This is an optimization exercise on Yosys and OpenROAD, whose aim is small area, not a production implementation.
At most, simulation tests tie the RTL to the original design; equivalence was not proved.
Not every run is shown, and edits may drop behaviour that the tests do not exercise.
Function not checked in run 4: the RTL went through the layout flow alone.
Power figures rest on the tool's default switching activity, not on a simulated workload.

### Clock wires, drivers and flops, run 1

Scale bar: 50 um.
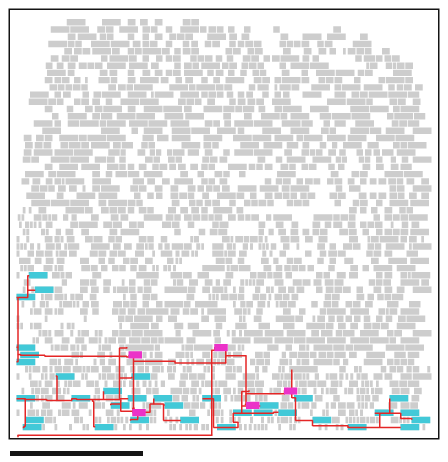
### Metal 4, run 1

Supply wires on this layer in grey.
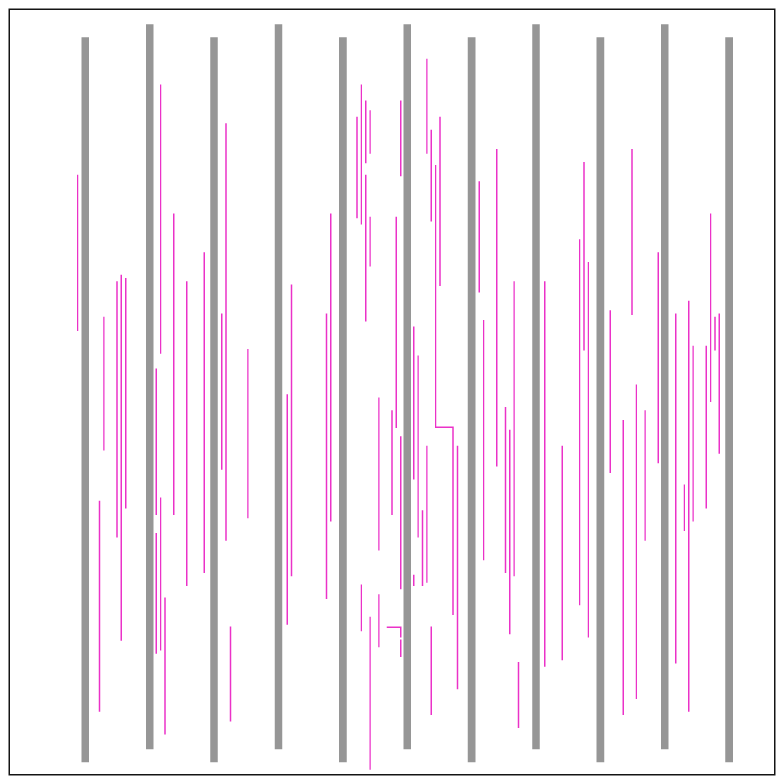
### Sizing map, run 1

Scale bar: 50 um.
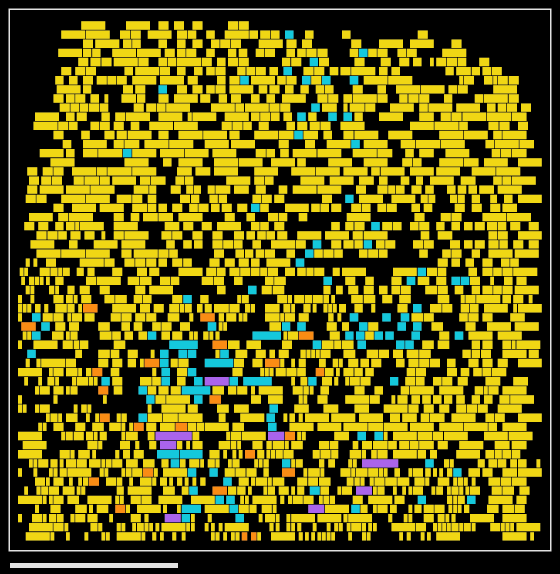
[flow/flow/run.sh]
#!/bin/bash
# Layout flow: the standard ORFS flow (standard.sh, unchanged synthesis),
# with the port buffers made of the smallest buffer cell instead of the
# default delay buffer, and power/area recovery on paths with positive slack
# after global routing. Each tool's output goes to a log in this folder.
set -euo pipefail
export BUFFER_PORTS_ARGS="-buffer_cell sky130_fd_sc_hd__buf_1"
export RECOVER_POWER=100
bash standard.sh > standard.log 2>&1
[flow/standard.sh]
#!/bin/bash
# synth_recipe.tcl (not shown) runs the flow's synth.tcl, then flattens the netlist and writes it again
# the make line also repeats each setting of config.mk as NAME=value (left out here)
make -C /OpenROAD-flow-scripts/flow DESIGN_CONFIG=/design/flow/config.mk WORK_HOME=/design/flow/orfs CLKGATE_MAP_FILE= SYNTH_SCRIPT=/design/flow/synth_recipe.tcl "${@:-finish}"
[flow/config.mk]
export PLATFORM = sky130hd
export DESIGN_NAME = alu_32
export DESIGN_NICKNAME = alu_32
export VERILOG_FILES = /design/flow/design.v
export SDC_FILE = /design/flow/constraint.sdc
export NUM_CORES = 4
export LEC_CHECK = 0
export CAP_MARGIN = 20
export CORE_MARGIN = 2
export CORE_UTILIZATION = 60
export CTS_BUF_LIST = sky130_fd_sc_hd__clkbuf_8
export PLACE_DENSITY = 0.7
export SLEW_MARGIN = 20
export SYNTH_HIERARCHICAL = 1
[flow/constraint.sdc]
create_clock -name core_clock -period 10.0 [get_ports {clk}]
set_input_delay 2.0000 -clock core_clock [delete_from_list [all_inputs] [get_ports {clk}]]
set_output_delay 2.0000 -clock core_clock [all_outputs]
set_load 0.01 [all_outputs]
[flow/design.v]
module alu_32(
    input clk, rst,
    input [31:0] a_in, b_in,
    input [3:0] select,
    output reg [31:0] y_out,
    output reg flag, carry_bit);
  wire [31:0] a_rev;
  genvar gi;
  generate for (gi = 0; gi < 32; gi = gi + 1) begin : rv
    assign a_rev[gi] = a_in[31 - gi];
  end endgenerate
  wire ng1;
  wire e2;
  wire s3;
  wire co4;
  wire s5;
  wire co6;
  wire s7;
  wire co8;
  wire s9;
  wire co10;
  wire s11;
  wire co12;
  wire s13;
  wire co14;
  wire s15;
  wire co16;
  wire s17;
  wire co18;
  wire s19;
  wire co20;
  wire s21;
  wire co22;
  wire s23;
  wire co24;
  wire s25;
  wire co26;
  wire s27;
  wire co28;
  wire s29;
  wire co30;
  wire s31;
  wire co32;
  wire s33;
  wire co34;
  wire s35;
  wire co36;
  wire s37;
  wire co38;
  wire s39;
  wire co40;
  wire s41;
  wire co42;
  wire s43;
  wire co44;
  wire s45;
  wire co46;
  wire s47;
  wire co48;
  wire s49;
  wire co50;
  wire s51;
  wire co52;
  wire s53;
  wire co54;
  wire s55;
  wire co56;
  wire s57;
  wire co58;
  wire s59;
  wire co60;
  wire s61;
  wire co62;
  wire s63;
  wire co64;
  wire s65;
  wire co66;
  wire s67;
  wire co68;
  wire s69;
  wire co70;
  wire s71;
  wire co72;
  wire s73;
  wire co74;
  wire s75;
  wire co76;
  wire s77;
  wire co78;
  wire s79;
  wire co80;
  wire s81;
  wire co82;
  wire s83;
  wire co84;
  wire s85;
  wire co86;
  wire s87;
  wire co88;
  wire s89;
  wire co90;
  wire s91;
  wire co92;
  wire s93;
  wire co94;
  wire s95;
  wire co96;
  wire s97;
  wire co98;
  wire s99;
  wire co100;
  wire s101;
  wire co102;
  wire s103;
  wire co104;
  wire s105;
  wire co106;
  wire s107;
  wire co108;
  wire s109;
  wire co110;
  wire s111;
  wire co112;
  wire s113;
  wire co114;
  wire s115;
  wire co116;
  wire s117;
  wire co118;
  wire s119;
  wire co120;
  wire s121;
  wire co122;
  wire s123;
  wire co124;
  wire s125;
  wire co126;
  wire s127;
  wire co128;
  wire s129;
  wire co130;
  wire s131;
  wire co132;
  wire s133;
  wire co134;
  wire s135;
  wire co136;
  wire s137;
  wire co138;
  wire s139;
  wire co140;
  wire s141;
  wire co142;
  wire s143;
  wire co144;
  wire s145;
  wire co146;
  wire s147;
  wire co148;
  wire s149;
  wire co150;
  wire s151;
  wire co152;
  wire s153;
  wire co154;
  wire s155;
  wire co156;
  wire s157;
  wire co158;
  wire s159;
  wire co160;
  wire s161;
  wire co162;
  wire s163;
  wire co164;
  wire s165;
  wire co166;
  wire s167;
  wire co168;
  wire s169;
  wire co170;
  wire s171;
  wire co172;
  wire s173;
  wire co174;
  wire s175;
  wire co176;
  wire s177;
  wire co178;
  wire s179;
  wire co180;
  wire s181;
  wire co182;
  wire s183;
  wire co184;
  wire s185;
  wire co186;
  wire s187;
  wire co188;
  wire s189;
  wire co190;
  wire s191;
  wire co192;
  wire s193;
  wire co194;
  wire s195;
  wire co196;
  wire s197;
  wire co198;
  wire s199;
  wire co200;
  wire s201;
  wire co202;
  wire s203;
  wire co204;
  wire s205;
  wire co206;
  wire s207;
  wire co208;
  wire s209;
  wire co210;
  wire s211;
  wire co212;
  wire s213;
  wire co214;
  wire s215;
  wire co216;
  wire s217;
  wire co218;
  wire s219;
  wire co220;
  wire s221;
  wire co222;
  wire s223;
  wire co224;
  wire s225;
  wire co226;
  wire s227;
  wire co228;
  wire s229;
  wire co230;
  wire s231;
  wire co232;
  wire s233;
  wire co234;
  wire s235;
  wire co236;
  wire s237;
  wire co238;
  wire s239;
  wire co240;
  wire s241;
  wire co242;
  wire s243;
  wire co244;
  wire s245;
  wire co246;
  wire s247;
  wire co248;
  wire s249;
  wire co250;
  wire s251;
  wire co252;
  wire s253;
  wire co254;
  wire s255;
  wire co256;
  wire s257;
  wire co258;
  wire s259;
  wire co260;
  wire s261;
  wire co262;
  wire s263;
  wire co264;
  wire s265;
  wire co266;
  wire s267;
  wire co268;
  wire s269;
  wire co270;
  wire s271;
  wire co272;
  wire s273;
  wire co274;
  wire s275;
  wire co276;
  wire s277;
  wire co278;
  wire s279;
  wire co280;
  wire s281;
  wire co282;
  wire s283;
  wire co284;
  wire s285;
  wire co286;
  wire s287;
  wire co288;
  wire s289;
  wire co290;
  wire s291;
  wire co292;
  wire s293;
  wire co294;
  wire s295;
  wire co296;
  wire s297;
  wire co298;
  wire s299;
  wire co300;
  wire s301;
  wire co302;
  wire s303;
  wire co304;
  wire s305;
  wire co306;
  wire s307;
  wire co308;
  wire s309;
  wire co310;
  wire s311;
  wire co312;
  wire s313;
  wire co314;
  wire s315;
  wire co316;
  wire s317;
  wire co318;
  wire s319;
  wire co320;
  wire s321;
  wire co322;
  wire s323;
  wire co324;
  wire s325;
  wire co326;
  wire s327;
  wire co328;
  wire s329;
  wire co330;
  wire s331;
  wire co332;
  wire s333;
  wire co334;
  wire s335;
  wire co336;
  wire s337;
  wire co338;
  wire s339;
  wire co340;
  wire s341;
  wire co342;
  wire s343;
  wire co344;
  wire s345;
  wire co346;
  wire s347;
  wire co348;
  wire s349;
  wire co350;
  wire s351;
  wire co352;
  wire s353;
  wire co354;
  wire s355;
  wire co356;
  wire s357;
  wire co358;
  wire s359;
  wire co360;
  wire s361;
  wire co362;
  wire s363;
  wire co364;
  wire s365;
  wire co366;
  wire s367;
  wire co368;
  wire s369;
  wire co370;
  wire s371;
  wire co372;
  wire s373;
  wire co374;
  wire s375;
  wire co376;
  wire s377;
  wire co378;
  wire s379;
  wire co380;
  wire s381;
  wire co382;
  wire s383;
  wire co384;
  wire s385;
  wire co386;
  wire s387;
  wire co388;
  wire s389;
  wire co390;
  wire s391;
  wire co392;
  wire s393;
  wire co394;
  wire s395;
  wire co396;
  wire s397;
  wire co398;
  wire s399;
  wire co400;
  wire s401;
  wire co402;
  wire s403;
  wire co404;
  wire s405;
  wire co406;
  wire s407;
  wire co408;
  wire s409;
  wire co410;
  wire s411;
  wire co412;
  wire s413;
  wire co414;
  wire s415;
  wire co416;
  wire s417;
  wire co418;
  wire s419;
  wire co420;
  wire s421;
  wire co422;
  wire s423;
  wire co424;
  wire s425;
  wire co426;
  wire s427;
  wire co428;
  wire s429;
  wire co430;
  wire s431;
  wire co432;
  wire s433;
  wire co434;
  wire s435;
  wire co436;
  wire s437;
  wire co438;
  wire s439;
  wire co440;
  wire s441;
  wire co442;
  wire s443;
  wire co444;
  wire s445;
  wire co446;
  wire s447;
  wire co448;
  wire s449;
  wire co450;
  wire s451;
  wire co452;
  wire s453;
  wire co454;
  wire s455;
  wire co456;
  wire y457;
  wire y458;
  wire y459;
  wire y460;
  wire y461;
  wire y462;
  wire y463;
  wire y464;
  wire y465;
  wire y466;
  wire y467;
  wire y468;
  wire y469;
  wire y470;
  wire y471;
  wire y472;
  wire y473;
  wire y474;
  wire y475;
  wire y476;
  wire y477;
  wire y478;
  wire y479;
  wire y480;
  wire y481;
  wire y482;
  wire y483;
  wire y484;
  wire y485;
  wire s486;
  wire co487;
  wire s488;
  wire co489;
  wire s490;
  wire co491;
  wire s492;
  wire co493;
  wire s494;
  wire co495;
  wire s496;
  wire co497;
  wire s498;
  wire co499;
  wire s500;
  wire co501;
  wire s502;
  wire co503;
  wire s504;
  wire co505;
  wire s506;
  wire co507;
  wire s508;
  wire co509;
  wire s510;
  wire co511;
  wire s512;
  wire co513;
  wire s514;
  wire co515;
  wire s516;
  wire co517;
  wire s518;
  wire co519;
  wire s520;
  wire co521;
  wire s522;
  wire co523;
  wire s524;
  wire co525;
  wire s526;
  wire co527;
  wire s528;
  wire co529;
  wire s530;
  wire co531;
  wire s532;
  wire co533;
  wire s534;
  wire co535;
  wire s536;
  wire co537;
  wire s538;
  wire co539;
  wire s540;
  wire co541;
  wire s542;
  wire co543;
  wire s544;
  wire co545;
  wire s546;
  wire co547;
  wire s548;
  wire co549;
  wire g550;
  wire g551;
  wire g552;
  wire p553;
  wire g554;
  wire p555;
  wire g556;
  wire p557;
  wire g558;
  wire p559;
  wire g560;
  wire p561;
  wire g562;
  wire p563;
  wire g564;
  wire p565;
  wire g566;
  wire p567;
  wire g568;
  wire p569;
  wire g570;
  wire p571;
  wire g572;
  wire g573;
  wire p574;
  wire g575;
  wire p576;
  wire g577;
  wire p578;
  wire g579;
  wire p580;
  wire g581;
  wire g582;
  wire p583;
  wire g584;
  wire g585;
  wire g586;
  wire g587;
  wire g588;
  wire g589;
  wire g590;
  wire g591;
  wire g592;
  wire g593;
  wire g594;
  wire g595;
  wire g596;
  wire g597;
  wire g598;
  wire g599;
  wire g600;
  wire g601;
  wire g602;
  wire y603;
  wire y604;
  wire y605;
  wire y606;
  wire y607;
  wire y608;
  wire y609;
  wire y610;
  wire y611;
  wire y612;
  wire y613;
  wire y614;
  wire y615;
  wire y616;
  wire y617;
  wire y618;
  wire y619;
  wire y620;
  wire y621;
  wire y622;
  wire y623;
  wire y624;
  wire y625;
  wire y626;
  wire op_add = (select == 4'd0);
  wire op_sub = (select == 4'd1);
  wire op_mul = (select == 4'd2);
  wire op_srl = (select == 4'd3);
  wire op_sll = (select == 4'd4);
  wire op_and = (select == 4'd5);
  wire op_or  = (select == 4'd6);
  wire op_xor = (select == 4'd7);
  wire op_not = (select == 4'd8);
  wire op_as  = op_add | op_sub;
  wire big;
  alu_big u_big (.b(b_in[31:5]), .y(big));
  wire op_sh  = op_srl | op_sll;   
  wire [31:0] x = op_srl ? a_rev : a_in;
  wire [15:0] shd;
  alu_dec u_dec (.s(b_in[4:1]), .d(shd));
  wire sh1 = op_sh & ~b_in[0];   
  wire sh2 = op_sh & b_in[0];    
  wire bx0 = b_in[0] ^ 1'b0;
  wire by0 = b_in[1] ^ b_in[0];
  wire one0 = (op_mul & bx0) | (shd[0] & sh1) | op_as;
  wire two0 = (op_mul & by0 & ~bx0) | (shd[0] & sh2);
  wire neg0 = op_mul & b_in[1];
  wire bx1 = b_in[2] ^ b_in[1];
  wire by1 = b_in[3] ^ b_in[2];
  wire one1 = (op_mul & bx1) | (shd[1] & sh1);
  wire two1 = (op_mul & by1 & ~bx1) | (shd[1] & sh2);
  wire neg1 = op_mul & b_in[3];
  wire bx2 = b_in[4] ^ b_in[3];
  wire by2 = b_in[5] ^ b_in[4];
  wire one2 = (op_mul & bx2) | (shd[2] & sh1);
  wire two2 = (op_mul & by2 & ~bx2) | (shd[2] & sh2);
  wire neg2 = op_mul & b_in[5];
  wire bx3 = b_in[6] ^ b_in[5];
  wire by3 = b_in[7] ^ b_in[6];
  wire one3 = (op_mul & bx3) | (shd[3] & sh1);
  wire two3 = (op_mul & by3 & ~bx3) | (shd[3] & sh2);
  wire neg3 = op_mul & b_in[7];
  wire bx4 = b_in[8] ^ b_in[7];
  wire by4 = b_in[9] ^ b_in[8];
  wire one4 = (op_mul & bx4) | (shd[4] & sh1);
  wire two4 = (op_mul & by4 & ~bx4) | (shd[4] & sh2);
  wire neg4 = op_mul & b_in[9];
  wire bx5 = b_in[10] ^ b_in[9];
  wire by5 = b_in[11] ^ b_in[10];
  wire one5 = (op_mul & bx5) | (shd[5] & sh1);
  wire two5 = (op_mul & by5 & ~bx5) | (shd[5] & sh2);
  wire neg5 = op_mul & b_in[11];
  wire bx6 = b_in[12] ^ b_in[11];
  wire by6 = b_in[13] ^ b_in[12];
  wire one6 = (op_mul & bx6) | (shd[6] & sh1);
  wire two6 = (op_mul & by6 & ~bx6) | (shd[6] & sh2);
  wire neg6 = op_mul & b_in[13];
  wire bx7 = b_in[14] ^ b_in[13];
  wire by7 = b_in[15] ^ b_in[14];
  wire one7 = (op_mul & bx7) | (shd[7] & sh1);
  wire two7 = (op_mul & by7 & ~bx7) | (shd[7] & sh2);
  wire neg7 = op_mul & b_in[15];
  wire bx8 = b_in[16] ^ b_in[15];
  wire by8 = b_in[17] ^ b_in[16];
  wire one8 = (op_mul & bx8) | (shd[8] & sh1);
  wire two8 = (op_mul & by8 & ~bx8) | (shd[8] & sh2);
  wire neg8 = op_mul & b_in[17];
  wire bx9 = b_in[18] ^ b_in[17];
  wire by9 = b_in[19] ^ b_in[18];
  wire one9 = (op_mul & bx9) | (shd[9] & sh1);
  wire two9 = (op_mul & by9 & ~bx9) | (shd[9] & sh2);
  wire neg9 = op_mul & b_in[19];
  wire bx10 = b_in[20] ^ b_in[19];
  wire by10 = b_in[21] ^ b_in[20];
  wire one10 = (op_mul & bx10) | (shd[10] & sh1);
  wire two10 = (op_mul & by10 & ~bx10) | (shd[10] & sh2);
  wire neg10 = op_mul & b_in[21];
  wire bx11 = b_in[22] ^ b_in[21];
  wire by11 = b_in[23] ^ b_in[22];
  wire one11 = (op_mul & bx11) | (shd[11] & sh1);
  wire two11 = (op_mul & by11 & ~bx11) | (shd[11] & sh2);
  wire neg11 = op_mul & b_in[23];
  wire bx12 = b_in[24] ^ b_in[23];
  wire by12 = b_in[25] ^ b_in[24];
  wire one12 = (op_mul & bx12) | (shd[12] & sh1);
  wire two12 = (op_mul & by12 & ~bx12) | (shd[12] & sh2);
  wire neg12 = op_mul & b_in[25];
  wire bx13 = b_in[26] ^ b_in[25];
  wire by13 = b_in[27] ^ b_in[26];
  wire one13 = (op_mul & bx13) | (shd[13] & sh1);
  wire two13 = (op_mul & by13 & ~bx13) | (shd[13] & sh2);
  wire neg13 = op_mul & b_in[27];
  wire bx14 = b_in[28] ^ b_in[27];
  wire by14 = b_in[29] ^ b_in[28];
  wire one14 = (op_mul & bx14) | (shd[14] & sh1);
  wire two14 = (op_mul & by14 & ~bx14) | (shd[14] & sh2);
  wire neg14 = op_mul & b_in[29];
  wire bx15 = b_in[30] ^ b_in[29];
  wire by15 = b_in[31] ^ b_in[30];
  wire one15 = (op_mul & bx15) | (shd[15] & sh1);
  wire two15 = (op_mul & by15 & ~bx15) | (shd[15] & sh2);
  wire neg15 = op_mul & b_in[31];
  wire xc1 = neg1 | op_sub;
  wire [272-1:0] ppv;
  alu_ppa u_ppa (.x(x), .one(one_v), .two(two_v), .xc(xc_v), .e(op_as), .b(b_in), .pp(ppv));
  wire [15:0] one_v = {one15, one14, one13, one12, one11, one10, one9, one8, one7, one6, one5, one4, one3, one2, one1, one0};
  wire [15:0] two_v = {two15, two14, two13, two12, two11, two10, two9, two8, two7, two6, two5, two4, two3, two2, two1, two0};
  wire [15:0] xc_v = {neg15, neg14, neg13, neg12, neg11, neg10, neg9, neg8, neg7, neg6, neg5, neg4, neg3, neg2, xc1, neg0};
  assign ng1 = neg0 | (op_as & (b_in[0] ^ op_sub));
  assign e2 = op_as & (b_in[1] ^ op_sub);
  alu_ha u4 (.a(neg12), .b(ppv[24]), .s(s3), .co(co4));
  alu_ha u6 (.a(ppv[25]), .b(ppv[55]), .s(s5), .co(co6));
  alu_fa u8 (.a(neg13), .b(ppv[26]), .c(ppv[56]), .s(s7), .co(co8));
  alu_ha u10 (.a(ppv[84]), .b(ppv[110]), .s(s9), .co(co10));
  alu_fa u12 (.a(ppv[27]), .b(ppv[57]), .c(ppv[85]), .s(s11), .co(co12));
  alu_ha u14 (.a(ppv[111]), .b(ppv[135]), .s(s13), .co(co14));
  alu_fa u16 (.a(neg14), .b(ppv[28]), .c(ppv[58]), .s(s15), .co(co16));
  alu_fa u18 (.a(ppv[86]), .b(ppv[112]), .c(ppv[136]), .s(s17), .co(co18));
  alu_ha u20 (.a(ppv[158]), .b(ppv[178]), .s(s19), .co(co20));
  alu_fa u22 (.a(ppv[29]), .b(ppv[59]), .c(ppv[87]), .s(s21), .co(co22));
  alu_fa u24 (.a(ppv[113]), .b(ppv[137]), .c(ppv[159]), .s(s23), .co(co24));
  alu_ha u26 (.a(ppv[179]), .b(ppv[197]), .s(s25), .co(co26));
  alu_fa u28 (.a(neg15), .b(ppv[30]), .c(ppv[60]), .s(s27), .co(co28));
  alu_fa u30 (.a(ppv[88]), .b(ppv[114]), .c(ppv[138]), .s(s29), .co(co30));
  alu_fa u32 (.a(ppv[160]), .b(ppv[180]), .c(ppv[198]), .s(s31), .co(co32));
  alu_ha u34 (.a(ppv[214]), .b(ppv[228]), .s(s33), .co(co34));
  alu_ha u36 (.a(neg8), .b(ppv[16]), .s(s35), .co(co36));
  alu_ha u38 (.a(ppv[17]), .b(ppv[47]), .s(s37), .co(co38));
  alu_fa u40 (.a(neg9), .b(ppv[18]), .c(ppv[48]), .s(s39), .co(co40));
  alu_ha u42 (.a(ppv[76]), .b(ppv[102]), .s(s41), .co(co42));
  alu_fa u44 (.a(ppv[19]), .b(ppv[49]), .c(ppv[77]), .s(s43), .co(co44));
  alu_ha u46 (.a(ppv[103]), .b(ppv[127]), .s(s45), .co(co46));
  alu_fa u48 (.a(neg10), .b(ppv[20]), .c(ppv[50]), .s(s47), .co(co48));
  alu_fa u50 (.a(ppv[78]), .b(ppv[104]), .c(ppv[128]), .s(s49), .co(co50));
  alu_ha u52 (.a(ppv[150]), .b(ppv[170]), .s(s51), .co(co52));
  alu_fa u54 (.a(ppv[21]), .b(ppv[51]), .c(ppv[79]), .s(s53), .co(co54));
  alu_fa u56 (.a(ppv[105]), .b(ppv[129]), .c(ppv[151]), .s(s55), .co(co56));
  alu_ha u58 (.a(ppv[171]), .b(ppv[189]), .s(s57), .co(co58));
  alu_fa u60 (.a(neg11), .b(ppv[22]), .c(ppv[52]), .s(s59), .co(co60));
  alu_fa u62 (.a(ppv[80]), .b(ppv[106]), .c(ppv[130]), .s(s61), .co(co62));
  alu_fa u64 (.a(ppv[152]), .b(ppv[172]), .c(ppv[190]), .s(s63), .co(co64));
  alu_ha u66 (.a(ppv[206]), .b(ppv[220]), .s(s65), .co(co66));
  alu_fa u68 (.a(ppv[23]), .b(ppv[53]), .c(ppv[81]), .s(s67), .co(co68));
  alu_fa u70 (.a(ppv[107]), .b(ppv[131]), .c(ppv[153]), .s(s69), .co(co70));
  alu_fa u72 (.a(ppv[173]), .b(ppv[191]), .c(ppv[207]), .s(s71), .co(co72));
  alu_ha u74 (.a(ppv[221]), .b(ppv[233]), .s(s73), .co(co74));
  alu_fa u76 (.a(ppv[54]), .b(ppv[82]), .c(ppv[108]), .s(s75), .co(co76));
  alu_fa u78 (.a(ppv[132]), .b(ppv[154]), .c(ppv[174]), .s(s77), .co(co78));
  alu_fa u80 (.a(ppv[192]), .b(ppv[208]), .c(ppv[222]), .s(s79), .co(co80));
  alu_fa u82 (.a(ppv[234]), .b(ppv[244]), .c(ppv[252]), .s(s81), .co(co82));
  alu_fa u84 (.a(ppv[83]), .b(ppv[109]), .c(ppv[133]), .s(s83), .co(co84));
  alu_fa u86 (.a(ppv[155]), .b(ppv[175]), .c(ppv[193]), .s(s85), .co(co86));
  alu_fa u88 (.a(ppv[209]), .b(ppv[223]), .c(ppv[235]), .s(s87), .co(co88));
  alu_fa u90 (.a(ppv[245]), .b(ppv[253]), .c(co4), .s(s89), .co(co90));
  alu_fa u92 (.a(ppv[134]), .b(ppv[156]), .c(ppv[176]), .s(s91), .co(co92));
  alu_fa u94 (.a(ppv[194]), .b(ppv[210]), .c(ppv[224]), .s(s93), .co(co94));
  alu_fa u96 (.a(ppv[236]), .b(ppv[246]), .c(ppv[254]), .s(s95), .co(co96));
  alu_fa u98 (.a(ppv[260]), .b(co6), .c(s9), .s(s97), .co(co98));
  alu_fa u100 (.a(ppv[157]), .b(ppv[177]), .c(ppv[195]), .s(s99), .co(co100));
  alu_fa u102 (.a(ppv[211]), .b(ppv[225]), .c(ppv[237]), .s(s101), .co(co102));
  alu_fa u104 (.a(ppv[247]), .b(ppv[255]), .c(ppv[261]), .s(s103), .co(co104));
  alu_fa u106 (.a(co10), .b(s13), .c(co8), .s(s105), .co(co106));
  alu_fa u108 (.a(ppv[196]), .b(ppv[212]), .c(ppv[226]), .s(s107), .co(co108));
  alu_fa u110 (.a(ppv[238]), .b(ppv[248]), .c(ppv[256]), .s(s109), .co(co110));
  alu_fa u112 (.a(ppv[262]), .b(ppv[266]), .c(co14), .s(s111), .co(co112));
  alu_fa u114 (.a(s19), .b(co12), .c(s15), .s(s113), .co(co114));
  alu_fa u116 (.a(ppv[213]), .b(ppv[227]), .c(ppv[239]), .s(s115), .co(co116));
  alu_fa u118 (.a(ppv[249]), .b(ppv[257]), .c(ppv[263]), .s(s117), .co(co118));
  alu_fa u120 (.a(ppv[267]), .b(co20), .c(s25), .s(s119), .co(co120));
  alu_fa u122 (.a(co16), .b(co18), .c(s21), .s(s121), .co(co122));
  alu_fa u124 (.a(ppv[240]), .b(ppv[250]), .c(ppv[258]), .s(s123), .co(co124));
  alu_fa u126 (.a(ppv[264]), .b(ppv[268]), .c(ppv[270]), .s(s125), .co(co126));
  alu_fa u128 (.a(co26), .b(s33), .c(co22), .s(s127), .co(co128));
  alu_fa u130 (.a(co24), .b(s27), .c(s29), .s(s129), .co(co130));
  alu_ha u132 (.a(neg5), .b(ppv[10]), .s(s131), .co(co132));
  alu_ha u134 (.a(ppv[11]), .b(ppv[41]), .s(s133), .co(co134));
  alu_fa u136 (.a(neg6), .b(ppv[12]), .c(ppv[42]), .s(s135), .co(co136));
  alu_ha u138 (.a(ppv[70]), .b(ppv[96]), .s(s137), .co(co138));
  alu_fa u140 (.a(ppv[13]), .b(ppv[43]), .c(ppv[71]), .s(s139), .co(co140));
  alu_ha u142 (.a(ppv[97]), .b(ppv[121]), .s(s141), .co(co142));
  alu_fa u144 (.a(neg7), .b(ppv[14]), .c(ppv[44]), .s(s143), .co(co144));
  alu_fa u146 (.a(ppv[72]), .b(ppv[98]), .c(ppv[122]), .s(s145), .co(co146));
  alu_ha u148 (.a(ppv[144]), .b(ppv[164]), .s(s147), .co(co148));
  alu_fa u150 (.a(ppv[15]), .b(ppv[45]), .c(ppv[73]), .s(s149), .co(co150));
  alu_fa u152 (.a(ppv[99]), .b(ppv[123]), .c(ppv[145]), .s(s151), .co(co152));
  alu_ha u154 (.a(ppv[165]), .b(ppv[183]), .s(s153), .co(co154));
  alu_fa u156 (.a(ppv[46]), .b(ppv[74]), .c(ppv[100]), .s(s155), .co(co156));
  alu_fa u158 (.a(ppv[124]), .b(ppv[146]), .c(ppv[166]), .s(s157), .co(co158));
  alu_fa u160 (.a(ppv[184]), .b(ppv[200]), .c(s35), .s(s159), .co(co160));
  alu_fa u162 (.a(ppv[75]), .b(ppv[101]), .c(ppv[125]), .s(s161), .co(co162));
  alu_fa u164 (.a(ppv[147]), .b(ppv[167]), .c(ppv[185]), .s(s163), .co(co164));
  alu_fa u166 (.a(ppv[201]), .b(co36), .c(s37), .s(s165), .co(co166));
  alu_fa u168 (.a(ppv[126]), .b(ppv[148]), .c(ppv[168]), .s(s167), .co(co168));
  alu_fa u170 (.a(ppv[186]), .b(ppv[202]), .c(ppv[216]), .s(s169), .co(co170));
  alu_fa u172 (.a(co38), .b(s41), .c(s39), .s(s171), .co(co172));
  alu_fa u174 (.a(ppv[149]), .b(ppv[169]), .c(ppv[187]), .s(s173), .co(co174));
  alu_fa u176 (.a(ppv[203]), .b(ppv[217]), .c(co42), .s(s175), .co(co176));
  alu_fa u178 (.a(s45), .b(co40), .c(s43), .s(s177), .co(co178));
  alu_fa u180 (.a(ppv[188]), .b(ppv[204]), .c(ppv[218]), .s(s179), .co(co180));
  alu_fa u182 (.a(ppv[230]), .b(co46), .c(s51), .s(s181), .co(co182));
  alu_fa u184 (.a(co44), .b(s47), .c(s49), .s(s183), .co(co184));
  alu_fa u186 (.a(ppv[205]), .b(ppv[219]), .c(ppv[231]), .s(s185), .co(co186));
  alu_fa u188 (.a(co52), .b(s57), .c(co48), .s(s187), .co(co188));
  alu_fa u190 (.a(co50), .b(s53), .c(s55), .s(s189), .co(co190));
  alu_fa u192 (.a(ppv[232]), .b(ppv[242]), .c(co58), .s(s191), .co(co192));
  alu_fa u194 (.a(s65), .b(co54), .c(co56), .s(s193), .co(co194));
  alu_fa u196 (.a(s59), .b(s61), .c(s63), .s(s195), .co(co196));
  alu_fa u198 (.a(ppv[243]), .b(co66), .c(s73), .s(s197), .co(co198));
  alu_fa u200 (.a(co60), .b(co62), .c(co64), .s(s199), .co(co200));
  alu_fa u202 (.a(s67), .b(s69), .c(s71), .s(s201), .co(co202));
  alu_fa u204 (.a(co74), .b(s3), .c(co68), .s(s203), .co(co204));
  alu_fa u206 (.a(co70), .b(co72), .c(s75), .s(s205), .co(co206));
  alu_fa u208 (.a(s77), .b(s79), .c(s81), .s(s207), .co(co208));
  alu_fa u210 (.a(s5), .b(co76), .c(co78), .s(s209), .co(co210));
  alu_fa u212 (.a(co80), .b(co82), .c(s83), .s(s211), .co(co212));
  alu_fa u214 (.a(s85), .b(s87), .c(s89), .s(s213), .co(co214));
  alu_fa u216 (.a(co84), .b(co86), .c(co88), .s(s215), .co(co216));
  alu_fa u218 (.a(s91), .b(s93), .c(s95), .s(s217), .co(co218));
  alu_fa u220 (.a(s7), .b(co90), .c(s97), .s(s219), .co(co220));
  alu_fa u222 (.a(co92), .b(co94), .c(co96), .s(s221), .co(co222));
  alu_fa u224 (.a(s99), .b(s101), .c(s103), .s(s223), .co(co224));
  alu_fa u226 (.a(s11), .b(co98), .c(s105), .s(s225), .co(co226));
  alu_fa u228 (.a(co100), .b(co102), .c(co104), .s(s227), .co(co228));
  alu_fa u230 (.a(s107), .b(s109), .c(s17), .s(s229), .co(co230));
  alu_fa u232 (.a(co106), .b(s111), .c(s113), .s(s231), .co(co232));
  alu_fa u234 (.a(co108), .b(co110), .c(s115), .s(s233), .co(co234));
  alu_fa u236 (.a(s117), .b(s23), .c(co112), .s(s235), .co(co236));
  alu_fa u238 (.a(s119), .b(co114), .c(s121), .s(s237), .co(co238));
  alu_fa u240 (.a(co116), .b(co118), .c(s123), .s(s239), .co(co240));
  alu_fa u242 (.a(s125), .b(s31), .c(co120), .s(s241), .co(co242));
  alu_fa u244 (.a(co122), .b(s127), .c(s129), .s(s243), .co(co244));
  alu_ha u246 (.a(neg3), .b(ppv[6]), .s(s245), .co(co246));
  alu_ha u248 (.a(ppv[7]), .b(ppv[37]), .s(s247), .co(co248));
  alu_fa u250 (.a(neg4), .b(ppv[8]), .c(ppv[38]), .s(s249), .co(co250));
  alu_ha u252 (.a(ppv[66]), .b(ppv[92]), .s(s251), .co(co252));
  alu_fa u254 (.a(ppv[9]), .b(ppv[39]), .c(ppv[67]), .s(s253), .co(co254));
  alu_ha u256 (.a(ppv[93]), .b(ppv[117]), .s(s255), .co(co256));
  alu_fa u258 (.a(ppv[40]), .b(ppv[68]), .c(ppv[94]), .s(s257), .co(co258));
  alu_fa u260 (.a(ppv[118]), .b(ppv[140]), .c(s131), .s(s259), .co(co260));
  alu_fa u262 (.a(ppv[69]), .b(ppv[95]), .c(ppv[119]), .s(s261), .co(co262));
  alu_fa u264 (.a(ppv[141]), .b(co132), .c(s133), .s(s263), .co(co264));
  alu_fa u266 (.a(ppv[120]), .b(ppv[142]), .c(ppv[162]), .s(s265), .co(co266));
  alu_fa u268 (.a(co134), .b(s137), .c(s135), .s(s267), .co(co268));
  alu_fa u270 (.a(ppv[143]), .b(ppv[163]), .c(co138), .s(s269), .co(co270));
  alu_fa u272 (.a(s141), .b(co136), .c(s139), .s(s271), .co(co272));
  alu_fa u274 (.a(ppv[182]), .b(co142), .c(s147), .s(s273), .co(co274));
  alu_fa u276 (.a(co140), .b(s143), .c(s145), .s(s275), .co(co276));
  alu_fa u278 (.a(co148), .b(s153), .c(co144), .s(s277), .co(co278));
  alu_fa u280 (.a(co146), .b(s149), .c(s151), .s(s279), .co(co280));
  alu_fa u282 (.a(co154), .b(co150), .c(co152), .s(s281), .co(co282));
  alu_fa u284 (.a(s155), .b(s157), .c(s159), .s(s283), .co(co284));
  alu_fa u286 (.a(co156), .b(co158), .c(s161), .s(s285), .co(co286));
  alu_fa u288 (.a(s163), .b(co160), .c(s165), .s(s287), .co(co288));
  alu_fa u290 (.a(co162), .b(co164), .c(s167), .s(s289), .co(co290));
  alu_fa u292 (.a(s169), .b(co166), .c(s171), .s(s291), .co(co292));
  alu_fa u294 (.a(co168), .b(co170), .c(s173), .s(s293), .co(co294));
  alu_fa u296 (.a(s175), .b(co172), .c(s177), .s(s295), .co(co296));
  alu_fa u298 (.a(co174), .b(s179), .c(co176), .s(s297), .co(co298));
  alu_fa u300 (.a(s181), .b(co178), .c(s183), .s(s299), .co(co300));
  alu_fa u302 (.a(co180), .b(s185), .c(co182), .s(s301), .co(co302));
  alu_fa u304 (.a(co184), .b(s187), .c(s189), .s(s303), .co(co304));
  alu_fa u306 (.a(co186), .b(co188), .c(s191), .s(s305), .co(co306));
  alu_fa u308 (.a(co190), .b(s193), .c(s195), .s(s307), .co(co308));
  alu_fa u310 (.a(co192), .b(co194), .c(s197), .s(s309), .co(co310));
  alu_fa u312 (.a(co196), .b(s199), .c(s201), .s(s311), .co(co312));
  alu_fa u314 (.a(co198), .b(co200), .c(co202), .s(s313), .co(co314));
  alu_fa u316 (.a(s203), .b(s205), .c(s207), .s(s315), .co(co316));
  alu_fa u318 (.a(co204), .b(co206), .c(co208), .s(s317), .co(co318));
  alu_fa u320 (.a(s209), .b(s211), .c(s213), .s(s319), .co(co320));
  alu_fa u322 (.a(co210), .b(co212), .c(s215), .s(s321), .co(co322));
  alu_fa u324 (.a(s217), .b(co214), .c(s219), .s(s323), .co(co324));
  alu_fa u326 (.a(co216), .b(co218), .c(s221), .s(s325), .co(co326));
  alu_fa u328 (.a(s223), .b(co220), .c(s225), .s(s327), .co(co328));
  alu_fa u330 (.a(co222), .b(co224), .c(s227), .s(s329), .co(co330));
  alu_fa u332 (.a(s229), .b(co226), .c(s231), .s(s331), .co(co332));
  alu_fa u334 (.a(co228), .b(co230), .c(s233), .s(s333), .co(co334));
  alu_fa u336 (.a(s235), .b(co232), .c(s237), .s(s335), .co(co336));
  alu_fa u338 (.a(co234), .b(s239), .c(co236), .s(s337), .co(co338));
  alu_fa u340 (.a(s241), .b(co238), .c(s243), .s(s339), .co(co340));
  alu_ha u342 (.a(neg2), .b(ppv[4]), .s(s341), .co(co342));
  alu_ha u344 (.a(ppv[5]), .b(ppv[35]), .s(s343), .co(co344));
  alu_fa u346 (.a(ppv[36]), .b(ppv[64]), .c(ppv[90]), .s(s345), .co(co346));
  alu_fa u348 (.a(ppv[65]), .b(ppv[91]), .c(co246), .s(s347), .co(co348));
  alu_fa u350 (.a(ppv[116]), .b(co248), .c(s251), .s(s349), .co(co350));
  alu_fa u352 (.a(co252), .b(s255), .c(co250), .s(s351), .co(co352));
  alu_fa u354 (.a(co256), .b(co254), .c(s257), .s(s353), .co(co354));
  alu_fa u356 (.a(co258), .b(s261), .c(co260), .s(s355), .co(co356));
  alu_fa u358 (.a(co262), .b(s265), .c(co264), .s(s357), .co(co358));
  alu_fa u360 (.a(co266), .b(s269), .c(co268), .s(s359), .co(co360));
  alu_fa u362 (.a(co270), .b(s273), .c(co272), .s(s361), .co(co362));
  alu_fa u364 (.a(co274), .b(co276), .c(s277), .s(s363), .co(co364));
  alu_fa u366 (.a(co278), .b(co280), .c(s281), .s(s365), .co(co366));
  alu_fa u368 (.a(co282), .b(s285), .c(co284), .s(s367), .co(co368));
  alu_fa u370 (.a(co286), .b(s289), .c(co288), .s(s369), .co(co370));
  alu_fa u372 (.a(co290), .b(s293), .c(co292), .s(s371), .co(co372));
  alu_fa u374 (.a(co294), .b(s297), .c(co296), .s(s373), .co(co374));
  alu_fa u376 (.a(co298), .b(s301), .c(co300), .s(s375), .co(co376));
  alu_fa u378 (.a(co302), .b(s305), .c(co304), .s(s377), .co(co378));
  alu_fa u380 (.a(co306), .b(s309), .c(co308), .s(s379), .co(co380));
  alu_fa u382 (.a(co310), .b(co312), .c(s313), .s(s381), .co(co382));
  alu_fa u384 (.a(co314), .b(co316), .c(s317), .s(s383), .co(co384));
  alu_fa u386 (.a(co318), .b(s321), .c(co320), .s(s385), .co(co386));
  alu_fa u388 (.a(co322), .b(s325), .c(co324), .s(s387), .co(co388));
  alu_fa u390 (.a(co326), .b(s329), .c(co328), .s(s389), .co(co390));
  alu_fa u392 (.a(co330), .b(s333), .c(co332), .s(s391), .co(co392));
  alu_fa u394 (.a(co334), .b(s337), .c(co336), .s(s393), .co(co394));
  alu_ha u396 (.a(op_sub), .b(ng1), .s(s395), .co(co396));
  alu_ha u398 (.a(e2), .b(ppv[1]), .s(s397), .co(co398));
  alu_fa u400 (.a(neg1), .b(ppv[2]), .c(ppv[32]), .s(s399), .co(co400));
  alu_ha u402 (.a(ppv[3]), .b(ppv[33]), .s(s401), .co(co402));
  alu_fa u404 (.a(ppv[34]), .b(ppv[62]), .c(s341), .s(s403), .co(co404));
  alu_fa u406 (.a(ppv[63]), .b(co342), .c(s343), .s(s405), .co(co406));
  alu_fa u408 (.a(co344), .b(s245), .c(s345), .s(s407), .co(co408));
  alu_fa u410 (.a(s247), .b(co346), .c(s347), .s(s409), .co(co410));
  alu_fa u412 (.a(s249), .b(co348), .c(s349), .s(s411), .co(co412));
  alu_fa u414 (.a(s253), .b(co350), .c(s351), .s(s413), .co(co414));
  alu_fa u416 (.a(co352), .b(s259), .c(s353), .s(s415), .co(co416));
  alu_fa u418 (.a(s263), .b(co354), .c(s355), .s(s417), .co(co418));
  alu_fa u420 (.a(s267), .b(co356), .c(s357), .s(s419), .co(co420));
  alu_fa u422 (.a(s271), .b(co358), .c(s359), .s(s421), .co(co422));
  alu_fa u424 (.a(s275), .b(co360), .c(s361), .s(s423), .co(co424));
  alu_fa u426 (.a(s279), .b(co362), .c(s363), .s(s425), .co(co426));
  alu_fa u428 (.a(co364), .b(s283), .c(s365), .s(s427), .co(co428));
  alu_fa u430 (.a(co366), .b(s287), .c(s367), .s(s429), .co(co430));
  alu_fa u432 (.a(s291), .b(co368), .c(s369), .s(s431), .co(co432));
  alu_fa u434 (.a(s295), .b(co370), .c(s371), .s(s433), .co(co434));
  alu_fa u436 (.a(s299), .b(co372), .c(s373), .s(s435), .co(co436));
  alu_fa u438 (.a(s303), .b(co374), .c(s375), .s(s437), .co(co438));
  alu_fa u440 (.a(s307), .b(co376), .c(s377), .s(s439), .co(co440));
  alu_fa u442 (.a(s311), .b(co378), .c(s379), .s(s441), .co(co442));
  alu_fa u444 (.a(s315), .b(co380), .c(s381), .s(s443), .co(co444));
  alu_fa u446 (.a(co382), .b(s319), .c(s383), .s(s445), .co(co446));
  alu_fa u448 (.a(co384), .b(s323), .c(s385), .s(s447), .co(co448));
  alu_fa u450 (.a(s327), .b(co386), .c(s387), .s(s449), .co(co450));
  alu_fa u452 (.a(s331), .b(co388), .c(s389), .s(s451), .co(co452));
  alu_fa u454 (.a(s335), .b(co390), .c(s391), .s(s453), .co(co454));
  alu_fa u456 (.a(s339), .b(co392), .c(s393), .s(s455), .co(co456));
  alu_xor u457 (.a(ppv[31]), .b(ppv[61]), .y(y457));
  alu_xor u458 (.a(ppv[89]), .b(ppv[115]), .y(y458));
  alu_xor u459 (.a(ppv[139]), .b(ppv[161]), .y(y459));
  alu_xor u460 (.a(ppv[181]), .b(ppv[199]), .y(y460));
  alu_xor u461 (.a(ppv[215]), .b(ppv[229]), .y(y461));
  alu_xor u462 (.a(ppv[241]), .b(ppv[251]), .y(y462));
  alu_xor u463 (.a(ppv[259]), .b(ppv[265]), .y(y463));
  alu_xor u464 (.a(ppv[269]), .b(ppv[271]), .y(y464));
  alu_xor u465 (.a(co34), .b(y457), .y(y465));
  alu_xor u466 (.a(y458), .b(y459), .y(y466));
  alu_xor u467 (.a(y460), .b(y461), .y(y467));
  alu_xor u468 (.a(y462), .b(y463), .y(y468));
  alu_xor u469 (.a(y464), .b(co124), .y(y469));
  alu_xor u470 (.a(co126), .b(co28), .y(y470));
  alu_xor u471 (.a(co30), .b(co32), .y(y471));
  alu_xor u472 (.a(y465), .b(y466), .y(y472));
  alu_xor u473 (.a(y467), .b(y468), .y(y473));
  alu_xor u474 (.a(y469), .b(y470), .y(y474));
  alu_xor u475 (.a(y471), .b(co128), .y(y475));
  alu_xor u476 (.a(y472), .b(y473), .y(y476));
  alu_xor u477 (.a(co240), .b(co130), .y(y477));
  alu_xor u478 (.a(y474), .b(co242), .y(y478));
  alu_xor u479 (.a(y475), .b(y476), .y(y479));
  alu_xor u480 (.a(y477), .b(y478), .y(y480));
  alu_xor u481 (.a(co244), .b(y479), .y(y481));
  alu_xor u482 (.a(co338), .b(y480), .y(y482));
  alu_xor u483 (.a(y481), .b(co340), .y(y483));
  alu_xor u484 (.a(y482), .b(y483), .y(y484));
  alu_xor u485 (.a(co394), .b(y484), .y(y485));
  alu_ha u487 (.a(s395), .b(ppv[0]), .s(s486), .co(co487));
  alu_fa u489 (.a(co396), .b(s397), .c(co487), .s(s488), .co(co489));
  alu_fa u491 (.a(co398), .b(s399), .c(co489), .s(s490), .co(co491));
  alu_fa u493 (.a(co400), .b(s401), .c(co491), .s(s492), .co(co493));
  alu_fa u495 (.a(co402), .b(s403), .c(co493), .s(s494), .co(co495));
  alu_fa u497 (.a(co404), .b(s405), .c(co495), .s(s496), .co(co497));
  alu_fa u499 (.a(co406), .b(s407), .c(co497), .s(s498), .co(co499));
  alu_fa u501 (.a(co408), .b(s409), .c(co499), .s(s500), .co(co501));
  alu_ha u503 (.a(co410), .b(s411), .s(s502), .co(co503));
  alu_ha u505 (.a(co412), .b(s413), .s(s504), .co(co505));
  alu_ha u507 (.a(co414), .b(s415), .s(s506), .co(co507));
  alu_ha u509 (.a(co416), .b(s417), .s(s508), .co(co509));
  alu_ha u511 (.a(co418), .b(s419), .s(s510), .co(co511));
  alu_ha u513 (.a(co420), .b(s421), .s(s512), .co(co513));
  alu_ha u515 (.a(co422), .b(s423), .s(s514), .co(co515));
  alu_ha u517 (.a(co424), .b(s425), .s(s516), .co(co517));
  alu_ha u519 (.a(co426), .b(s427), .s(s518), .co(co519));
  alu_ha u521 (.a(co428), .b(s429), .s(s520), .co(co521));
  alu_ha u523 (.a(co430), .b(s431), .s(s522), .co(co523));
  alu_ha u525 (.a(co432), .b(s433), .s(s524), .co(co525));
  alu_ha u527 (.a(co434), .b(s435), .s(s526), .co(co527));
  alu_ha u529 (.a(co436), .b(s437), .s(s528), .co(co529));
  alu_ha u531 (.a(co438), .b(s439), .s(s530), .co(co531));
  alu_ha u533 (.a(co440), .b(s441), .s(s532), .co(co533));
  alu_ha u535 (.a(co442), .b(s443), .s(s534), .co(co535));
  alu_ha u537 (.a(co444), .b(s445), .s(s536), .co(co537));
  alu_ha u539 (.a(co446), .b(s447), .s(s538), .co(co539));
  alu_ha u541 (.a(co448), .b(s449), .s(s540), .co(co541));
  alu_ha u543 (.a(co450), .b(s451), .s(s542), .co(co543));
  alu_ha u545 (.a(co452), .b(s453), .s(s544), .co(co545));
  alu_ha u547 (.a(co454), .b(s455), .s(s546), .co(co547));
  alu_ha u549 (.a(co456), .b(y485), .s(s548), .co(co549));
  alu_g u550 (.g1(co503), .p1(s502), .g0(co501), .g(g550));
  alu_g u551 (.g1(co505), .p1(s504), .g0(g550), .g(g551));
  alu_gp u553 (.g1(co509), .p1(s508), .g0(co507), .p0(s506), .g(g552), .p(p553));
  alu_gp u555 (.g1(co513), .p1(s512), .g0(co511), .p0(s510), .g(g554), .p(p555));
  alu_gp u557 (.g1(co517), .p1(s516), .g0(co515), .p0(s514), .g(g556), .p(p557));
  alu_gp u559 (.g1(co521), .p1(s520), .g0(co519), .p0(s518), .g(g558), .p(p559));
  alu_gp u561 (.g1(co525), .p1(s524), .g0(co523), .p0(s522), .g(g560), .p(p561));
  alu_gp u563 (.g1(co529), .p1(s528), .g0(co527), .p0(s526), .g(g562), .p(p563));
  alu_gp u565 (.g1(co533), .p1(s532), .g0(co531), .p0(s530), .g(g564), .p(p565));
  alu_gp u567 (.g1(co537), .p1(s536), .g0(co535), .p0(s534), .g(g566), .p(p567));
  alu_gp u569 (.g1(co541), .p1(s540), .g0(co539), .p0(s538), .g(g568), .p(p569));
  alu_gp u571 (.g1(co545), .p1(s544), .g0(co543), .p0(s542), .g(g570), .p(p571));
  alu_g u572 (.g1(g552), .p1(p553), .g0(g551), .g(g572));
  alu_gp u574 (.g1(g556), .p1(p557), .g0(g554), .p0(p555), .g(g573), .p(p574));
  alu_gp u576 (.g1(g560), .p1(p561), .g0(g558), .p0(p559), .g(g575), .p(p576));
  alu_gp u578 (.g1(g564), .p1(p565), .g0(g562), .p0(p563), .g(g577), .p(p578));
  alu_gp u580 (.g1(g568), .p1(p569), .g0(g566), .p0(p567), .g(g579), .p(p580));
  alu_g u581 (.g1(g573), .p1(p574), .g0(g572), .g(g581));
  alu_gp u583 (.g1(g577), .p1(p578), .g0(g575), .p0(p576), .g(g582), .p(p583));
  alu_g u584 (.g1(g582), .p1(p583), .g0(g581), .g(g584));
  alu_g u585 (.g1(g575), .p1(p576), .g0(g581), .g(g585));
  alu_g u586 (.g1(g579), .p1(p580), .g0(g584), .g(g586));
  alu_g u587 (.g1(g554), .p1(p555), .g0(g572), .g(g587));
  alu_g u588 (.g1(g558), .p1(p559), .g0(g581), .g(g588));
  alu_g u589 (.g1(g562), .p1(p563), .g0(g585), .g(g589));
  alu_g u590 (.g1(g566), .p1(p567), .g0(g584), .g(g590));
  alu_g u591 (.g1(g570), .p1(p571), .g0(g586), .g(g591));
  alu_g u592 (.g1(co507), .p1(s506), .g0(g551), .g(g592));
  alu_g u593 (.g1(co511), .p1(s510), .g0(g572), .g(g593));
  alu_g u594 (.g1(co515), .p1(s514), .g0(g587), .g(g594));
  alu_g u595 (.g1(co519), .p1(s518), .g0(g581), .g(g595));
  alu_g u596 (.g1(co523), .p1(s522), .g0(g588), .g(g596));
  alu_g u597 (.g1(co527), .p1(s526), .g0(g585), .g(g597));
  alu_g u598 (.g1(co531), .p1(s530), .g0(g589), .g(g598));
  alu_g u599 (.g1(co535), .p1(s534), .g0(g584), .g(g599));
  alu_g u600 (.g1(co539), .p1(s538), .g0(g590), .g(g600));
  alu_g u601 (.g1(co543), .p1(s542), .g0(g586), .g(g601));
  alu_g u602 (.g1(co547), .p1(s546), .g0(g591), .g(g602));
  alu_xor u603 (.a(s502), .b(co501), .y(y603));
  alu_xor u604 (.a(s504), .b(g550), .y(y604));
  alu_xor u605 (.a(s506), .b(g551), .y(y605));
  alu_xor u606 (.a(s508), .b(g592), .y(y606));
  alu_xor u607 (.a(s510), .b(g572), .y(y607));
  alu_xor u608 (.a(s512), .b(g593), .y(y608));
  alu_xor u609 (.a(s514), .b(g587), .y(y609));
  alu_xor u610 (.a(s516), .b(g594), .y(y610));
  alu_xor u611 (.a(s518), .b(g581), .y(y611));
  alu_xor u612 (.a(s520), .b(g595), .y(y612));
  alu_xor u613 (.a(s522), .b(g588), .y(y613));
  alu_xor u614 (.a(s524), .b(g596), .y(y614));
  alu_xor u615 (.a(s526), .b(g585), .y(y615));
  alu_xor u616 (.a(s528), .b(g597), .y(y616));
  alu_xor u617 (.a(s530), .b(g589), .y(y617));
  alu_xor u618 (.a(s532), .b(g598), .y(y618));
  alu_xor u619 (.a(s534), .b(g584), .y(y619));
  alu_xor u620 (.a(s536), .b(g599), .y(y620));
  alu_xor u621 (.a(s538), .b(g590), .y(y621));
  alu_xor u622 (.a(s540), .b(g600), .y(y622));
  alu_xor u623 (.a(s542), .b(g586), .y(y623));
  alu_xor u624 (.a(s544), .b(g601), .y(y624));
  alu_xor u625 (.a(s546), .b(g591), .y(y625));
  alu_xor u626 (.a(s548), .b(g602), .y(y626));
  wire [31:0] r = {y626, y625, y624, y623, y622, y621, y620, y619, y618, y617, y616, y615, y614, y613, y612, y611, y610, y609, y608, y607, y606, y605, y604, y603, s500, s498, s496, s494, s492, s490, s488, s486};
  wire p31 = s548;
  wire c31 = g602;
  wire [31:0] r_rev;
  generate for (gi = 0; gi < 32; gi = gi + 1) begin : rr
    assign r_rev[gi] = r[31 - gi];
  end endgenerate
  wire nr = ~rst;
  wire o_arith = nr & (op_add | op_sub | op_mul | (op_sll & ~big));
  wire o_rev = nr & op_srl & ~big;
  wire lc11 = nr & (op_and | op_or);
  wire lc10 = nr & (op_or | op_xor);
  wire lc01 = nr & (op_or | op_xor | op_not);
  wire lc00 = nr & op_not;
  wire [31:0] res = ({32{o_arith}} & r)
                  | ({32{o_rev}} & r_rev)
                  | ({32{lc11}} & a_in & b_in)
                  | ({32{lc10}} & a_in & ~b_in)
                  | ({32{lc01}} & ~a_in & b_in)
                  | ({32{lc00}} & ~a_in & ~b_in);
  wire k1 = (a_in[31] & b_in[31]) | ((a_in[31] | b_in[31]) & p31);
  wire k0 = (a_in[31] & b_in[31]) | ((a_in[31] | b_in[31]) & ~p31);
  wire cout = c31 ? k1 : k0;
  wire o_add = nr & op_add;
  always @(posedge clk) begin
    y_out <= res;
    flag <= o_add & cout;
    carry_bit <= o_add ? cout : (carry_bit & nr);
  end
endmodule
module alu_fa(input a, b, c, output s, co);
  assign s = a ^ b ^ c;
  assign co = (a & b) | (a & c) | (b & c);
endmodule
module alu_ha(input a, b, output s, co);
  assign s = a ^ b;
  assign co = a & b;
endmodule
module alu_xor(input a, b, output y);
  assign y = a ^ b;
endmodule
module alu_big(input [26:0] b, output y);
  assign y = |b;
endmodule
module alu_dec(input [3:0] s, output [15:0] d);
  genvar i;
  generate for (i = 0; i < 16; i = i + 1) begin : g
    assign d[i] = (s == i);
  end endgenerate
endmodule
module alu_gp(input g1, p1, g0, p0, output g, p);
  assign g = g1 | (p1 & g0);
  assign p = p1 & p0;
endmodule
module alu_g(input g1, p1, g0, output g);
  assign g = g1 | (p1 & g0);
endmodule
module alu_ppa(input [31:0] x, input [15:0] one, two, xc, input e,
               input [31:0] b, output [271:0] pp);
  assign pp[0] = ((one[0] & x[0])) ^ xc[0];
  assign pp[1] = ((one[0] & x[1]) | (two[0] & x[0])) ^ xc[0];
  assign pp[2] = ((one[0] & x[2]) | (two[0] & x[1])) ^ xc[0];
  assign pp[3] = ((one[0] & x[3]) | (two[0] & x[2])) ^ xc[0];
  assign pp[4] = ((one[0] & x[4]) | (two[0] & x[3])) ^ xc[0];
  assign pp[5] = ((one[0] & x[5]) | (two[0] & x[4])) ^ xc[0];
  assign pp[6] = ((one[0] & x[6]) | (two[0] & x[5])) ^ xc[0];
  assign pp[7] = ((one[0] & x[7]) | (two[0] & x[6])) ^ xc[0];
  assign pp[8] = ((one[0] & x[8]) | (two[0] & x[7])) ^ xc[0];
  assign pp[9] = ((one[0] & x[9]) | (two[0] & x[8])) ^ xc[0];
  assign pp[10] = ((one[0] & x[10]) | (two[0] & x[9])) ^ xc[0];
  assign pp[11] = ((one[0] & x[11]) | (two[0] & x[10])) ^ xc[0];
  assign pp[12] = ((one[0] & x[12]) | (two[0] & x[11])) ^ xc[0];
  assign pp[13] = ((one[0] & x[13]) | (two[0] & x[12])) ^ xc[0];
  assign pp[14] = ((one[0] & x[14]) | (two[0] & x[13])) ^ xc[0];
  assign pp[15] = ((one[0] & x[15]) | (two[0] & x[14])) ^ xc[0];
  assign pp[16] = ((one[0] & x[16]) | (two[0] & x[15])) ^ xc[0];
  assign pp[17] = ((one[0] & x[17]) | (two[0] & x[16])) ^ xc[0];
  assign pp[18] = ((one[0] & x[18]) | (two[0] & x[17])) ^ xc[0];
  assign pp[19] = ((one[0] & x[19]) | (two[0] & x[18])) ^ xc[0];
  assign pp[20] = ((one[0] & x[20]) | (two[0] & x[19])) ^ xc[0];
  assign pp[21] = ((one[0] & x[21]) | (two[0] & x[20])) ^ xc[0];
  assign pp[22] = ((one[0] & x[22]) | (two[0] & x[21])) ^ xc[0];
  assign pp[23] = ((one[0] & x[23]) | (two[0] & x[22])) ^ xc[0];
  assign pp[24] = ((one[0] & x[24]) | (two[0] & x[23])) ^ xc[0];
  assign pp[25] = ((one[0] & x[25]) | (two[0] & x[24])) ^ xc[0];
  assign pp[26] = ((one[0] & x[26]) | (two[0] & x[25])) ^ xc[0];
  assign pp[27] = ((one[0] & x[27]) | (two[0] & x[26])) ^ xc[0];
  assign pp[28] = ((one[0] & x[28]) | (two[0] & x[27])) ^ xc[0];
  assign pp[29] = ((one[0] & x[29]) | (two[0] & x[28])) ^ xc[0];
  assign pp[30] = ((one[0] & x[30]) | (two[0] & x[29])) ^ xc[0];
  assign pp[31] = ((one[0] & x[31]) | (two[0] & x[30])) ^ xc[0];
  assign pp[32] = ((one[1] & x[0]) | (e & b[2])) ^ xc[1];
  assign pp[33] = ((one[1] & x[1]) | (two[1] & x[0]) | (e & b[3])) ^ xc[1];
  assign pp[34] = ((one[1] & x[2]) | (two[1] & x[1]) | (e & b[4])) ^ xc[1];
  assign pp[35] = ((one[1] & x[3]) | (two[1] & x[2]) | (e & b[5])) ^ xc[1];
  assign pp[36] = ((one[1] & x[4]) | (two[1] & x[3]) | (e & b[6])) ^ xc[1];
  assign pp[37] = ((one[1] & x[5]) | (two[1] & x[4]) | (e & b[7])) ^ xc[1];
  assign pp[38] = ((one[1] & x[6]) | (two[1] & x[5]) | (e & b[8])) ^ xc[1];
  assign pp[39] = ((one[1] & x[7]) | (two[1] & x[6]) | (e & b[9])) ^ xc[1];
  assign pp[40] = ((one[1] & x[8]) | (two[1] & x[7]) | (e & b[10])) ^ xc[1];
  assign pp[41] = ((one[1] & x[9]) | (two[1] & x[8]) | (e & b[11])) ^ xc[1];
  assign pp[42] = ((one[1] & x[10]) | (two[1] & x[9]) | (e & b[12])) ^ xc[1];
  assign pp[43] = ((one[1] & x[11]) | (two[1] & x[10]) | (e & b[13])) ^ xc[1];
  assign pp[44] = ((one[1] & x[12]) | (two[1] & x[11]) | (e & b[14])) ^ xc[1];
  assign pp[45] = ((one[1] & x[13]) | (two[1] & x[12]) | (e & b[15])) ^ xc[1];
  assign pp[46] = ((one[1] & x[14]) | (two[1] & x[13]) | (e & b[16])) ^ xc[1];
  assign pp[47] = ((one[1] & x[15]) | (two[1] & x[14]) | (e & b[17])) ^ xc[1];
  assign pp[48] = ((one[1] & x[16]) | (two[1] & x[15]) | (e & b[18])) ^ xc[1];
  assign pp[49] = ((one[1] & x[17]) | (two[1] & x[16]) | (e & b[19])) ^ xc[1];
  assign pp[50] = ((one[1] & x[18]) | (two[1] & x[17]) | (e & b[20])) ^ xc[1];
  assign pp[51] = ((one[1] & x[19]) | (two[1] & x[18]) | (e & b[21])) ^ xc[1];
  assign pp[52] = ((one[1] & x[20]) | (two[1] & x[19]) | (e & b[22])) ^ xc[1];
  assign pp[53] = ((one[1] & x[21]) | (two[1] & x[20]) | (e & b[23])) ^ xc[1];
  assign pp[54] = ((one[1] & x[22]) | (two[1] & x[21]) | (e & b[24])) ^ xc[1];
  assign pp[55] = ((one[1] & x[23]) | (two[1] & x[22]) | (e & b[25])) ^ xc[1];
  assign pp[56] = ((one[1] & x[24]) | (two[1] & x[23]) | (e & b[26])) ^ xc[1];
  assign pp[57] = ((one[1] & x[25]) | (two[1] & x[24]) | (e & b[27])) ^ xc[1];
  assign pp[58] = ((one[1] & x[26]) | (two[1] & x[25]) | (e & b[28])) ^ xc[1];
  assign pp[59] = ((one[1] & x[27]) | (two[1] & x[26]) | (e & b[29])) ^ xc[1];
  assign pp[60] = ((one[1] & x[28]) | (two[1] & x[27]) | (e & b[30])) ^ xc[1];
  assign pp[61] = ((one[1] & x[29]) | (two[1] & x[28]) | (e & b[31])) ^ xc[1];
  assign pp[62] = ((one[2] & x[0])) ^ xc[2];
  assign pp[63] = ((one[2] & x[1]) | (two[2] & x[0])) ^ xc[2];
  assign pp[64] = ((one[2] & x[2]) | (two[2] & x[1])) ^ xc[2];
  assign pp[65] = ((one[2] & x[3]) | (two[2] & x[2])) ^ xc[2];
  assign pp[66] = ((one[2] & x[4]) | (two[2] & x[3])) ^ xc[2];
  assign pp[67] = ((one[2] & x[5]) | (two[2] & x[4])) ^ xc[2];
  assign pp[68] = ((one[2] & x[6]) | (two[2] & x[5])) ^ xc[2];
  assign pp[69] = ((one[2] & x[7]) | (two[2] & x[6])) ^ xc[2];
  assign pp[70] = ((one[2] & x[8]) | (two[2] & x[7])) ^ xc[2];
  assign pp[71] = ((one[2] & x[9]) | (two[2] & x[8])) ^ xc[2];
  assign pp[72] = ((one[2] & x[10]) | (two[2] & x[9])) ^ xc[2];
  assign pp[73] = ((one[2] & x[11]) | (two[2] & x[10])) ^ xc[2];
  assign pp[74] = ((one[2] & x[12]) | (two[2] & x[11])) ^ xc[2];
  assign pp[75] = ((one[2] & x[13]) | (two[2] & x[12])) ^ xc[2];
  assign pp[76] = ((one[2] & x[14]) | (two[2] & x[13])) ^ xc[2];
  assign pp[77] = ((one[2] & x[15]) | (two[2] & x[14])) ^ xc[2];
  assign pp[78] = ((one[2] & x[16]) | (two[2] & x[15])) ^ xc[2];
  assign pp[79] = ((one[2] & x[17]) | (two[2] & x[16])) ^ xc[2];
  assign pp[80] = ((one[2] & x[18]) | (two[2] & x[17])) ^ xc[2];
  assign pp[81] = ((one[2] & x[19]) | (two[2] & x[18])) ^ xc[2];
  assign pp[82] = ((one[2] & x[20]) | (two[2] & x[19])) ^ xc[2];
  assign pp[83] = ((one[2] & x[21]) | (two[2] & x[20])) ^ xc[2];
  assign pp[84] = ((one[2] & x[22]) | (two[2] & x[21])) ^ xc[2];
  assign pp[85] = ((one[2] & x[23]) | (two[2] & x[22])) ^ xc[2];
  assign pp[86] = ((one[2] & x[24]) | (two[2] & x[23])) ^ xc[2];
  assign pp[87] = ((one[2] & x[25]) | (two[2] & x[24])) ^ xc[2];
  assign pp[88] = ((one[2] & x[26]) | (two[2] & x[25])) ^ xc[2];
  assign pp[89] = ((one[2] & x[27]) | (two[2] & x[26])) ^ xc[2];
  assign pp[90] = ((one[3] & x[0])) ^ xc[3];
  assign pp[91] = ((one[3] & x[1]) | (two[3] & x[0])) ^ xc[3];
  assign pp[92] = ((one[3] & x[2]) | (two[3] & x[1])) ^ xc[3];
  assign pp[93] = ((one[3] & x[3]) | (two[3] & x[2])) ^ xc[3];
  assign pp[94] = ((one[3] & x[4]) | (two[3] & x[3])) ^ xc[3];
  assign pp[95] = ((one[3] & x[5]) | (two[3] & x[4])) ^ xc[3];
  assign pp[96] = ((one[3] & x[6]) | (two[3] & x[5])) ^ xc[3];
  assign pp[97] = ((one[3] & x[7]) | (two[3] & x[6])) ^ xc[3];
  assign pp[98] = ((one[3] & x[8]) | (two[3] & x[7])) ^ xc[3];
  assign pp[99] = ((one[3] & x[9]) | (two[3] & x[8])) ^ xc[3];
  assign pp[100] = ((one[3] & x[10]) | (two[3] & x[9])) ^ xc[3];
  assign pp[101] = ((one[3] & x[11]) | (two[3] & x[10])) ^ xc[3];
  assign pp[102] = ((one[3] & x[12]) | (two[3] & x[11])) ^ xc[3];
  assign pp[103] = ((one[3] & x[13]) | (two[3] & x[12])) ^ xc[3];
  assign pp[104] = ((one[3] & x[14]) | (two[3] & x[13])) ^ xc[3];
  assign pp[105] = ((one[3] & x[15]) | (two[3] & x[14])) ^ xc[3];
  assign pp[106] = ((one[3] & x[16]) | (two[3] & x[15])) ^ xc[3];
  assign pp[107] = ((one[3] & x[17]) | (two[3] & x[16])) ^ xc[3];
  assign pp[108] = ((one[3] & x[18]) | (two[3] & x[17])) ^ xc[3];
  assign pp[109] = ((one[3] & x[19]) | (two[3] & x[18])) ^ xc[3];
  assign pp[110] = ((one[3] & x[20]) | (two[3] & x[19])) ^ xc[3];
  assign pp[111] = ((one[3] & x[21]) | (two[3] & x[20])) ^ xc[3];
  assign pp[112] = ((one[3] & x[22]) | (two[3] & x[21])) ^ xc[3];
  assign pp[113] = ((one[3] & x[23]) | (two[3] & x[22])) ^ xc[3];
  assign pp[114] = ((one[3] & x[24]) | (two[3] & x[23])) ^ xc[3];
  assign pp[115] = ((one[3] & x[25]) | (two[3] & x[24])) ^ xc[3];
  assign pp[116] = ((one[4] & x[0])) ^ xc[4];
  assign pp[117] = ((one[4] & x[1]) | (two[4] & x[0])) ^ xc[4];
  assign pp[118] = ((one[4] & x[2]) | (two[4] & x[1])) ^ xc[4];
  assign pp[119] = ((one[4] & x[3]) | (two[4] & x[2])) ^ xc[4];
  assign pp[120] = ((one[4] & x[4]) | (two[4] & x[3])) ^ xc[4];
  assign pp[121] = ((one[4] & x[5]) | (two[4] & x[4])) ^ xc[4];
  assign pp[122] = ((one[4] & x[6]) | (two[4] & x[5])) ^ xc[4];
  assign pp[123] = ((one[4] & x[7]) | (two[4] & x[6])) ^ xc[4];
  assign pp[124] = ((one[4] & x[8]) | (two[4] & x[7])) ^ xc[4];
  assign pp[125] = ((one[4] & x[9]) | (two[4] & x[8])) ^ xc[4];
  assign pp[126] = ((one[4] & x[10]) | (two[4] & x[9])) ^ xc[4];
  assign pp[127] = ((one[4] & x[11]) | (two[4] & x[10])) ^ xc[4];
  assign pp[128] = ((one[4] & x[12]) | (two[4] & x[11])) ^ xc[4];
  assign pp[129] = ((one[4] & x[13]) | (two[4] & x[12])) ^ xc[4];
  assign pp[130] = ((one[4] & x[14]) | (two[4] & x[13])) ^ xc[4];
  assign pp[131] = ((one[4] & x[15]) | (two[4] & x[14])) ^ xc[4];
  assign pp[132] = ((one[4] & x[16]) | (two[4] & x[15])) ^ xc[4];
  assign pp[133] = ((one[4] & x[17]) | (two[4] & x[16])) ^ xc[4];
  assign pp[134] = ((one[4] & x[18]) | (two[4] & x[17])) ^ xc[4];
  assign pp[135] = ((one[4] & x[19]) | (two[4] & x[18])) ^ xc[4];
  assign pp[136] = ((one[4] & x[20]) | (two[4] & x[19])) ^ xc[4];
  assign pp[137] = ((one[4] & x[21]) | (two[4] & x[20])) ^ xc[4];
  assign pp[138] = ((one[4] & x[22]) | (two[4] & x[21])) ^ xc[4];
  assign pp[139] = ((one[4] & x[23]) | (two[4] & x[22])) ^ xc[4];
  assign pp[140] = ((one[5] & x[0])) ^ xc[5];
  assign pp[141] = ((one[5] & x[1]) | (two[5] & x[0])) ^ xc[5];
  assign pp[142] = ((one[5] & x[2]) | (two[5] & x[1])) ^ xc[5];
  assign pp[143] = ((one[5] & x[3]) | (two[5] & x[2])) ^ xc[5];
  assign pp[144] = ((one[5] & x[4]) | (two[5] & x[3])) ^ xc[5];
  assign pp[145] = ((one[5] & x[5]) | (two[5] & x[4])) ^ xc[5];
  assign pp[146] = ((one[5] & x[6]) | (two[5] & x[5])) ^ xc[5];
  assign pp[147] = ((one[5] & x[7]) | (two[5] & x[6])) ^ xc[5];
  assign pp[148] = ((one[5] & x[8]) | (two[5] & x[7])) ^ xc[5];
  assign pp[149] = ((one[5] & x[9]) | (two[5] & x[8])) ^ xc[5];
  assign pp[150] = ((one[5] & x[10]) | (two[5] & x[9])) ^ xc[5];
  assign pp[151] = ((one[5] & x[11]) | (two[5] & x[10])) ^ xc[5];
  assign pp[152] = ((one[5] & x[12]) | (two[5] & x[11])) ^ xc[5];
  assign pp[153] = ((one[5] & x[13]) | (two[5] & x[12])) ^ xc[5];
  assign pp[154] = ((one[5] & x[14]) | (two[5] & x[13])) ^ xc[5];
  assign pp[155] = ((one[5] & x[15]) | (two[5] & x[14])) ^ xc[5];
  assign pp[156] = ((one[5] & x[16]) | (two[5] & x[15])) ^ xc[5];
  assign pp[157] = ((one[5] & x[17]) | (two[5] & x[16])) ^ xc[5];
  assign pp[158] = ((one[5] & x[18]) | (two[5] & x[17])) ^ xc[5];
  assign pp[159] = ((one[5] & x[19]) | (two[5] & x[18])) ^ xc[5];
  assign pp[160] = ((one[5] & x[20]) | (two[5] & x[19])) ^ xc[5];
  assign pp[161] = ((one[5] & x[21]) | (two[5] & x[20])) ^ xc[5];
  assign pp[162] = ((one[6] & x[0])) ^ xc[6];
  assign pp[163] = ((one[6] & x[1]) | (two[6] & x[0])) ^ xc[6];
  assign pp[164] = ((one[6] & x[2]) | (two[6] & x[1])) ^ xc[6];
  assign pp[165] = ((one[6] & x[3]) | (two[6] & x[2])) ^ xc[6];
  assign pp[166] = ((one[6] & x[4]) | (two[6] & x[3])) ^ xc[6];
  assign pp[167] = ((one[6] & x[5]) | (two[6] & x[4])) ^ xc[6];
  assign pp[168] = ((one[6] & x[6]) | (two[6] & x[5])) ^ xc[6];
  assign pp[169] = ((one[6] & x[7]) | (two[6] & x[6])) ^ xc[6];
  assign pp[170] = ((one[6] & x[8]) | (two[6] & x[7])) ^ xc[6];
  assign pp[171] = ((one[6] & x[9]) | (two[6] & x[8])) ^ xc[6];
  assign pp[172] = ((one[6] & x[10]) | (two[6] & x[9])) ^ xc[6];
  assign pp[173] = ((one[6] & x[11]) | (two[6] & x[10])) ^ xc[6];
  assign pp[174] = ((one[6] & x[12]) | (two[6] & x[11])) ^ xc[6];
  assign pp[175] = ((one[6] & x[13]) | (two[6] & x[12])) ^ xc[6];
  assign pp[176] = ((one[6] & x[14]) | (two[6] & x[13])) ^ xc[6];
  assign pp[177] = ((one[6] & x[15]) | (two[6] & x[14])) ^ xc[6];
  assign pp[178] = ((one[6] & x[16]) | (two[6] & x[15])) ^ xc[6];
  assign pp[179] = ((one[6] & x[17]) | (two[6] & x[16])) ^ xc[6];
  assign pp[180] = ((one[6] & x[18]) | (two[6] & x[17])) ^ xc[6];
  assign pp[181] = ((one[6] & x[19]) | (two[6] & x[18])) ^ xc[6];
  assign pp[182] = ((one[7] & x[0])) ^ xc[7];
  assign pp[183] = ((one[7] & x[1]) | (two[7] & x[0])) ^ xc[7];
  assign pp[184] = ((one[7] & x[2]) | (two[7] & x[1])) ^ xc[7];
  assign pp[185] = ((one[7] & x[3]) | (two[7] & x[2])) ^ xc[7];
  assign pp[186] = ((one[7] & x[4]) | (two[7] & x[3])) ^ xc[7];
  assign pp[187] = ((one[7] & x[5]) | (two[7] & x[4])) ^ xc[7];
  assign pp[188] = ((one[7] & x[6]) | (two[7] & x[5])) ^ xc[7];
  assign pp[189] = ((one[7] & x[7]) | (two[7] & x[6])) ^ xc[7];
  assign pp[190] = ((one[7] & x[8]) | (two[7] & x[7])) ^ xc[7];
  assign pp[191] = ((one[7] & x[9]) | (two[7] & x[8])) ^ xc[7];
  assign pp[192] = ((one[7] & x[10]) | (two[7] & x[9])) ^ xc[7];
  assign pp[193] = ((one[7] & x[11]) | (two[7] & x[10])) ^ xc[7];
  assign pp[194] = ((one[7] & x[12]) | (two[7] & x[11])) ^ xc[7];
  assign pp[195] = ((one[7] & x[13]) | (two[7] & x[12])) ^ xc[7];
  assign pp[196] = ((one[7] & x[14]) | (two[7] & x[13])) ^ xc[7];
  assign pp[197] = ((one[7] & x[15]) | (two[7] & x[14])) ^ xc[7];
  assign pp[198] = ((one[7] & x[16]) | (two[7] & x[15])) ^ xc[7];
  assign pp[199] = ((one[7] & x[17]) | (two[7] & x[16])) ^ xc[7];
  assign pp[200] = ((one[8] & x[0])) ^ xc[8];
  assign pp[201] = ((one[8] & x[1]) | (two[8] & x[0])) ^ xc[8];
  assign pp[202] = ((one[8] & x[2]) | (two[8] & x[1])) ^ xc[8];
  assign pp[203] = ((one[8] & x[3]) | (two[8] & x[2])) ^ xc[8];
  assign pp[204] = ((one[8] & x[4]) | (two[8] & x[3])) ^ xc[8];
  assign pp[205] = ((one[8] & x[5]) | (two[8] & x[4])) ^ xc[8];
  assign pp[206] = ((one[8] & x[6]) | (two[8] & x[5])) ^ xc[8];
  assign pp[207] = ((one[8] & x[7]) | (two[8] & x[6])) ^ xc[8];
  assign pp[208] = ((one[8] & x[8]) | (two[8] & x[7])) ^ xc[8];
  assign pp[209] = ((one[8] & x[9]) | (two[8] & x[8])) ^ xc[8];
  assign pp[210] = ((one[8] & x[10]) | (two[8] & x[9])) ^ xc[8];
  assign pp[211] = ((one[8] & x[11]) | (two[8] & x[10])) ^ xc[8];
  assign pp[212] = ((one[8] & x[12]) | (two[8] & x[11])) ^ xc[8];
  assign pp[213] = ((one[8] & x[13]) | (two[8] & x[12])) ^ xc[8];
  assign pp[214] = ((one[8] & x[14]) | (two[8] & x[13])) ^ xc[8];
  assign pp[215] = ((one[8] & x[15]) | (two[8] & x[14])) ^ xc[8];
  assign pp[216] = ((one[9] & x[0])) ^ xc[9];
  assign pp[217] = ((one[9] & x[1]) | (two[9] & x[0])) ^ xc[9];
  assign pp[218] = ((one[9] & x[2]) | (two[9] & x[1])) ^ xc[9];
  assign pp[219] = ((one[9] & x[3]) | (two[9] & x[2])) ^ xc[9];
  assign pp[220] = ((one[9] & x[4]) | (two[9] & x[3])) ^ xc[9];
  assign pp[221] = ((one[9] & x[5]) | (two[9] & x[4])) ^ xc[9];
  assign pp[222] = ((one[9] & x[6]) | (two[9] & x[5])) ^ xc[9];
  assign pp[223] = ((one[9] & x[7]) | (two[9] & x[6])) ^ xc[9];
  assign pp[224] = ((one[9] & x[8]) | (two[9] & x[7])) ^ xc[9];
  assign pp[225] = ((one[9] & x[9]) | (two[9] & x[8])) ^ xc[9];
  assign pp[226] = ((one[9] & x[10]) | (two[9] & x[9])) ^ xc[9];
  assign pp[227] = ((one[9] & x[11]) | (two[9] & x[10])) ^ xc[9];
  assign pp[228] = ((one[9] & x[12]) | (two[9] & x[11])) ^ xc[9];
  assign pp[229] = ((one[9] & x[13]) | (two[9] & x[12])) ^ xc[9];
  assign pp[230] = ((one[10] & x[0])) ^ xc[10];
  assign pp[231] = ((one[10] & x[1]) | (two[10] & x[0])) ^ xc[10];
  assign pp[232] = ((one[10] & x[2]) | (two[10] & x[1])) ^ xc[10];
  assign pp[233] = ((one[10] & x[3]) | (two[10] & x[2])) ^ xc[10];
  assign pp[234] = ((one[10] & x[4]) | (two[10] & x[3])) ^ xc[10];
  assign pp[235] = ((one[10] & x[5]) | (two[10] & x[4])) ^ xc[10];
  assign pp[236] = ((one[10] & x[6]) | (two[10] & x[5])) ^ xc[10];
  assign pp[237] = ((one[10] & x[7]) | (two[10] & x[6])) ^ xc[10];
  assign pp[238] = ((one[10] & x[8]) | (two[10] & x[7])) ^ xc[10];
  assign pp[239] = ((one[10] & x[9]) | (two[10] & x[8])) ^ xc[10];
  assign pp[240] = ((one[10] & x[10]) | (two[10] & x[9])) ^ xc[10];
  assign pp[241] = ((one[10] & x[11]) | (two[10] & x[10])) ^ xc[10];
  assign pp[242] = ((one[11] & x[0])) ^ xc[11];
  assign pp[243] = ((one[11] & x[1]) | (two[11] & x[0])) ^ xc[11];
  assign pp[244] = ((one[11] & x[2]) | (two[11] & x[1])) ^ xc[11];
  assign pp[245] = ((one[11] & x[3]) | (two[11] & x[2])) ^ xc[11];
  assign pp[246] = ((one[11] & x[4]) | (two[11] & x[3])) ^ xc[11];
  assign pp[247] = ((one[11] & x[5]) | (two[11] & x[4])) ^ xc[11];
  assign pp[248] = ((one[11] & x[6]) | (two[11] & x[5])) ^ xc[11];
  assign pp[249] = ((one[11] & x[7]) | (two[11] & x[6])) ^ xc[11];
  assign pp[250] = ((one[11] & x[8]) | (two[11] & x[7])) ^ xc[11];
  assign pp[251] = ((one[11] & x[9]) | (two[11] & x[8])) ^ xc[11];
  assign pp[252] = ((one[12] & x[0])) ^ xc[12];
  assign pp[253] = ((one[12] & x[1]) | (two[12] & x[0])) ^ xc[12];
  assign pp[254] = ((one[12] & x[2]) | (two[12] & x[1])) ^ xc[12];
  assign pp[255] = ((one[12] & x[3]) | (two[12] & x[2])) ^ xc[12];
  assign pp[256] = ((one[12] & x[4]) | (two[12] & x[3])) ^ xc[12];
  assign pp[257] = ((one[12] & x[5]) | (two[12] & x[4])) ^ xc[12];
  assign pp[258] = ((one[12] & x[6]) | (two[12] & x[5])) ^ xc[12];
  assign pp[259] = ((one[12] & x[7]) | (two[12] & x[6])) ^ xc[12];
  assign pp[260] = ((one[13] & x[0])) ^ xc[13];
  assign pp[261] = ((one[13] & x[1]) | (two[13] & x[0])) ^ xc[13];
  assign pp[262] = ((one[13] & x[2]) | (two[13] & x[1])) ^ xc[13];
  assign pp[263] = ((one[13] & x[3]) | (two[13] & x[2])) ^ xc[13];
  assign pp[264] = ((one[13] & x[4]) | (two[13] & x[3])) ^ xc[13];
  assign pp[265] = ((one[13] & x[5]) | (two[13] & x[4])) ^ xc[13];
  assign pp[266] = ((one[14] & x[0])) ^ xc[14];
  assign pp[267] = ((one[14] & x[1]) | (two[14] & x[0])) ^ xc[14];
  assign pp[268] = ((one[14] & x[2]) | (two[14] & x[1])) ^ xc[14];
  assign pp[269] = ((one[14] & x[3]) | (two[14] & x[2])) ^ xc[14];
  assign pp[270] = ((one[15] & x[0])) ^ xc[15];
  assign pp[271] = ((one[15] & x[1]) | (two[15] & x[0])) ^ xc[15];
endmodule
==> out/results.ini, run 1 <==
[run_status]
status = no timing/DRC/antenna violations

[detailed_routing]
met1_length_um = 19750
dr_wl_met2_um = 23400
firstDrtPassIters = 9
met3_length_um = 5251
first_iter_violations = 1798

[logic_synthesis]
muxShareOfSynthArea_pct = 0.2114
yosys_register_bits = 34
yosys.area.top_type = fa_1
synth_nets = 1956
synth_compound_area_share_pct = 24.21
synth_xor_area_share_pct = 22.08
synth_seq_area_share_pct = 4.601
avgSynthCellArea_um2 = 9.093
yosys_warnings = 7
async_flop_share_pct = 0
syn_inst = 1627
yosysTopAreaCellShare_pct = 27.60
synthesis.area_mm2 = 0.01479
synth_adder_area_share_pct = 32.32
synth_common_cells = 273 x xnor2_1, 228 x a22oi_1, 204 x fa_1
synth-edff-count = 0
synth.distinct_cells = 53
synth-main-ff-cell = dfxtp_1

[cts]
cts_tree = yes
post-cts-setup-buffers = 0
clock-sinks = 34
htree_levels = 2
path_clk_slew_ps = 80
cts_buffers = 5
clockBufferDepth = 2

[finish]
seq_area_um2 = 680.7
fin_nets = 1959
drive_above_1_share_pct = 8.155
stdcell_count = 1956
filler_cell_count = 2147
multi_input_area_mm2 = 0.01311

[pwr]
seq_cell_power_w = 0.000158
p_per_area_mw_per_mm2 = 93.87
cellLeakagePower_nw = 6.799
p_int_w = 0.0006659
top_power_group = combinational logic
seqPwrFrac_pct = 10.8
comb_power_w = 0.00114

[die]
fp.dieW_um = 161.0
die_y_um = 161.0
initial_core_util_pct = 61.01
rows = 57

[worst_setup_path]
r2r-start = carry_bit
arrival_ps = 9520
crit_type = input port to flip-flop
r2r_slack_ps = 9390
crit_start = select[0]
crit_end = carry_bit
r2r-end = carry_bit
worst_ep_required_time_ps = 10190

[global_route]
first_global_vias = 13130
use_met2_pct = 61.86
gr-total-overflow = 0
grt_usage_pct = 39.41
antenna_found_initial = 1
grt_max_degree = 34
met1_usage_pct = 53.90

[sta]
relSlewSlack_pct = 38.37
worst_slew_pin_slew_ps = 924.4
rsz0062_at_grt = false
hold_slack_ps = 509.6
setup_violations = 0
min_period_over_period_pct = 93.27
hold_viol = 0

[hold_path]
min_path_type = flip-flop to flip-flop
min_path_cells = 2
hold_end = carry_bit

[placement]
port-buffer-count = 103
finalWeightedCongestion = 0.9688
hpwlAfterDp_um = 38790
place_ws_ps = 491.6
place_inst = 1947

## Picture notes: 'Clock wires, drivers and flops'
legend:
  magenta:
    item: cells driving clock nets
    count: 5
  red:
    item: clock wires
    length: 615 um
  cyan:
    item: flip-flops
    count: 34
flops lie: a horizontal strip, bottom
clock latency on the worst-skew pair: 310 ps
Power Clock: 0.000161 W
clock share of power: 11.0%
final setup skew: 0 ps

## Picture notes: 'Metal 4'
wire length on this layer: 2930 um
share of all routed wire: 5.7%
main direction: vertical
Post-Route WL: 51340 um
DR vias: 13380

## Picture notes: 'Sizing map'
legend:
  yellow:
    size: drive 1 or less
    cells: 1498
    most_used: xnor2_1
  orange:
    size: drive 2
    cells: 23
    most_used: o21ai_2
  cyan:
    size: drive 3 to 4
    cells: 102
    most_used: buf_4
  purple:
    size: drive 6 and up
    cells: 8
    most_used: clkbuf_8
Area Overhead vs Synth: 5.049%
bufs w/o clock: 196
post-route cell area: 0.01554 mm^2

==> run 1: per-stage QoR <==
stage / area, um^2 / utilization, %
2_1_floorplan: 14790 / -
3_3_place_gp: 15400 / 63.51
5_1_grt: 15540 / 64.08
4_1_cts: 15540 / 64.08
6_report: 15540 / 64.09
3_5_place_dp: 15400 / 63.51
==> run 1: cell families (layout without fill, tap and decap cells) <==
family,after synthesis,in the layout
compound gates,472,472
xor+xnor,373,373
fa+ha+maj,260,260
buf+inv,232,236
flops,34,34
mux,3,3
other cells,0,1
simple gates,253,253
==> run 1: area by class of cell <==
| cell class | instances | area share, % |
|---|---|---|
| Antenna cell | 1 | 0.01610 |
| Multi-Input combinational cell | 1361 | 84.34 |
| Tap cell | 324 | 2.608 |
| Sequential cell | 34 | 4.380 |
| Clock inverter | 3 | 0.4428 |
| Clock buffer | 5 | 0.4428 |
| Inverter | 32 | 0.7729 |
| Timing Repair Buffer | 196 | 6.996 |
==> run 1: per-module statistics from Yosys, one instance, submodules excluded <==
module / area, um^2 / copies in the design / cells
alu_ppa: 5112 / 1 / 680
alu_big: 57.56 / 1 / 9
alu_ha: 12.51 / 55 / 1
alu_g: 7.507 / 23 / 1
alu_32: 3732 / 1 / 553
alu_xor: 8.758 / 53 / 1
alu_fa: 20.02 / 204 / 1
alu_dec: 276.5 / 1 / 20
alu_gp: 13.76 / 15 / 2
==> run 1: critical path, stage by stage <==
cell,delay (ps)
clkbuf_2,260
or3b_1,430
a21o_1,260
nor2_8,270
a221o_1,260
buf_4,190
a22oi_1,90
xnor2_1,210
fa_1,470
fa_1,430
fa_1,410
fa_1,400
fa_1,410
fa_1,410
fa_1,420
a21o_1,210
a21o_1,200
a21o_1,220
a21o_1,280
a21o_1,270
a21o_1,220
a21o_1,180
a21o_1,230
xnor2_1,170
maj3_1,380
mux2i_1,150
nor2_1,50
==> run 1: sequential cells by signal, summed over array words and instances (netlist names) <==
register,count
flag,1
carry_bit,1
y_out,32
==> run 1: placed cells by master, fill, tap and decap left out, drive strengths merged, types with 15 or more instances in the layout <==
cell	netlist	final
and2	32	32
o21ai	31	31
inv	32	32
fa	204	204
ha	55	55
a21oi	16	16
o22ai	47	47
buf	131	194
a222oi	29	29
nand2	139	139
a22oi	228	228
nor2	32	32
a32o	31	31
dfxtp	34	34
a211o	31	31
a22o	15	15
xnor2	273	273
a21o	39	39
xor2	100	100
==> inputs of run 2 (changes only) <==
==> flow/flow/run.sh (replaced) <==
#!/bin/bash
# Layout flow: the standard ORFS flow (standard.sh, unchanged synthesis),
# with the port buffers made of the smallest buffer cell instead of the
# default delay buffer, clock tree synthesis without dummy balancing loads,
# and power/area recovery on paths with positive slack after global routing.
# Each tool's output goes to a log in this folder.
set -euo pipefail
export BUFFER_PORTS_ARGS="-buffer_cell sky130_fd_sc_hd__buf_1"
export RECOVER_POWER=100
export CTS_ARGS="-sink_clustering_enable -repair_clock_nets -buf_list sky130_fd_sc_hd__clkbuf_8 -dont_use_dummy_load"
bash standard.sh > standard.log 2>&1
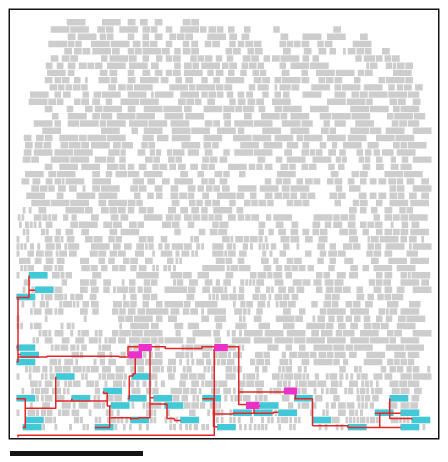
*Clock wires, drivers and flops, run 2*
Scale bar: 50 um.
clock latency on the worst-skew pair: 290 ps
clock share of power: 6.9%
Power Clock: 0.0000966 W

==> run 2 against run 1 <==
  * Still clean on timing, DRC and antenna
  * Routed wire length is 0.30% lower
  * Worst setup slack better by 6.8 ps
  * Combinational power hardly changed
  * Global-route usage is 0.094 points lower
  * Sequential power hardly changed
  * Final cell count is 0.15% lower
  * Die area stayed put
  * Core utilization is 0.28 points lower
  * Critical endpoint unchanged
  * Largest power group unchanged
  * Highest routed layer unchanged
==> out/results.ini, run 2 <==
[placement]
placed_area_mm2 = 0.01540
finalWeightedCongestion = 0.9688
place_ws_ps = 491.6
place_inst = 1947
hpwlAfterDp_um = 38790
port-buffer-count = 103

[global_route]
antenna_found_initial = 1
grt-busiest-layer = met2
grt_pass1_wl_um = 78730
grt_usage_pct = 39.32
grt_max_degree = 34
gr-total-overflow = 0
use_met2_pct = 61.80
first_global_vias = 13150
met1_usage_pct = 53.88
met3_usage_pct = 5.984

[finish]
stdcell_count = 1953
filler_cell_count = 2159
seq_area_um2 = 680.7
top_regs = y_out (32), carry_bit (1), flag (1)
largest_register_ffs = 32
final_cell_area_mm2 = 0.01547
final_cell_mix = 273 x xnor2_1, 228 x a22oi_1, 204 x fa_1
top_register = y_out
multi_input_area_mm2 = 0.01311
syn2layout_area_growth_pct = 4.584
drive_above_1_share_pct = 7.985
fin_nets = 1959
layout_commonest_cell = xnor2_1
fin_util_pct = 63.81

[worst_setup_path]
cp_max_fo = 21
worst_ep_required_time_ps = 10170
critPathCaptureType = flip-flop
startpoint_type = input port
crit_type = input port to flip-flop
arrival_ps = 9490

[die]
io_pins = 104
fp.dieArea_mm2 = 0.02593
core_mm2 = 0.02425
initial_core_util_pct = 61.01
rows = 57

[cts]
post-cts-setup-buffers = 0
cts_root_buffer = clkbuf_8
path_clk_slew_ps = 70
cts_tree = yes
cts_buffers = 5
htree_levels = 2
cts_resized = 0
clockBufferDepth = 2
hold_buffers = 0
clock-sinks = 34

[logic_synthesis]
synth_common_cells = 273 x xnor2_1, 228 x a22oi_1, 204 x fa_1
netlist_top_cells_area = fa_1 28%, xnor2_1 16%, a22oi_1 12%
synth-main-ff-cell = dfxtp_1
synth_seq_area_share_pct = 4.601
yosys.area.top_type = fa_1
syn_inst = 1627
yosys_warnings = 7
avgSynthCellArea_um2 = 9.093
synth_most_common_cell = xnor2_1
synthesis.area_mm2 = 0.01479
yosysTopAreaCellShare_pct = 27.60
async_flop_share_pct = 0
synth-edff-count = 0
yosys_register_bits = 34
synth_nets = 1956
synth.distinct_cells = 53

[detailed_routing]
firstDrtPassIters = 15
via_count = 13380
ant_nets = 0
drcViolationCount = 0
wl_um = 51190
first_iter_violations = 1885
viasPerCell = 6.852
wl_per_cell_um = 26.21

[sta]
hold_viol = 0
relSlewSlack_pct = 37.35
worst_slew_pin_slew_ps = 939.7
hold_slack_ps = 507.2
skew_ps = 0
slew_violations = 0
max_freq_mhz = 107.3
setup_ws_ps = 679.6
rsz0062_at_grt = false
setup_violations = 0
setup_tns_ps = 0
fin_crit_ps = 9320
min_period_over_period_pct = 93.20

[pwr]
cellLeakagePower_nw = 6.766
p_per_area_mw_per_mm2 = 90.04
peakVddDrop_mv = 0.1049
design_power_total_w = 0.001393

[job]
max-cap-violations = 0

[run_status]
status = no timing/DRC/antenna violations

[hold_path]
min_path_type = flip-flop to flip-flop

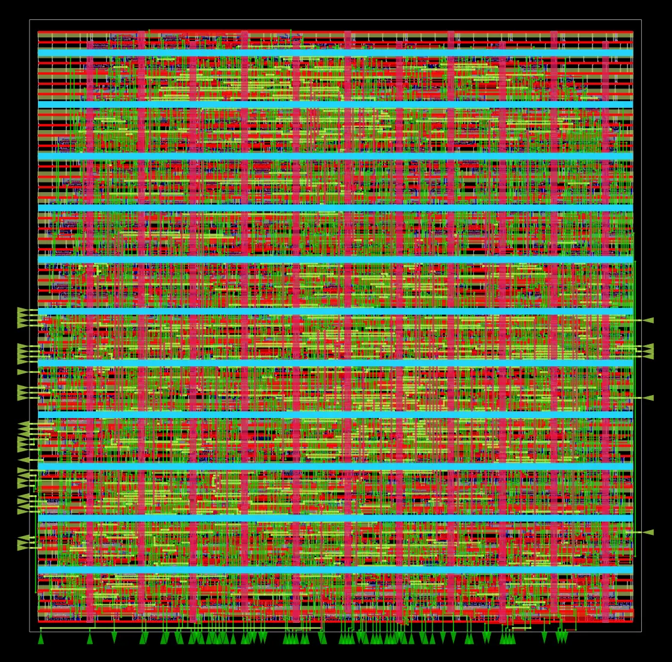
*Full-chip view from the flow's report step, run 2*
Die H: 161.0 um
Die Width: 161.0 um

## run 2: cell counts after synthesis
No cell type changed its count.
## run 2: final timing paths
path         cells after the start         to  startpoint  slack, ps
max                             28  carry_bit   select[0]        680
min                              2  carry_bit   carry_bit        510
max reg2reg                      2  carry_bit   carry_bit       9390
min reg2reg                      2  carry_bit   carry_bit        510
## run 2: area by class of cell
type	instances	share of cell area [%]
Multi-Input combinational cell	1361	84.72
Clock buffer	5	0.4448
Sequential cell	34	4.399
Timing Repair Buffer	196	7.027
Antenna cell	1	0.01617
Inverter	32	0.7763
Tap cell	324	2.620
## run 2: critical path, cell delays in order
cell      delay, ps
clkbuf_2        260
or3b_1          430
a21o_1          260
nor2_8          260
a221o_1         260
buf_4           190
nand2_1          80
xnor2_1         130
ha_1            200
fa_1            390
fa_1            410
fa_1            420
fa_1            400
fa_1            410
fa_1            410
fa_1            420
a21o_1          210
a21o_1          200
a21o_1          220
a21o_1          280
a21o_1          280
a21o_1          220
a21o_1          180
a21o_1          230
xnor2_1         170
maj3_1          380
mux2i_1         140
nor2_1           50
## run 2: report_power, final
group          internal (W)  leakage (nW)   total, W  switching (W)
Clock             0.0000449        0.0360  0.0000966      0.0000517
Sequential         0.000153         0.278   0.000158     0.00000498
Combinational      0.000412          6.45    0.00114       0.000726
## run 2: layer usage
layer  routed length (um)  up-vias
met2                23290      861
met4                 2896        0
met5                    0        -
met1                19820     6612
li1                     -     5748
met3                 5180      161
## run 2: Yosys stat by module, one instance, submodules excluded
module | flip-flops and latches | cell area [um^2] | cells inside | copies in the design
alu_ppa | 0 | 5112 | 680 | 1
alu_32 | 34 | 3732 | 553 | 1
alu_dec | 0 | 276.5 | 20 | 1
alu_big | 0 | 57.56 | 9 | 1
alu_fa | 0 | 20.02 | 1 | 204
alu_gp | 0 | 13.76 | 2 | 15
alu_ha | 0 | 12.51 | 1 | 55
alu_xor | 0 | 8.758 | 1 | 53
alu_g | 0 | 7.507 | 1 | 23
## run 2: cell families after synthesis
logic type,Yosys count,synth area share [%]
AOI/OAI and AO/OA,472,24.21
muxes,3,0.2114
xor gates and xnor gates,373,22.08
adders and majority gates,260,32.32
buffers and inverters,232,7.502
and+or+nand+nor,253,9.066
DFF,34,4.601
==> inputs of run 3 (changes only) <==
--- a/flow/config.mk
+++ b/flow/config.mk
@@ -11,2 +11,3 @@
 export CTS_BUF_LIST = sky130_fd_sc_hd__clkbuf_8
+export GPL_ROUTABILITY_DRIVEN = 0
 export PLACE_DENSITY = 0.7
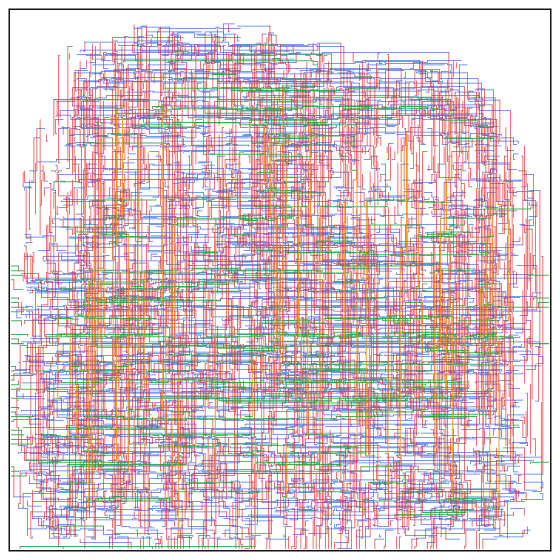
*Routed metal, one colour a layer, run 3*
legend:
  orange:
    layer: met4
    wire_length: 2880 um
  red:
    layer: met2
    wire_length: 22.7 mm
  blue:
    layer: met1
    wire_length: 19400 um
  green:
    layer: met3
    wire_length: 5560 um
GRT Util Overall: 38.77%
Post-Route WL: 50540 um
DR vias: 13390
WL/cell: 25.96 um

==> run 3 against run 2 <==
  * Final cell count shrank 0.31%
  * Final area shrank 0.26%
  * Routed wire length shrank 1.3%
  * Hold slack gained 13 ps
  * Sequential share of layout area is essentially flat
  * First-iteration DRC count grew 2.1%
  * Critical path depth shrank 1
  * Maximum frequency shrank 0.14%
  * Global-route usage shrank 0.55 points
  * Synthesized area is the same
  * Clock power shrank 2.2%
  * Highest routed layer unchanged
==> out/results.ini, run 3 <==
[cts]
clock-sinks = 34
clockBufferDepth = 2
cts_tree = yes
htree_levels = 2
cts_resized = 0
hold_buffers = 0
cts_root_buffer = clkbuf_8
path_clk_slew_ps = 90

[logic_synthesis]
synth_common_cells = 273 x xnor2_1, 228 x a22oi_1, 204 x fa_1
yosysTopAreaCellShare_pct = 27.60
yosys_register_bits = 34
avgSynthCellArea_um2 = 9.093
synth_most_common_cell = xnor2_1
async_flop_share_pct = 0
synth.distinct_cells = 53

[sta]
setup_tns_ps = 0
slew_violations = 0
max_freq_mhz = 107.1
setup_violations = 0
min_period_over_period_pct = 93.34
rsz0062_at_grt = false
skew_ps = 0
relSlewSlack_pct = 20.48
hold_viol = 0

[worst_setup_path]
crit_type = input port to flip-flop
r2r-end = carry_bit
crit_slowest_cell = and4bb_2
arrival_ps = 9520
critPathCaptureType = flip-flop
r2r-start = carry_bit
critPathMaxStageDelay_ps = 600
cp_max_fo = 21
startpoint_type = input port

[die]
rows = 57
core_mm2 = 0.02425
fp.dieArea_mm2 = 0.02593
die_y_um = 161.0
io_pins = 104

[finish]
stdcell_count = 1947
top_regs = y_out (32), carry_bit (1), flag (1)
layout_commonest_cell = xnor2_1
syn2layout_area_growth_pct = 4.313
final_cell_area_mm2 = 0.01543
diodes = 0
filler_cell_count = 2113
largest_register_ffs = 32
fin_nets = 1954

[hold_path]
hp-start = carry_bit
min_path_cells = 2
hold_end = carry_bit

[placement]
placed_area_mm2 = 0.01537
place_inst = 1942
hpwlAfterDp_um = 37670

[detailed_routing]
drcViolationCount = 0
ant_nets = 0
viasPerCell = 6.878

[run_status]
status = no timing/DRC/antenna violations

[pwr]
cellLeakagePower_nw = 6.741
p_per_area_mw_per_mm2 = 89.84
design_power_total_w = 0.001386
peakVddDrop_mv = 0.1284

[job]
max-cap-violations = 0

[global_route]
antenna_found_initial = 0

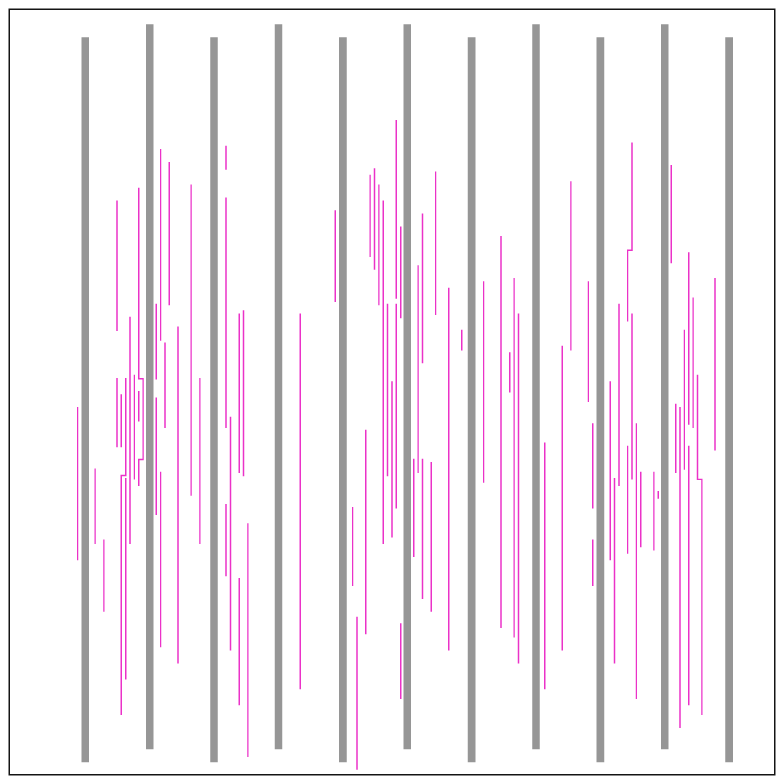
*Metal 4, run 3*
Supply wires on this layer in grey.
share of all routed wire: 5.7%
nets with wire on the layer: 70
main direction: vertical

run 3: cell counts after synthesis:
Identical to the previous run, type by type.
run 3: layer usage:
layer	track usage, %	share of wire (%)	up-vias
li1	-	-	5750
met1	52.14	38	6575
met2	60.20	45	890
met3	7.961	11	176
met4	18.26	5.7	0
met5	0	0	-
run 3: power breakdown:
group	total, W	internal (W)	switching, W	leakage, nW
Combinational	0.00113	0.000413	0.000721	6.43
Clock	0.0000945	0.0000449	0.0000496	0.0359
Sequential	0.000158	0.000153	0.00000489	0.278
Total	0.00139	0.000611	0.000775	6.74
run 3: critical path: cells and delay by family:
family,cells,cell delay [ps]
adders and majority gates,8,3330
AOI/OAI and AO/OA,10,2130
buffers and inverters,3,800
and+or+nand+nor,3,720
xor gates and xnor gates,2,400
muxes,1,140
run 3: kinds of logic (layout without fill, tap and decap cells):
group	after synthesis	in the layout	synth area share, %
muxes	3	3	0.2114
buffers and inverters	232	228	7.502
DFF	34	34	4.601
xor gates and xnor gates	373	373	22.08
adders and majority gates	260	260	32.32
AOI/OAI and AO/OA	472	472	24.21
and+or+nand+nor	253	253	9.066
run 3: Yosys stat by module, one instance, submodules excluded:
module	times used	cells	area (um^2)	flops+latches
alu_32	1	553	3732	34
alu_big	1	9	57.56	0
alu_dec	1	20	276.5	0
alu_fa	204	1	20.02	0
alu_g	23	1	7.507	0
alu_gp	15	2	13.76	0
alu_ha	55	1	12.51	0
alu_ppa	1	680	5112	0
alu_xor	53	1	8.758	0
run 3: worst max path at each step:
stage	startpoint	endpoint	slack [ps]	cells past startpoint
finish	select[0]	carry_bit	670	27
global route	select[0]	carry_bit	390	27
CTS	select[0]	flag	810	26
detailed placement	select[0]	carry_bit	510	24
global placement	select[0]	carry_bit	570	27
floorplan	select[2]	flag	1160	28
run 3: final cells by class:
type	instances	area (um^2)	share of cell area, %
flip-flops and latches	34	680.7	4.411
well taps	324	405.4	2.627
repair buffers	191	1050	6.802
clock buffers	5	68.82	0.4459
inverters	32	120.1	0.7783
multi-input cells	1361	13110	84.94
run 3: through the flow:
step | setup WS [ps] | hold WS [ps] | util [%]
2_1_floorplan | 1157 | 527.9 | -
3_3_place_gp | 565.7 | 500.6 | 63.36
3_5_place_dp | 509.4 | 493.7 | 63.37
4_1_cts | 811.8 | 517.5 | 63.66
5_1_grt | 389.4 | 540.0 | 63.64
6_report | 666.4 | 519.7 | 63.64
==> inputs of run 4 (changes only) <==
--- a/flow/design.v
+++ b/flow/design.v
@@ -581,4 +581,4 @@
   wire g570;
-  wire p571;
-  wire g572;
+  wire g571;
+  wire p572;
   wire g573;
@@ -590,6 +590,6 @@
   wire g579;
-  wire p580;
-  wire g581;
+  wire g580;
+  wire p581;
   wire g582;
-  wire p583;
+  wire g583;
   wire g584;
@@ -609,6 +609,6 @@
   wire g598;
-  wire g599;
-  wire g600;
-  wire g601;
-  wire g602;
+  wire y599;
+  wire y600;
+  wire y601;
+  wire y602;
   wire y603;
@@ -631,8 +631,2 @@
   wire y620;
-  wire y621;
-  wire y622;
-  wire y623;
-  wire y624;
-  wire y625;
-  wire y626;
   wire op_add = (select == 4'd0);
@@ -1007,4 +1001,4 @@
   alu_fa u501 (.a(co408), .b(s409), .c(co499), .s(s500), .co(co501));
-  alu_ha u503 (.a(co410), .b(s411), .s(s502), .co(co503));
-  alu_ha u505 (.a(co412), .b(s413), .s(s504), .co(co505));
+  alu_fa u503 (.a(co410), .b(s411), .c(co501), .s(s502), .co(co503));
+  alu_fa u505 (.a(co412), .b(s413), .c(co503), .s(s504), .co(co505));
   alu_ha u507 (.a(co414), .b(s415), .s(s506), .co(co507));
@@ -1031,67 +1025,62 @@
   alu_ha u549 (.a(co456), .b(y485), .s(s548), .co(co549));
-  alu_g u550 (.g1(co503), .p1(s502), .g0(co501), .g(g550));
-  alu_g u551 (.g1(co505), .p1(s504), .g0(g550), .g(g551));
-  alu_gp u553 (.g1(co509), .p1(s508), .g0(co507), .p0(s506), .g(g552), .p(p553));
-  alu_gp u555 (.g1(co513), .p1(s512), .g0(co511), .p0(s510), .g(g554), .p(p555));
-  alu_gp u557 (.g1(co517), .p1(s516), .g0(co515), .p0(s514), .g(g556), .p(p557));
-  alu_gp u559 (.g1(co521), .p1(s520), .g0(co519), .p0(s518), .g(g558), .p(p559));
-  alu_gp u561 (.g1(co525), .p1(s524), .g0(co523), .p0(s522), .g(g560), .p(p561));
-  alu_gp u563 (.g1(co529), .p1(s528), .g0(co527), .p0(s526), .g(g562), .p(p563));
-  alu_gp u565 (.g1(co533), .p1(s532), .g0(co531), .p0(s530), .g(g564), .p(p565));
-  alu_gp u567 (.g1(co537), .p1(s536), .g0(co535), .p0(s534), .g(g566), .p(p567));
-  alu_gp u569 (.g1(co541), .p1(s540), .g0(co539), .p0(s538), .g(g568), .p(p569));
-  alu_gp u571 (.g1(co545), .p1(s544), .g0(co543), .p0(s542), .g(g570), .p(p571));
-  alu_g u572 (.g1(g552), .p1(p553), .g0(g551), .g(g572));
-  alu_gp u574 (.g1(g556), .p1(p557), .g0(g554), .p0(p555), .g(g573), .p(p574));
-  alu_gp u576 (.g1(g560), .p1(p561), .g0(g558), .p0(p559), .g(g575), .p(p576));
-  alu_gp u578 (.g1(g564), .p1(p565), .g0(g562), .p0(p563), .g(g577), .p(p578));
-  alu_gp u580 (.g1(g568), .p1(p569), .g0(g566), .p0(p567), .g(g579), .p(p580));
-  alu_g u581 (.g1(g573), .p1(p574), .g0(g572), .g(g581));
-  alu_gp u583 (.g1(g577), .p1(p578), .g0(g575), .p0(p576), .g(g582), .p(p583));
-  alu_g u584 (.g1(g582), .p1(p583), .g0(g581), .g(g584));
-  alu_g u585 (.g1(g575), .p1(p576), .g0(g581), .g(g585));
-  alu_g u586 (.g1(g579), .p1(p580), .g0(g584), .g(g586));
-  alu_g u587 (.g1(g554), .p1(p555), .g0(g572), .g(g587));
-  alu_g u588 (.g1(g558), .p1(p559), .g0(g581), .g(g588));
-  alu_g u589 (.g1(g562), .p1(p563), .g0(g585), .g(g589));
-  alu_g u590 (.g1(g566), .p1(p567), .g0(g584), .g(g590));
-  alu_g u591 (.g1(g570), .p1(p571), .g0(g586), .g(g591));
-  alu_g u592 (.g1(co507), .p1(s506), .g0(g551), .g(g592));
-  alu_g u593 (.g1(co511), .p1(s510), .g0(g572), .g(g593));
-  alu_g u594 (.g1(co515), .p1(s514), .g0(g587), .g(g594));
-  alu_g u595 (.g1(co519), .p1(s518), .g0(g581), .g(g595));
-  alu_g u596 (.g1(co523), .p1(s522), .g0(g588), .g(g596));
-  alu_g u597 (.g1(co527), .p1(s526), .g0(g585), .g(g597));
-  alu_g u598 (.g1(co531), .p1(s530), .g0(g589), .g(g598));
-  alu_g u599 (.g1(co535), .p1(s534), .g0(g584), .g(g599));
-  alu_g u600 (.g1(co539), .p1(s538), .g0(g590), .g(g600));
-  alu_g u601 (.g1(co543), .p1(s542), .g0(g586), .g(g601));
-  alu_g u602 (.g1(co547), .p1(s546), .g0(g591), .g(g602));
-  alu_xor u603 (.a(s502), .b(co501), .y(y603));
-  alu_xor u604 (.a(s504), .b(g550), .y(y604));
-  alu_xor u605 (.a(s506), .b(g551), .y(y605));
-  alu_xor u606 (.a(s508), .b(g592), .y(y606));
-  alu_xor u607 (.a(s510), .b(g572), .y(y607));
-  alu_xor u608 (.a(s512), .b(g593), .y(y608));
-  alu_xor u609 (.a(s514), .b(g587), .y(y609));
-  alu_xor u610 (.a(s516), .b(g594), .y(y610));
-  alu_xor u611 (.a(s518), .b(g581), .y(y611));
-  alu_xor u612 (.a(s520), .b(g595), .y(y612));
-  alu_xor u613 (.a(s522), .b(g588), .y(y613));
-  alu_xor u614 (.a(s524), .b(g596), .y(y614));
-  alu_xor u615 (.a(s526), .b(g585), .y(y615));
-  alu_xor u616 (.a(s528), .b(g597), .y(y616));
-  alu_xor u617 (.a(s530), .b(g589), .y(y617));
-  alu_xor u618 (.a(s532), .b(g598), .y(y618));
-  alu_xor u619 (.a(s534), .b(g584), .y(y619));
-  alu_xor u620 (.a(s536), .b(g599), .y(y620));
-  alu_xor u621 (.a(s538), .b(g590), .y(y621));
-  alu_xor u622 (.a(s540), .b(g600), .y(y622));
-  alu_xor u623 (.a(s542), .b(g586), .y(y623));
-  alu_xor u624 (.a(s544), .b(g601), .y(y624));
-  alu_xor u625 (.a(s546), .b(g591), .y(y625));
-  alu_xor u626 (.a(s548), .b(g602), .y(y626));
-  wire [31:0] r = {y626, y625, y624, y623, y622, y621, y620, y619, y618, y617, y616, y615, y614, y613, y612, y611, y610, y609, y608, y607, y606, y605, y604, y603, s500, s498, s496, s494, s492, s490, s488, s486};
+  alu_g u550 (.g1(co507), .p1(s506), .g0(co505), .g(g550));
+  alu_g u551 (.g1(co509), .p1(s508), .g0(g550), .g(g551));
+  alu_gp u553 (.g1(co513), .p1(s512), .g0(co511), .p0(s510), .g(g552), .p(p553));
+  alu_gp u555 (.g1(co517), .p1(s516), .g0(co515), .p0(s514), .g(g554), .p(p555));
+  alu_gp u557 (.g1(co521), .p1(s520), .g0(co519), .p0(s518), .g(g556), .p(p557));
+  alu_gp u559 (.g1(co525), .p1(s524), .g0(co523), .p0(s522), .g(g558), .p(p559));
+  alu_gp u561 (.g1(co529), .p1(s528), .g0(co527), .p0(s526), .g(g560), .p(p561));
+  alu_gp u563 (.g1(co533), .p1(s532), .g0(co531), .p0(s530), .g(g562), .p(p563));
+  alu_gp u565 (.g1(co537), .p1(s536), .g0(co535), .p0(s534), .g(g564), .p(p565));
+  alu_gp u567 (.g1(co541), .p1(s540), .g0(co539), .p0(s538), .g(g566), .p(p567));
+  alu_gp u569 (.g1(co545), .p1(s544), .g0(co543), .p0(s542), .g(g568), .p(p569));
+  alu_g u570 (.g1(g552), .p1(p553), .g0(g551), .g(g570));
+  alu_gp u572 (.g1(g556), .p1(p557), .g0(g554), .p0(p555), .g(g571), .p(p572));
+  alu_gp u574 (.g1(g560), .p1(p561), .g0(g558), .p0(p559), .g(g573), .p(p574));
+  alu_gp u576 (.g1(g564), .p1(p565), .g0(g562), .p0(p563), .g(g575), .p(p576));
+  alu_gp u578 (.g1(g568), .p1(p569), .g0(g566), .p0(p567), .g(g577), .p(p578));
+  alu_g u579 (.g1(g571), .p1(p572), .g0(g570), .g(g579));
+  alu_gp u581 (.g1(g575), .p1(p576), .g0(g573), .p0(p574), .g(g580), .p(p581));
+  alu_g u582 (.g1(g580), .p1(p581), .g0(g579), .g(g582));
+  alu_g u583 (.g1(g573), .p1(p574), .g0(g579), .g(g583));
+  alu_g u584 (.g1(g577), .p1(p578), .g0(g582), .g(g584));
+  alu_g u585 (.g1(g554), .p1(p555), .g0(g570), .g(g585));
+  alu_g u586 (.g1(g558), .p1(p559), .g0(g579), .g(g586));
+  alu_g u587 (.g1(g562), .p1(p563), .g0(g583), .g(g587));
+  alu_g u588 (.g1(g566), .p1(p567), .g0(g582), .g(g588));
+  alu_g u589 (.g1(co511), .p1(s510), .g0(g551), .g(g589));
+  alu_g u590 (.g1(co515), .p1(s514), .g0(g570), .g(g590));
+  alu_g u591 (.g1(co519), .p1(s518), .g0(g585), .g(g591));
+  alu_g u592 (.g1(co523), .p1(s522), .g0(g579), .g(g592));
+  alu_g u593 (.g1(co527), .p1(s526), .g0(g586), .g(g593));
+  alu_g u594 (.g1(co531), .p1(s530), .g0(g583), .g(g594));
+  alu_g u595 (.g1(co535), .p1(s534), .g0(g587), .g(g595));
+  alu_g u596 (.g1(co539), .p1(s538), .g0(g582), .g(g596));
+  alu_g u597 (.g1(co543), .p1(s542), .g0(g588), .g(g597));
+  alu_g u598 (.g1(co547), .p1(s546), .g0(g584), .g(g598));
+  alu_xor u599 (.a(s506), .b(co505), .y(y599));
+  alu_xor u600 (.a(s508), .b(g550), .y(y600));
+  alu_xor u601 (.a(s510), .b(g551), .y(y601));
+  alu_xor u602 (.a(s512), .b(g589), .y(y602));
+  alu_xor u603 (.a(s514), .b(g570), .y(y603));
+  alu_xor u604 (.a(s516), .b(g590), .y(y604));
+  alu_xor u605 (.a(s518), .b(g585), .y(y605));
+  alu_xor u606 (.a(s520), .b(g591), .y(y606));
+  alu_xor u607 (.a(s522), .b(g579), .y(y607));
+  alu_xor u608 (.a(s524), .b(g592), .y(y608));
+  alu_xor u609 (.a(s526), .b(g586), .y(y609));
+  alu_xor u610 (.a(s528), .b(g593), .y(y610));
+  alu_xor u611 (.a(s530), .b(g583), .y(y611));
+  alu_xor u612 (.a(s532), .b(g594), .y(y612));
+  alu_xor u613 (.a(s534), .b(g587), .y(y613));
+  alu_xor u614 (.a(s536), .b(g595), .y(y614));
+  alu_xor u615 (.a(s538), .b(g582), .y(y615));
+  alu_xor u616 (.a(s540), .b(g596), .y(y616));
+  alu_xor u617 (.a(s542), .b(g588), .y(y617));
+  alu_xor u618 (.a(s544), .b(g597), .y(y618));
+  alu_xor u619 (.a(s546), .b(g584), .y(y619));
+  alu_xor u620 (.a(s548), .b(g598), .y(y620));
+  wire [31:0] r = {y620, y619, y618, y617, y616, y615, y614, y613, y612, y611, y610, y609, y608, y607, y606, y605, y604, y603, y602, y601, y600, y599, s504, s502, s500, s498, s496, s494, s492, s490, s488, s486};
   wire p31 = s548;
-  wire c31 = g602;
+  wire c31 = g598;
   wire [31:0] r_rev;
--- a/flow/config.mk
+++ b/flow/config.mk
@@ -11,3 +11,2 @@
 export CTS_BUF_LIST = sky130_fd_sc_hd__clkbuf_8
-export GPL_ROUTABILITY_DRIVEN = 0
 export PLACE_DENSITY = 0.7
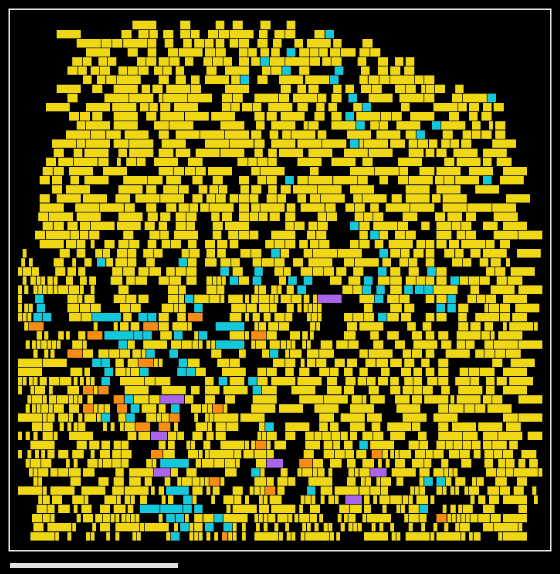
*Sizing map, run 4*
Scale bar: 50 um.
post-route cell area: 0.01547 mm^2
Area Overhead vs Synth: 4.771%

==> run 4 against run 3 <==
  * Clock-buffer cell count did not move
  * Critical endpoint unchanged
  * Final cell count did not move
  * Clock skew did not move
  * Total power rose by 1.5%
  * Synthesized area fell by 0.21%
  * Core utilization rose by 0.14 points
  * Largest cell class unchanged
  * Combinational power barely moved
  * Synthesized cell count fell by 0.37%
  * Still clean on timing, DRC and antenna
  * Highest routed layer unchanged
==> out/results.ini, run 4 <==
[run_status]
status = no timing/DRC/antenna violations

[cts]
clockBufferDepth = 2
clock-sinks = 34
post-cts-setup-buffers = 0
worstSkewPairLatency_ps = 300
cts_root_buffer = clkbuf_8
hold_buffers = 0
path_clk_slew_ps = 80
htree_levels = 2
cts_buffers = 5
cts_resized = 0

[logic_synthesis]
synth-edff-count = 0
yosys.area.top_type = fa_1
synth_nets = 1950
synth.distinct_cells = 53
async_flop_share_pct = 0
synth-main-ff-cell = dfxtp_1
netlist_top_cells_area = fa_1 28%, xnor2_1 16%, a22oi_1 12%
synthesis.area_mm2 = 0.01476
yosysTopAreaCellShare_pct = 27.93
synth_seq_area_share_pct = 4.611
yosys_warnings = 7
synth_most_common_cell = xnor2_1
yosys_register_bits = 34
syn_inst = 1621

[global_route]
first_global_vias = 13280
gr-total-overflow = 0
antenna_found_initial = 0
grt_pass1_wl_um = 78930
grt_usage_pct = 39.59
grt_max_degree = 47

[sta]
setup_ws_ps = 379.6
skew_ps = 0
rsz0062_at_grt = false
hold_viol = 0
setup_tns_ps = 0
slew_violations = 0
min_period_over_period_pct = 96.20
hold_slack_ps = 524.0
relSlewSlack_pct = 23.25
fin_crit_ps = 9620
setup_violations = 0
max_freq_mhz = 103.9
worst_slew_pin_slew_ps = 1144

[worst_setup_path]
r2r-end = carry_bit
startpoint_type = input port
r2r-start = carry_bit
cp_max_fo = 27
r2r_cells = 2
critPathCaptureType = flip-flop
arrival_ps = 9800
worst_ep_required_time_ps = 10180
r2r_slack_ps = 9380
crit_type = input port to flip-flop

[detailed_routing]
ant_nets = 0
drcViolationCount = 0
first_iter_violations = 1968
firstDrtPassIters = 11
viasPerCell = 6.949

[finish]
final_cell_mix = 273 x xnor2_1, 228 x a22oi_1, 206 x fa_1
fin_util_pct = 63.79
diodes = 0
filler_cell_count = 2096
fin_nets = 1954
drive_above_1_share_pct = 8.133
largest_register_ffs = 32
top_regs = y_out (32), carry_bit (1), flag (1)
top_register = y_out
layout_commonest_cell = xnor2_1
stdcell_count = 1947

[job]
max-cap-violations = 0

[pwr]
cellLeakagePower_nw = 6.729
clkPwrFrac_pct = 7.1
p_per_area_mw_per_mm2 = 90.99
p_int_w = 0.0006303
design_power_total_w = 0.001407
peakVddDrop_mv = 0.08768
p_comb_share_pct = 81.6
swShare_pct = 55.22

[placement]
finalWeightedCongestion = 1.039
hpwlAfterDp_um = 38550
place_inst = 1942
port-buffer-count = 103
place_ws_ps = 299.4

[hold_path]
hp-start = carry_bit

[die]
io_pins = 104
fp.dieArea_mm2 = 0.02588
fp.dieW_um = 160.9
die_y_um = 160.9
rows = 57
core_mm2 = 0.02425
initial_core_util_pct = 60.88

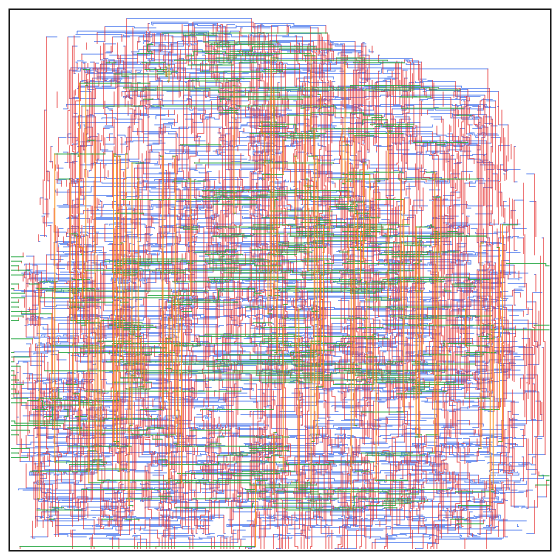
*Routed metal, one colour a layer, run 4*
legend:
  orange:
    layer: met4
    wire_length: 3580 um
  blue:
    layer: met1
    wire_length: 19400 um
  red:
    layer: met2
    wire_length: 22.9 mm
  green:
    layer: met3
    wire_length: 5390 um
DR vias: 13530
Post-Route WL: 51310 um
WL/cell: 26.35 um

-- run 4: worst max-delay path: stages --
cell and delay [ps]:
clkbuf_1 150, buf_4 380, nor4b_4 360, a221o_1 330
a22oi_1 150, xnor2_1 140, ha_1 310, fa_1 430
fa_1 410, fa_1 420, fa_1 410, fa_1 390
fa_1 410, fa_1 410, fa_1 400, fa_1 440
a21o_1 210, a21o_1 210, a21o_1 210, a21o_1 240
a21o_1 270, a21o_1 210, a21o_1 190, xnor2_1 130
maj3_1 380, mux2i_1 150, nor2_1 50
-- run 4: cell families (layout without fill, tap and decap cells) --
kind of cell | count (synthesis) | count (layout) | synth area share (%)
AO/OA/AOI/OAI | 469 | 469 | 24.11
XOR/XNOR | 371 | 371 | 22.01
adder cells (fa/ha/maj) | 260 | 260 | 32.49
buffers and inverters | 232 | 234 | 7.518
flip-flops | 34 | 34 | 4.611
multiplexers | 3 | 3 | 0.2119
AND/OR/NAND/NOR | 252 | 252 | 9.043
-- run 4: power by group through the flow --
| stage | Sequential (W) | Combinational [W] | Clock (W) |
|---|---|---|---|
| after global placement | 0.000162 | 0.00108 | 0 |
| after detailed placement | 0.000162 | 0.00110 | 0 |
| after floorplan | 0.000170 | 0.000723 | 0 |
| after CTS | 0.000159 | 0.00111 | 0.000102 |
| final | 0.000159 | 0.00115 | 0.000100 |
| after global routing | 0.000160 | 0.00121 | 0.000107 |
-- run 4: how the worst max path moves through the flow --
stage	endpoint	depth (start not counted)	start	slack, ps
2_1_floorplan	flag	29	select[2]	580
3_3_place_gp	carry_bit	29	select[2]	360
3_5_place_dp	carry_bit	29	select[2]	300
4_1_cts	carry_bit	29	select[2]	540
5_1_grt	carry_bit	27	select[1]	130
6_report	carry_bit	27	select[1]	380
-- run 4: area by class of cell --
class,instances,area (um^2),share of cell area (%)
inverters,32,120.1,0.7766
repair buffers,197,1106,7.151
clock buffers,5,68.82,0.4449
multi-input cells,1355,13090,84.61
well taps,324,405.4,2.621
flip-flops and latches,34,680.7,4.401
-- run 4: metal layers --
| layer | share of wire [%] | GRT usage, % | vias to the layer above | routed length, um |
|---|---|---|---|---|
| met2 | 45 | 60.85 | 971 | 22900 |
| met1 | 38 | 53.18 | 6631 | 19440 |
| met3 | 11 | 7.128 | 188 | 5392 |
| met4 | 7.0 | 21.63 | 0 | 3577 |
| li1 | - | - | 5739 | - |
| met5 | 0 | 0 | - | 0 |

-- port drivers added, routing unchanged --
In the flow no input, the clock included, has a driving cell. The finished layouts below were timed again as built, in two steps. Step 1, drivers: a clkbuf_16 drives clk and a buf_2 each remaining input, both assumed. Step 2 also shifts input and output timing later by t, the mid clock arrival at the registers, as if the neighbouring blocks saw the same clock. a / b / c = no drivers / after step 1 / after step 2; a / b = the first two.
run	t (ns)	setup slack, ns	worst data-port slew with drivers (ns)
run 1	0.336	0.673 / 0.686 / 0.350	0.08
run 2	0.325	0.680 / 0.692 / 0.368	0.08
run 3	0.322	0.666 / 0.677 / 0.356	0.06
run 4	0.326	0.380 / 0.389 / 0.063	0.04
After both steps every run listed still meets setup and hold. The setup slack of run 1, which loses most, moves by +0.013 ns with the drivers and by -0.323 ns with both steps.
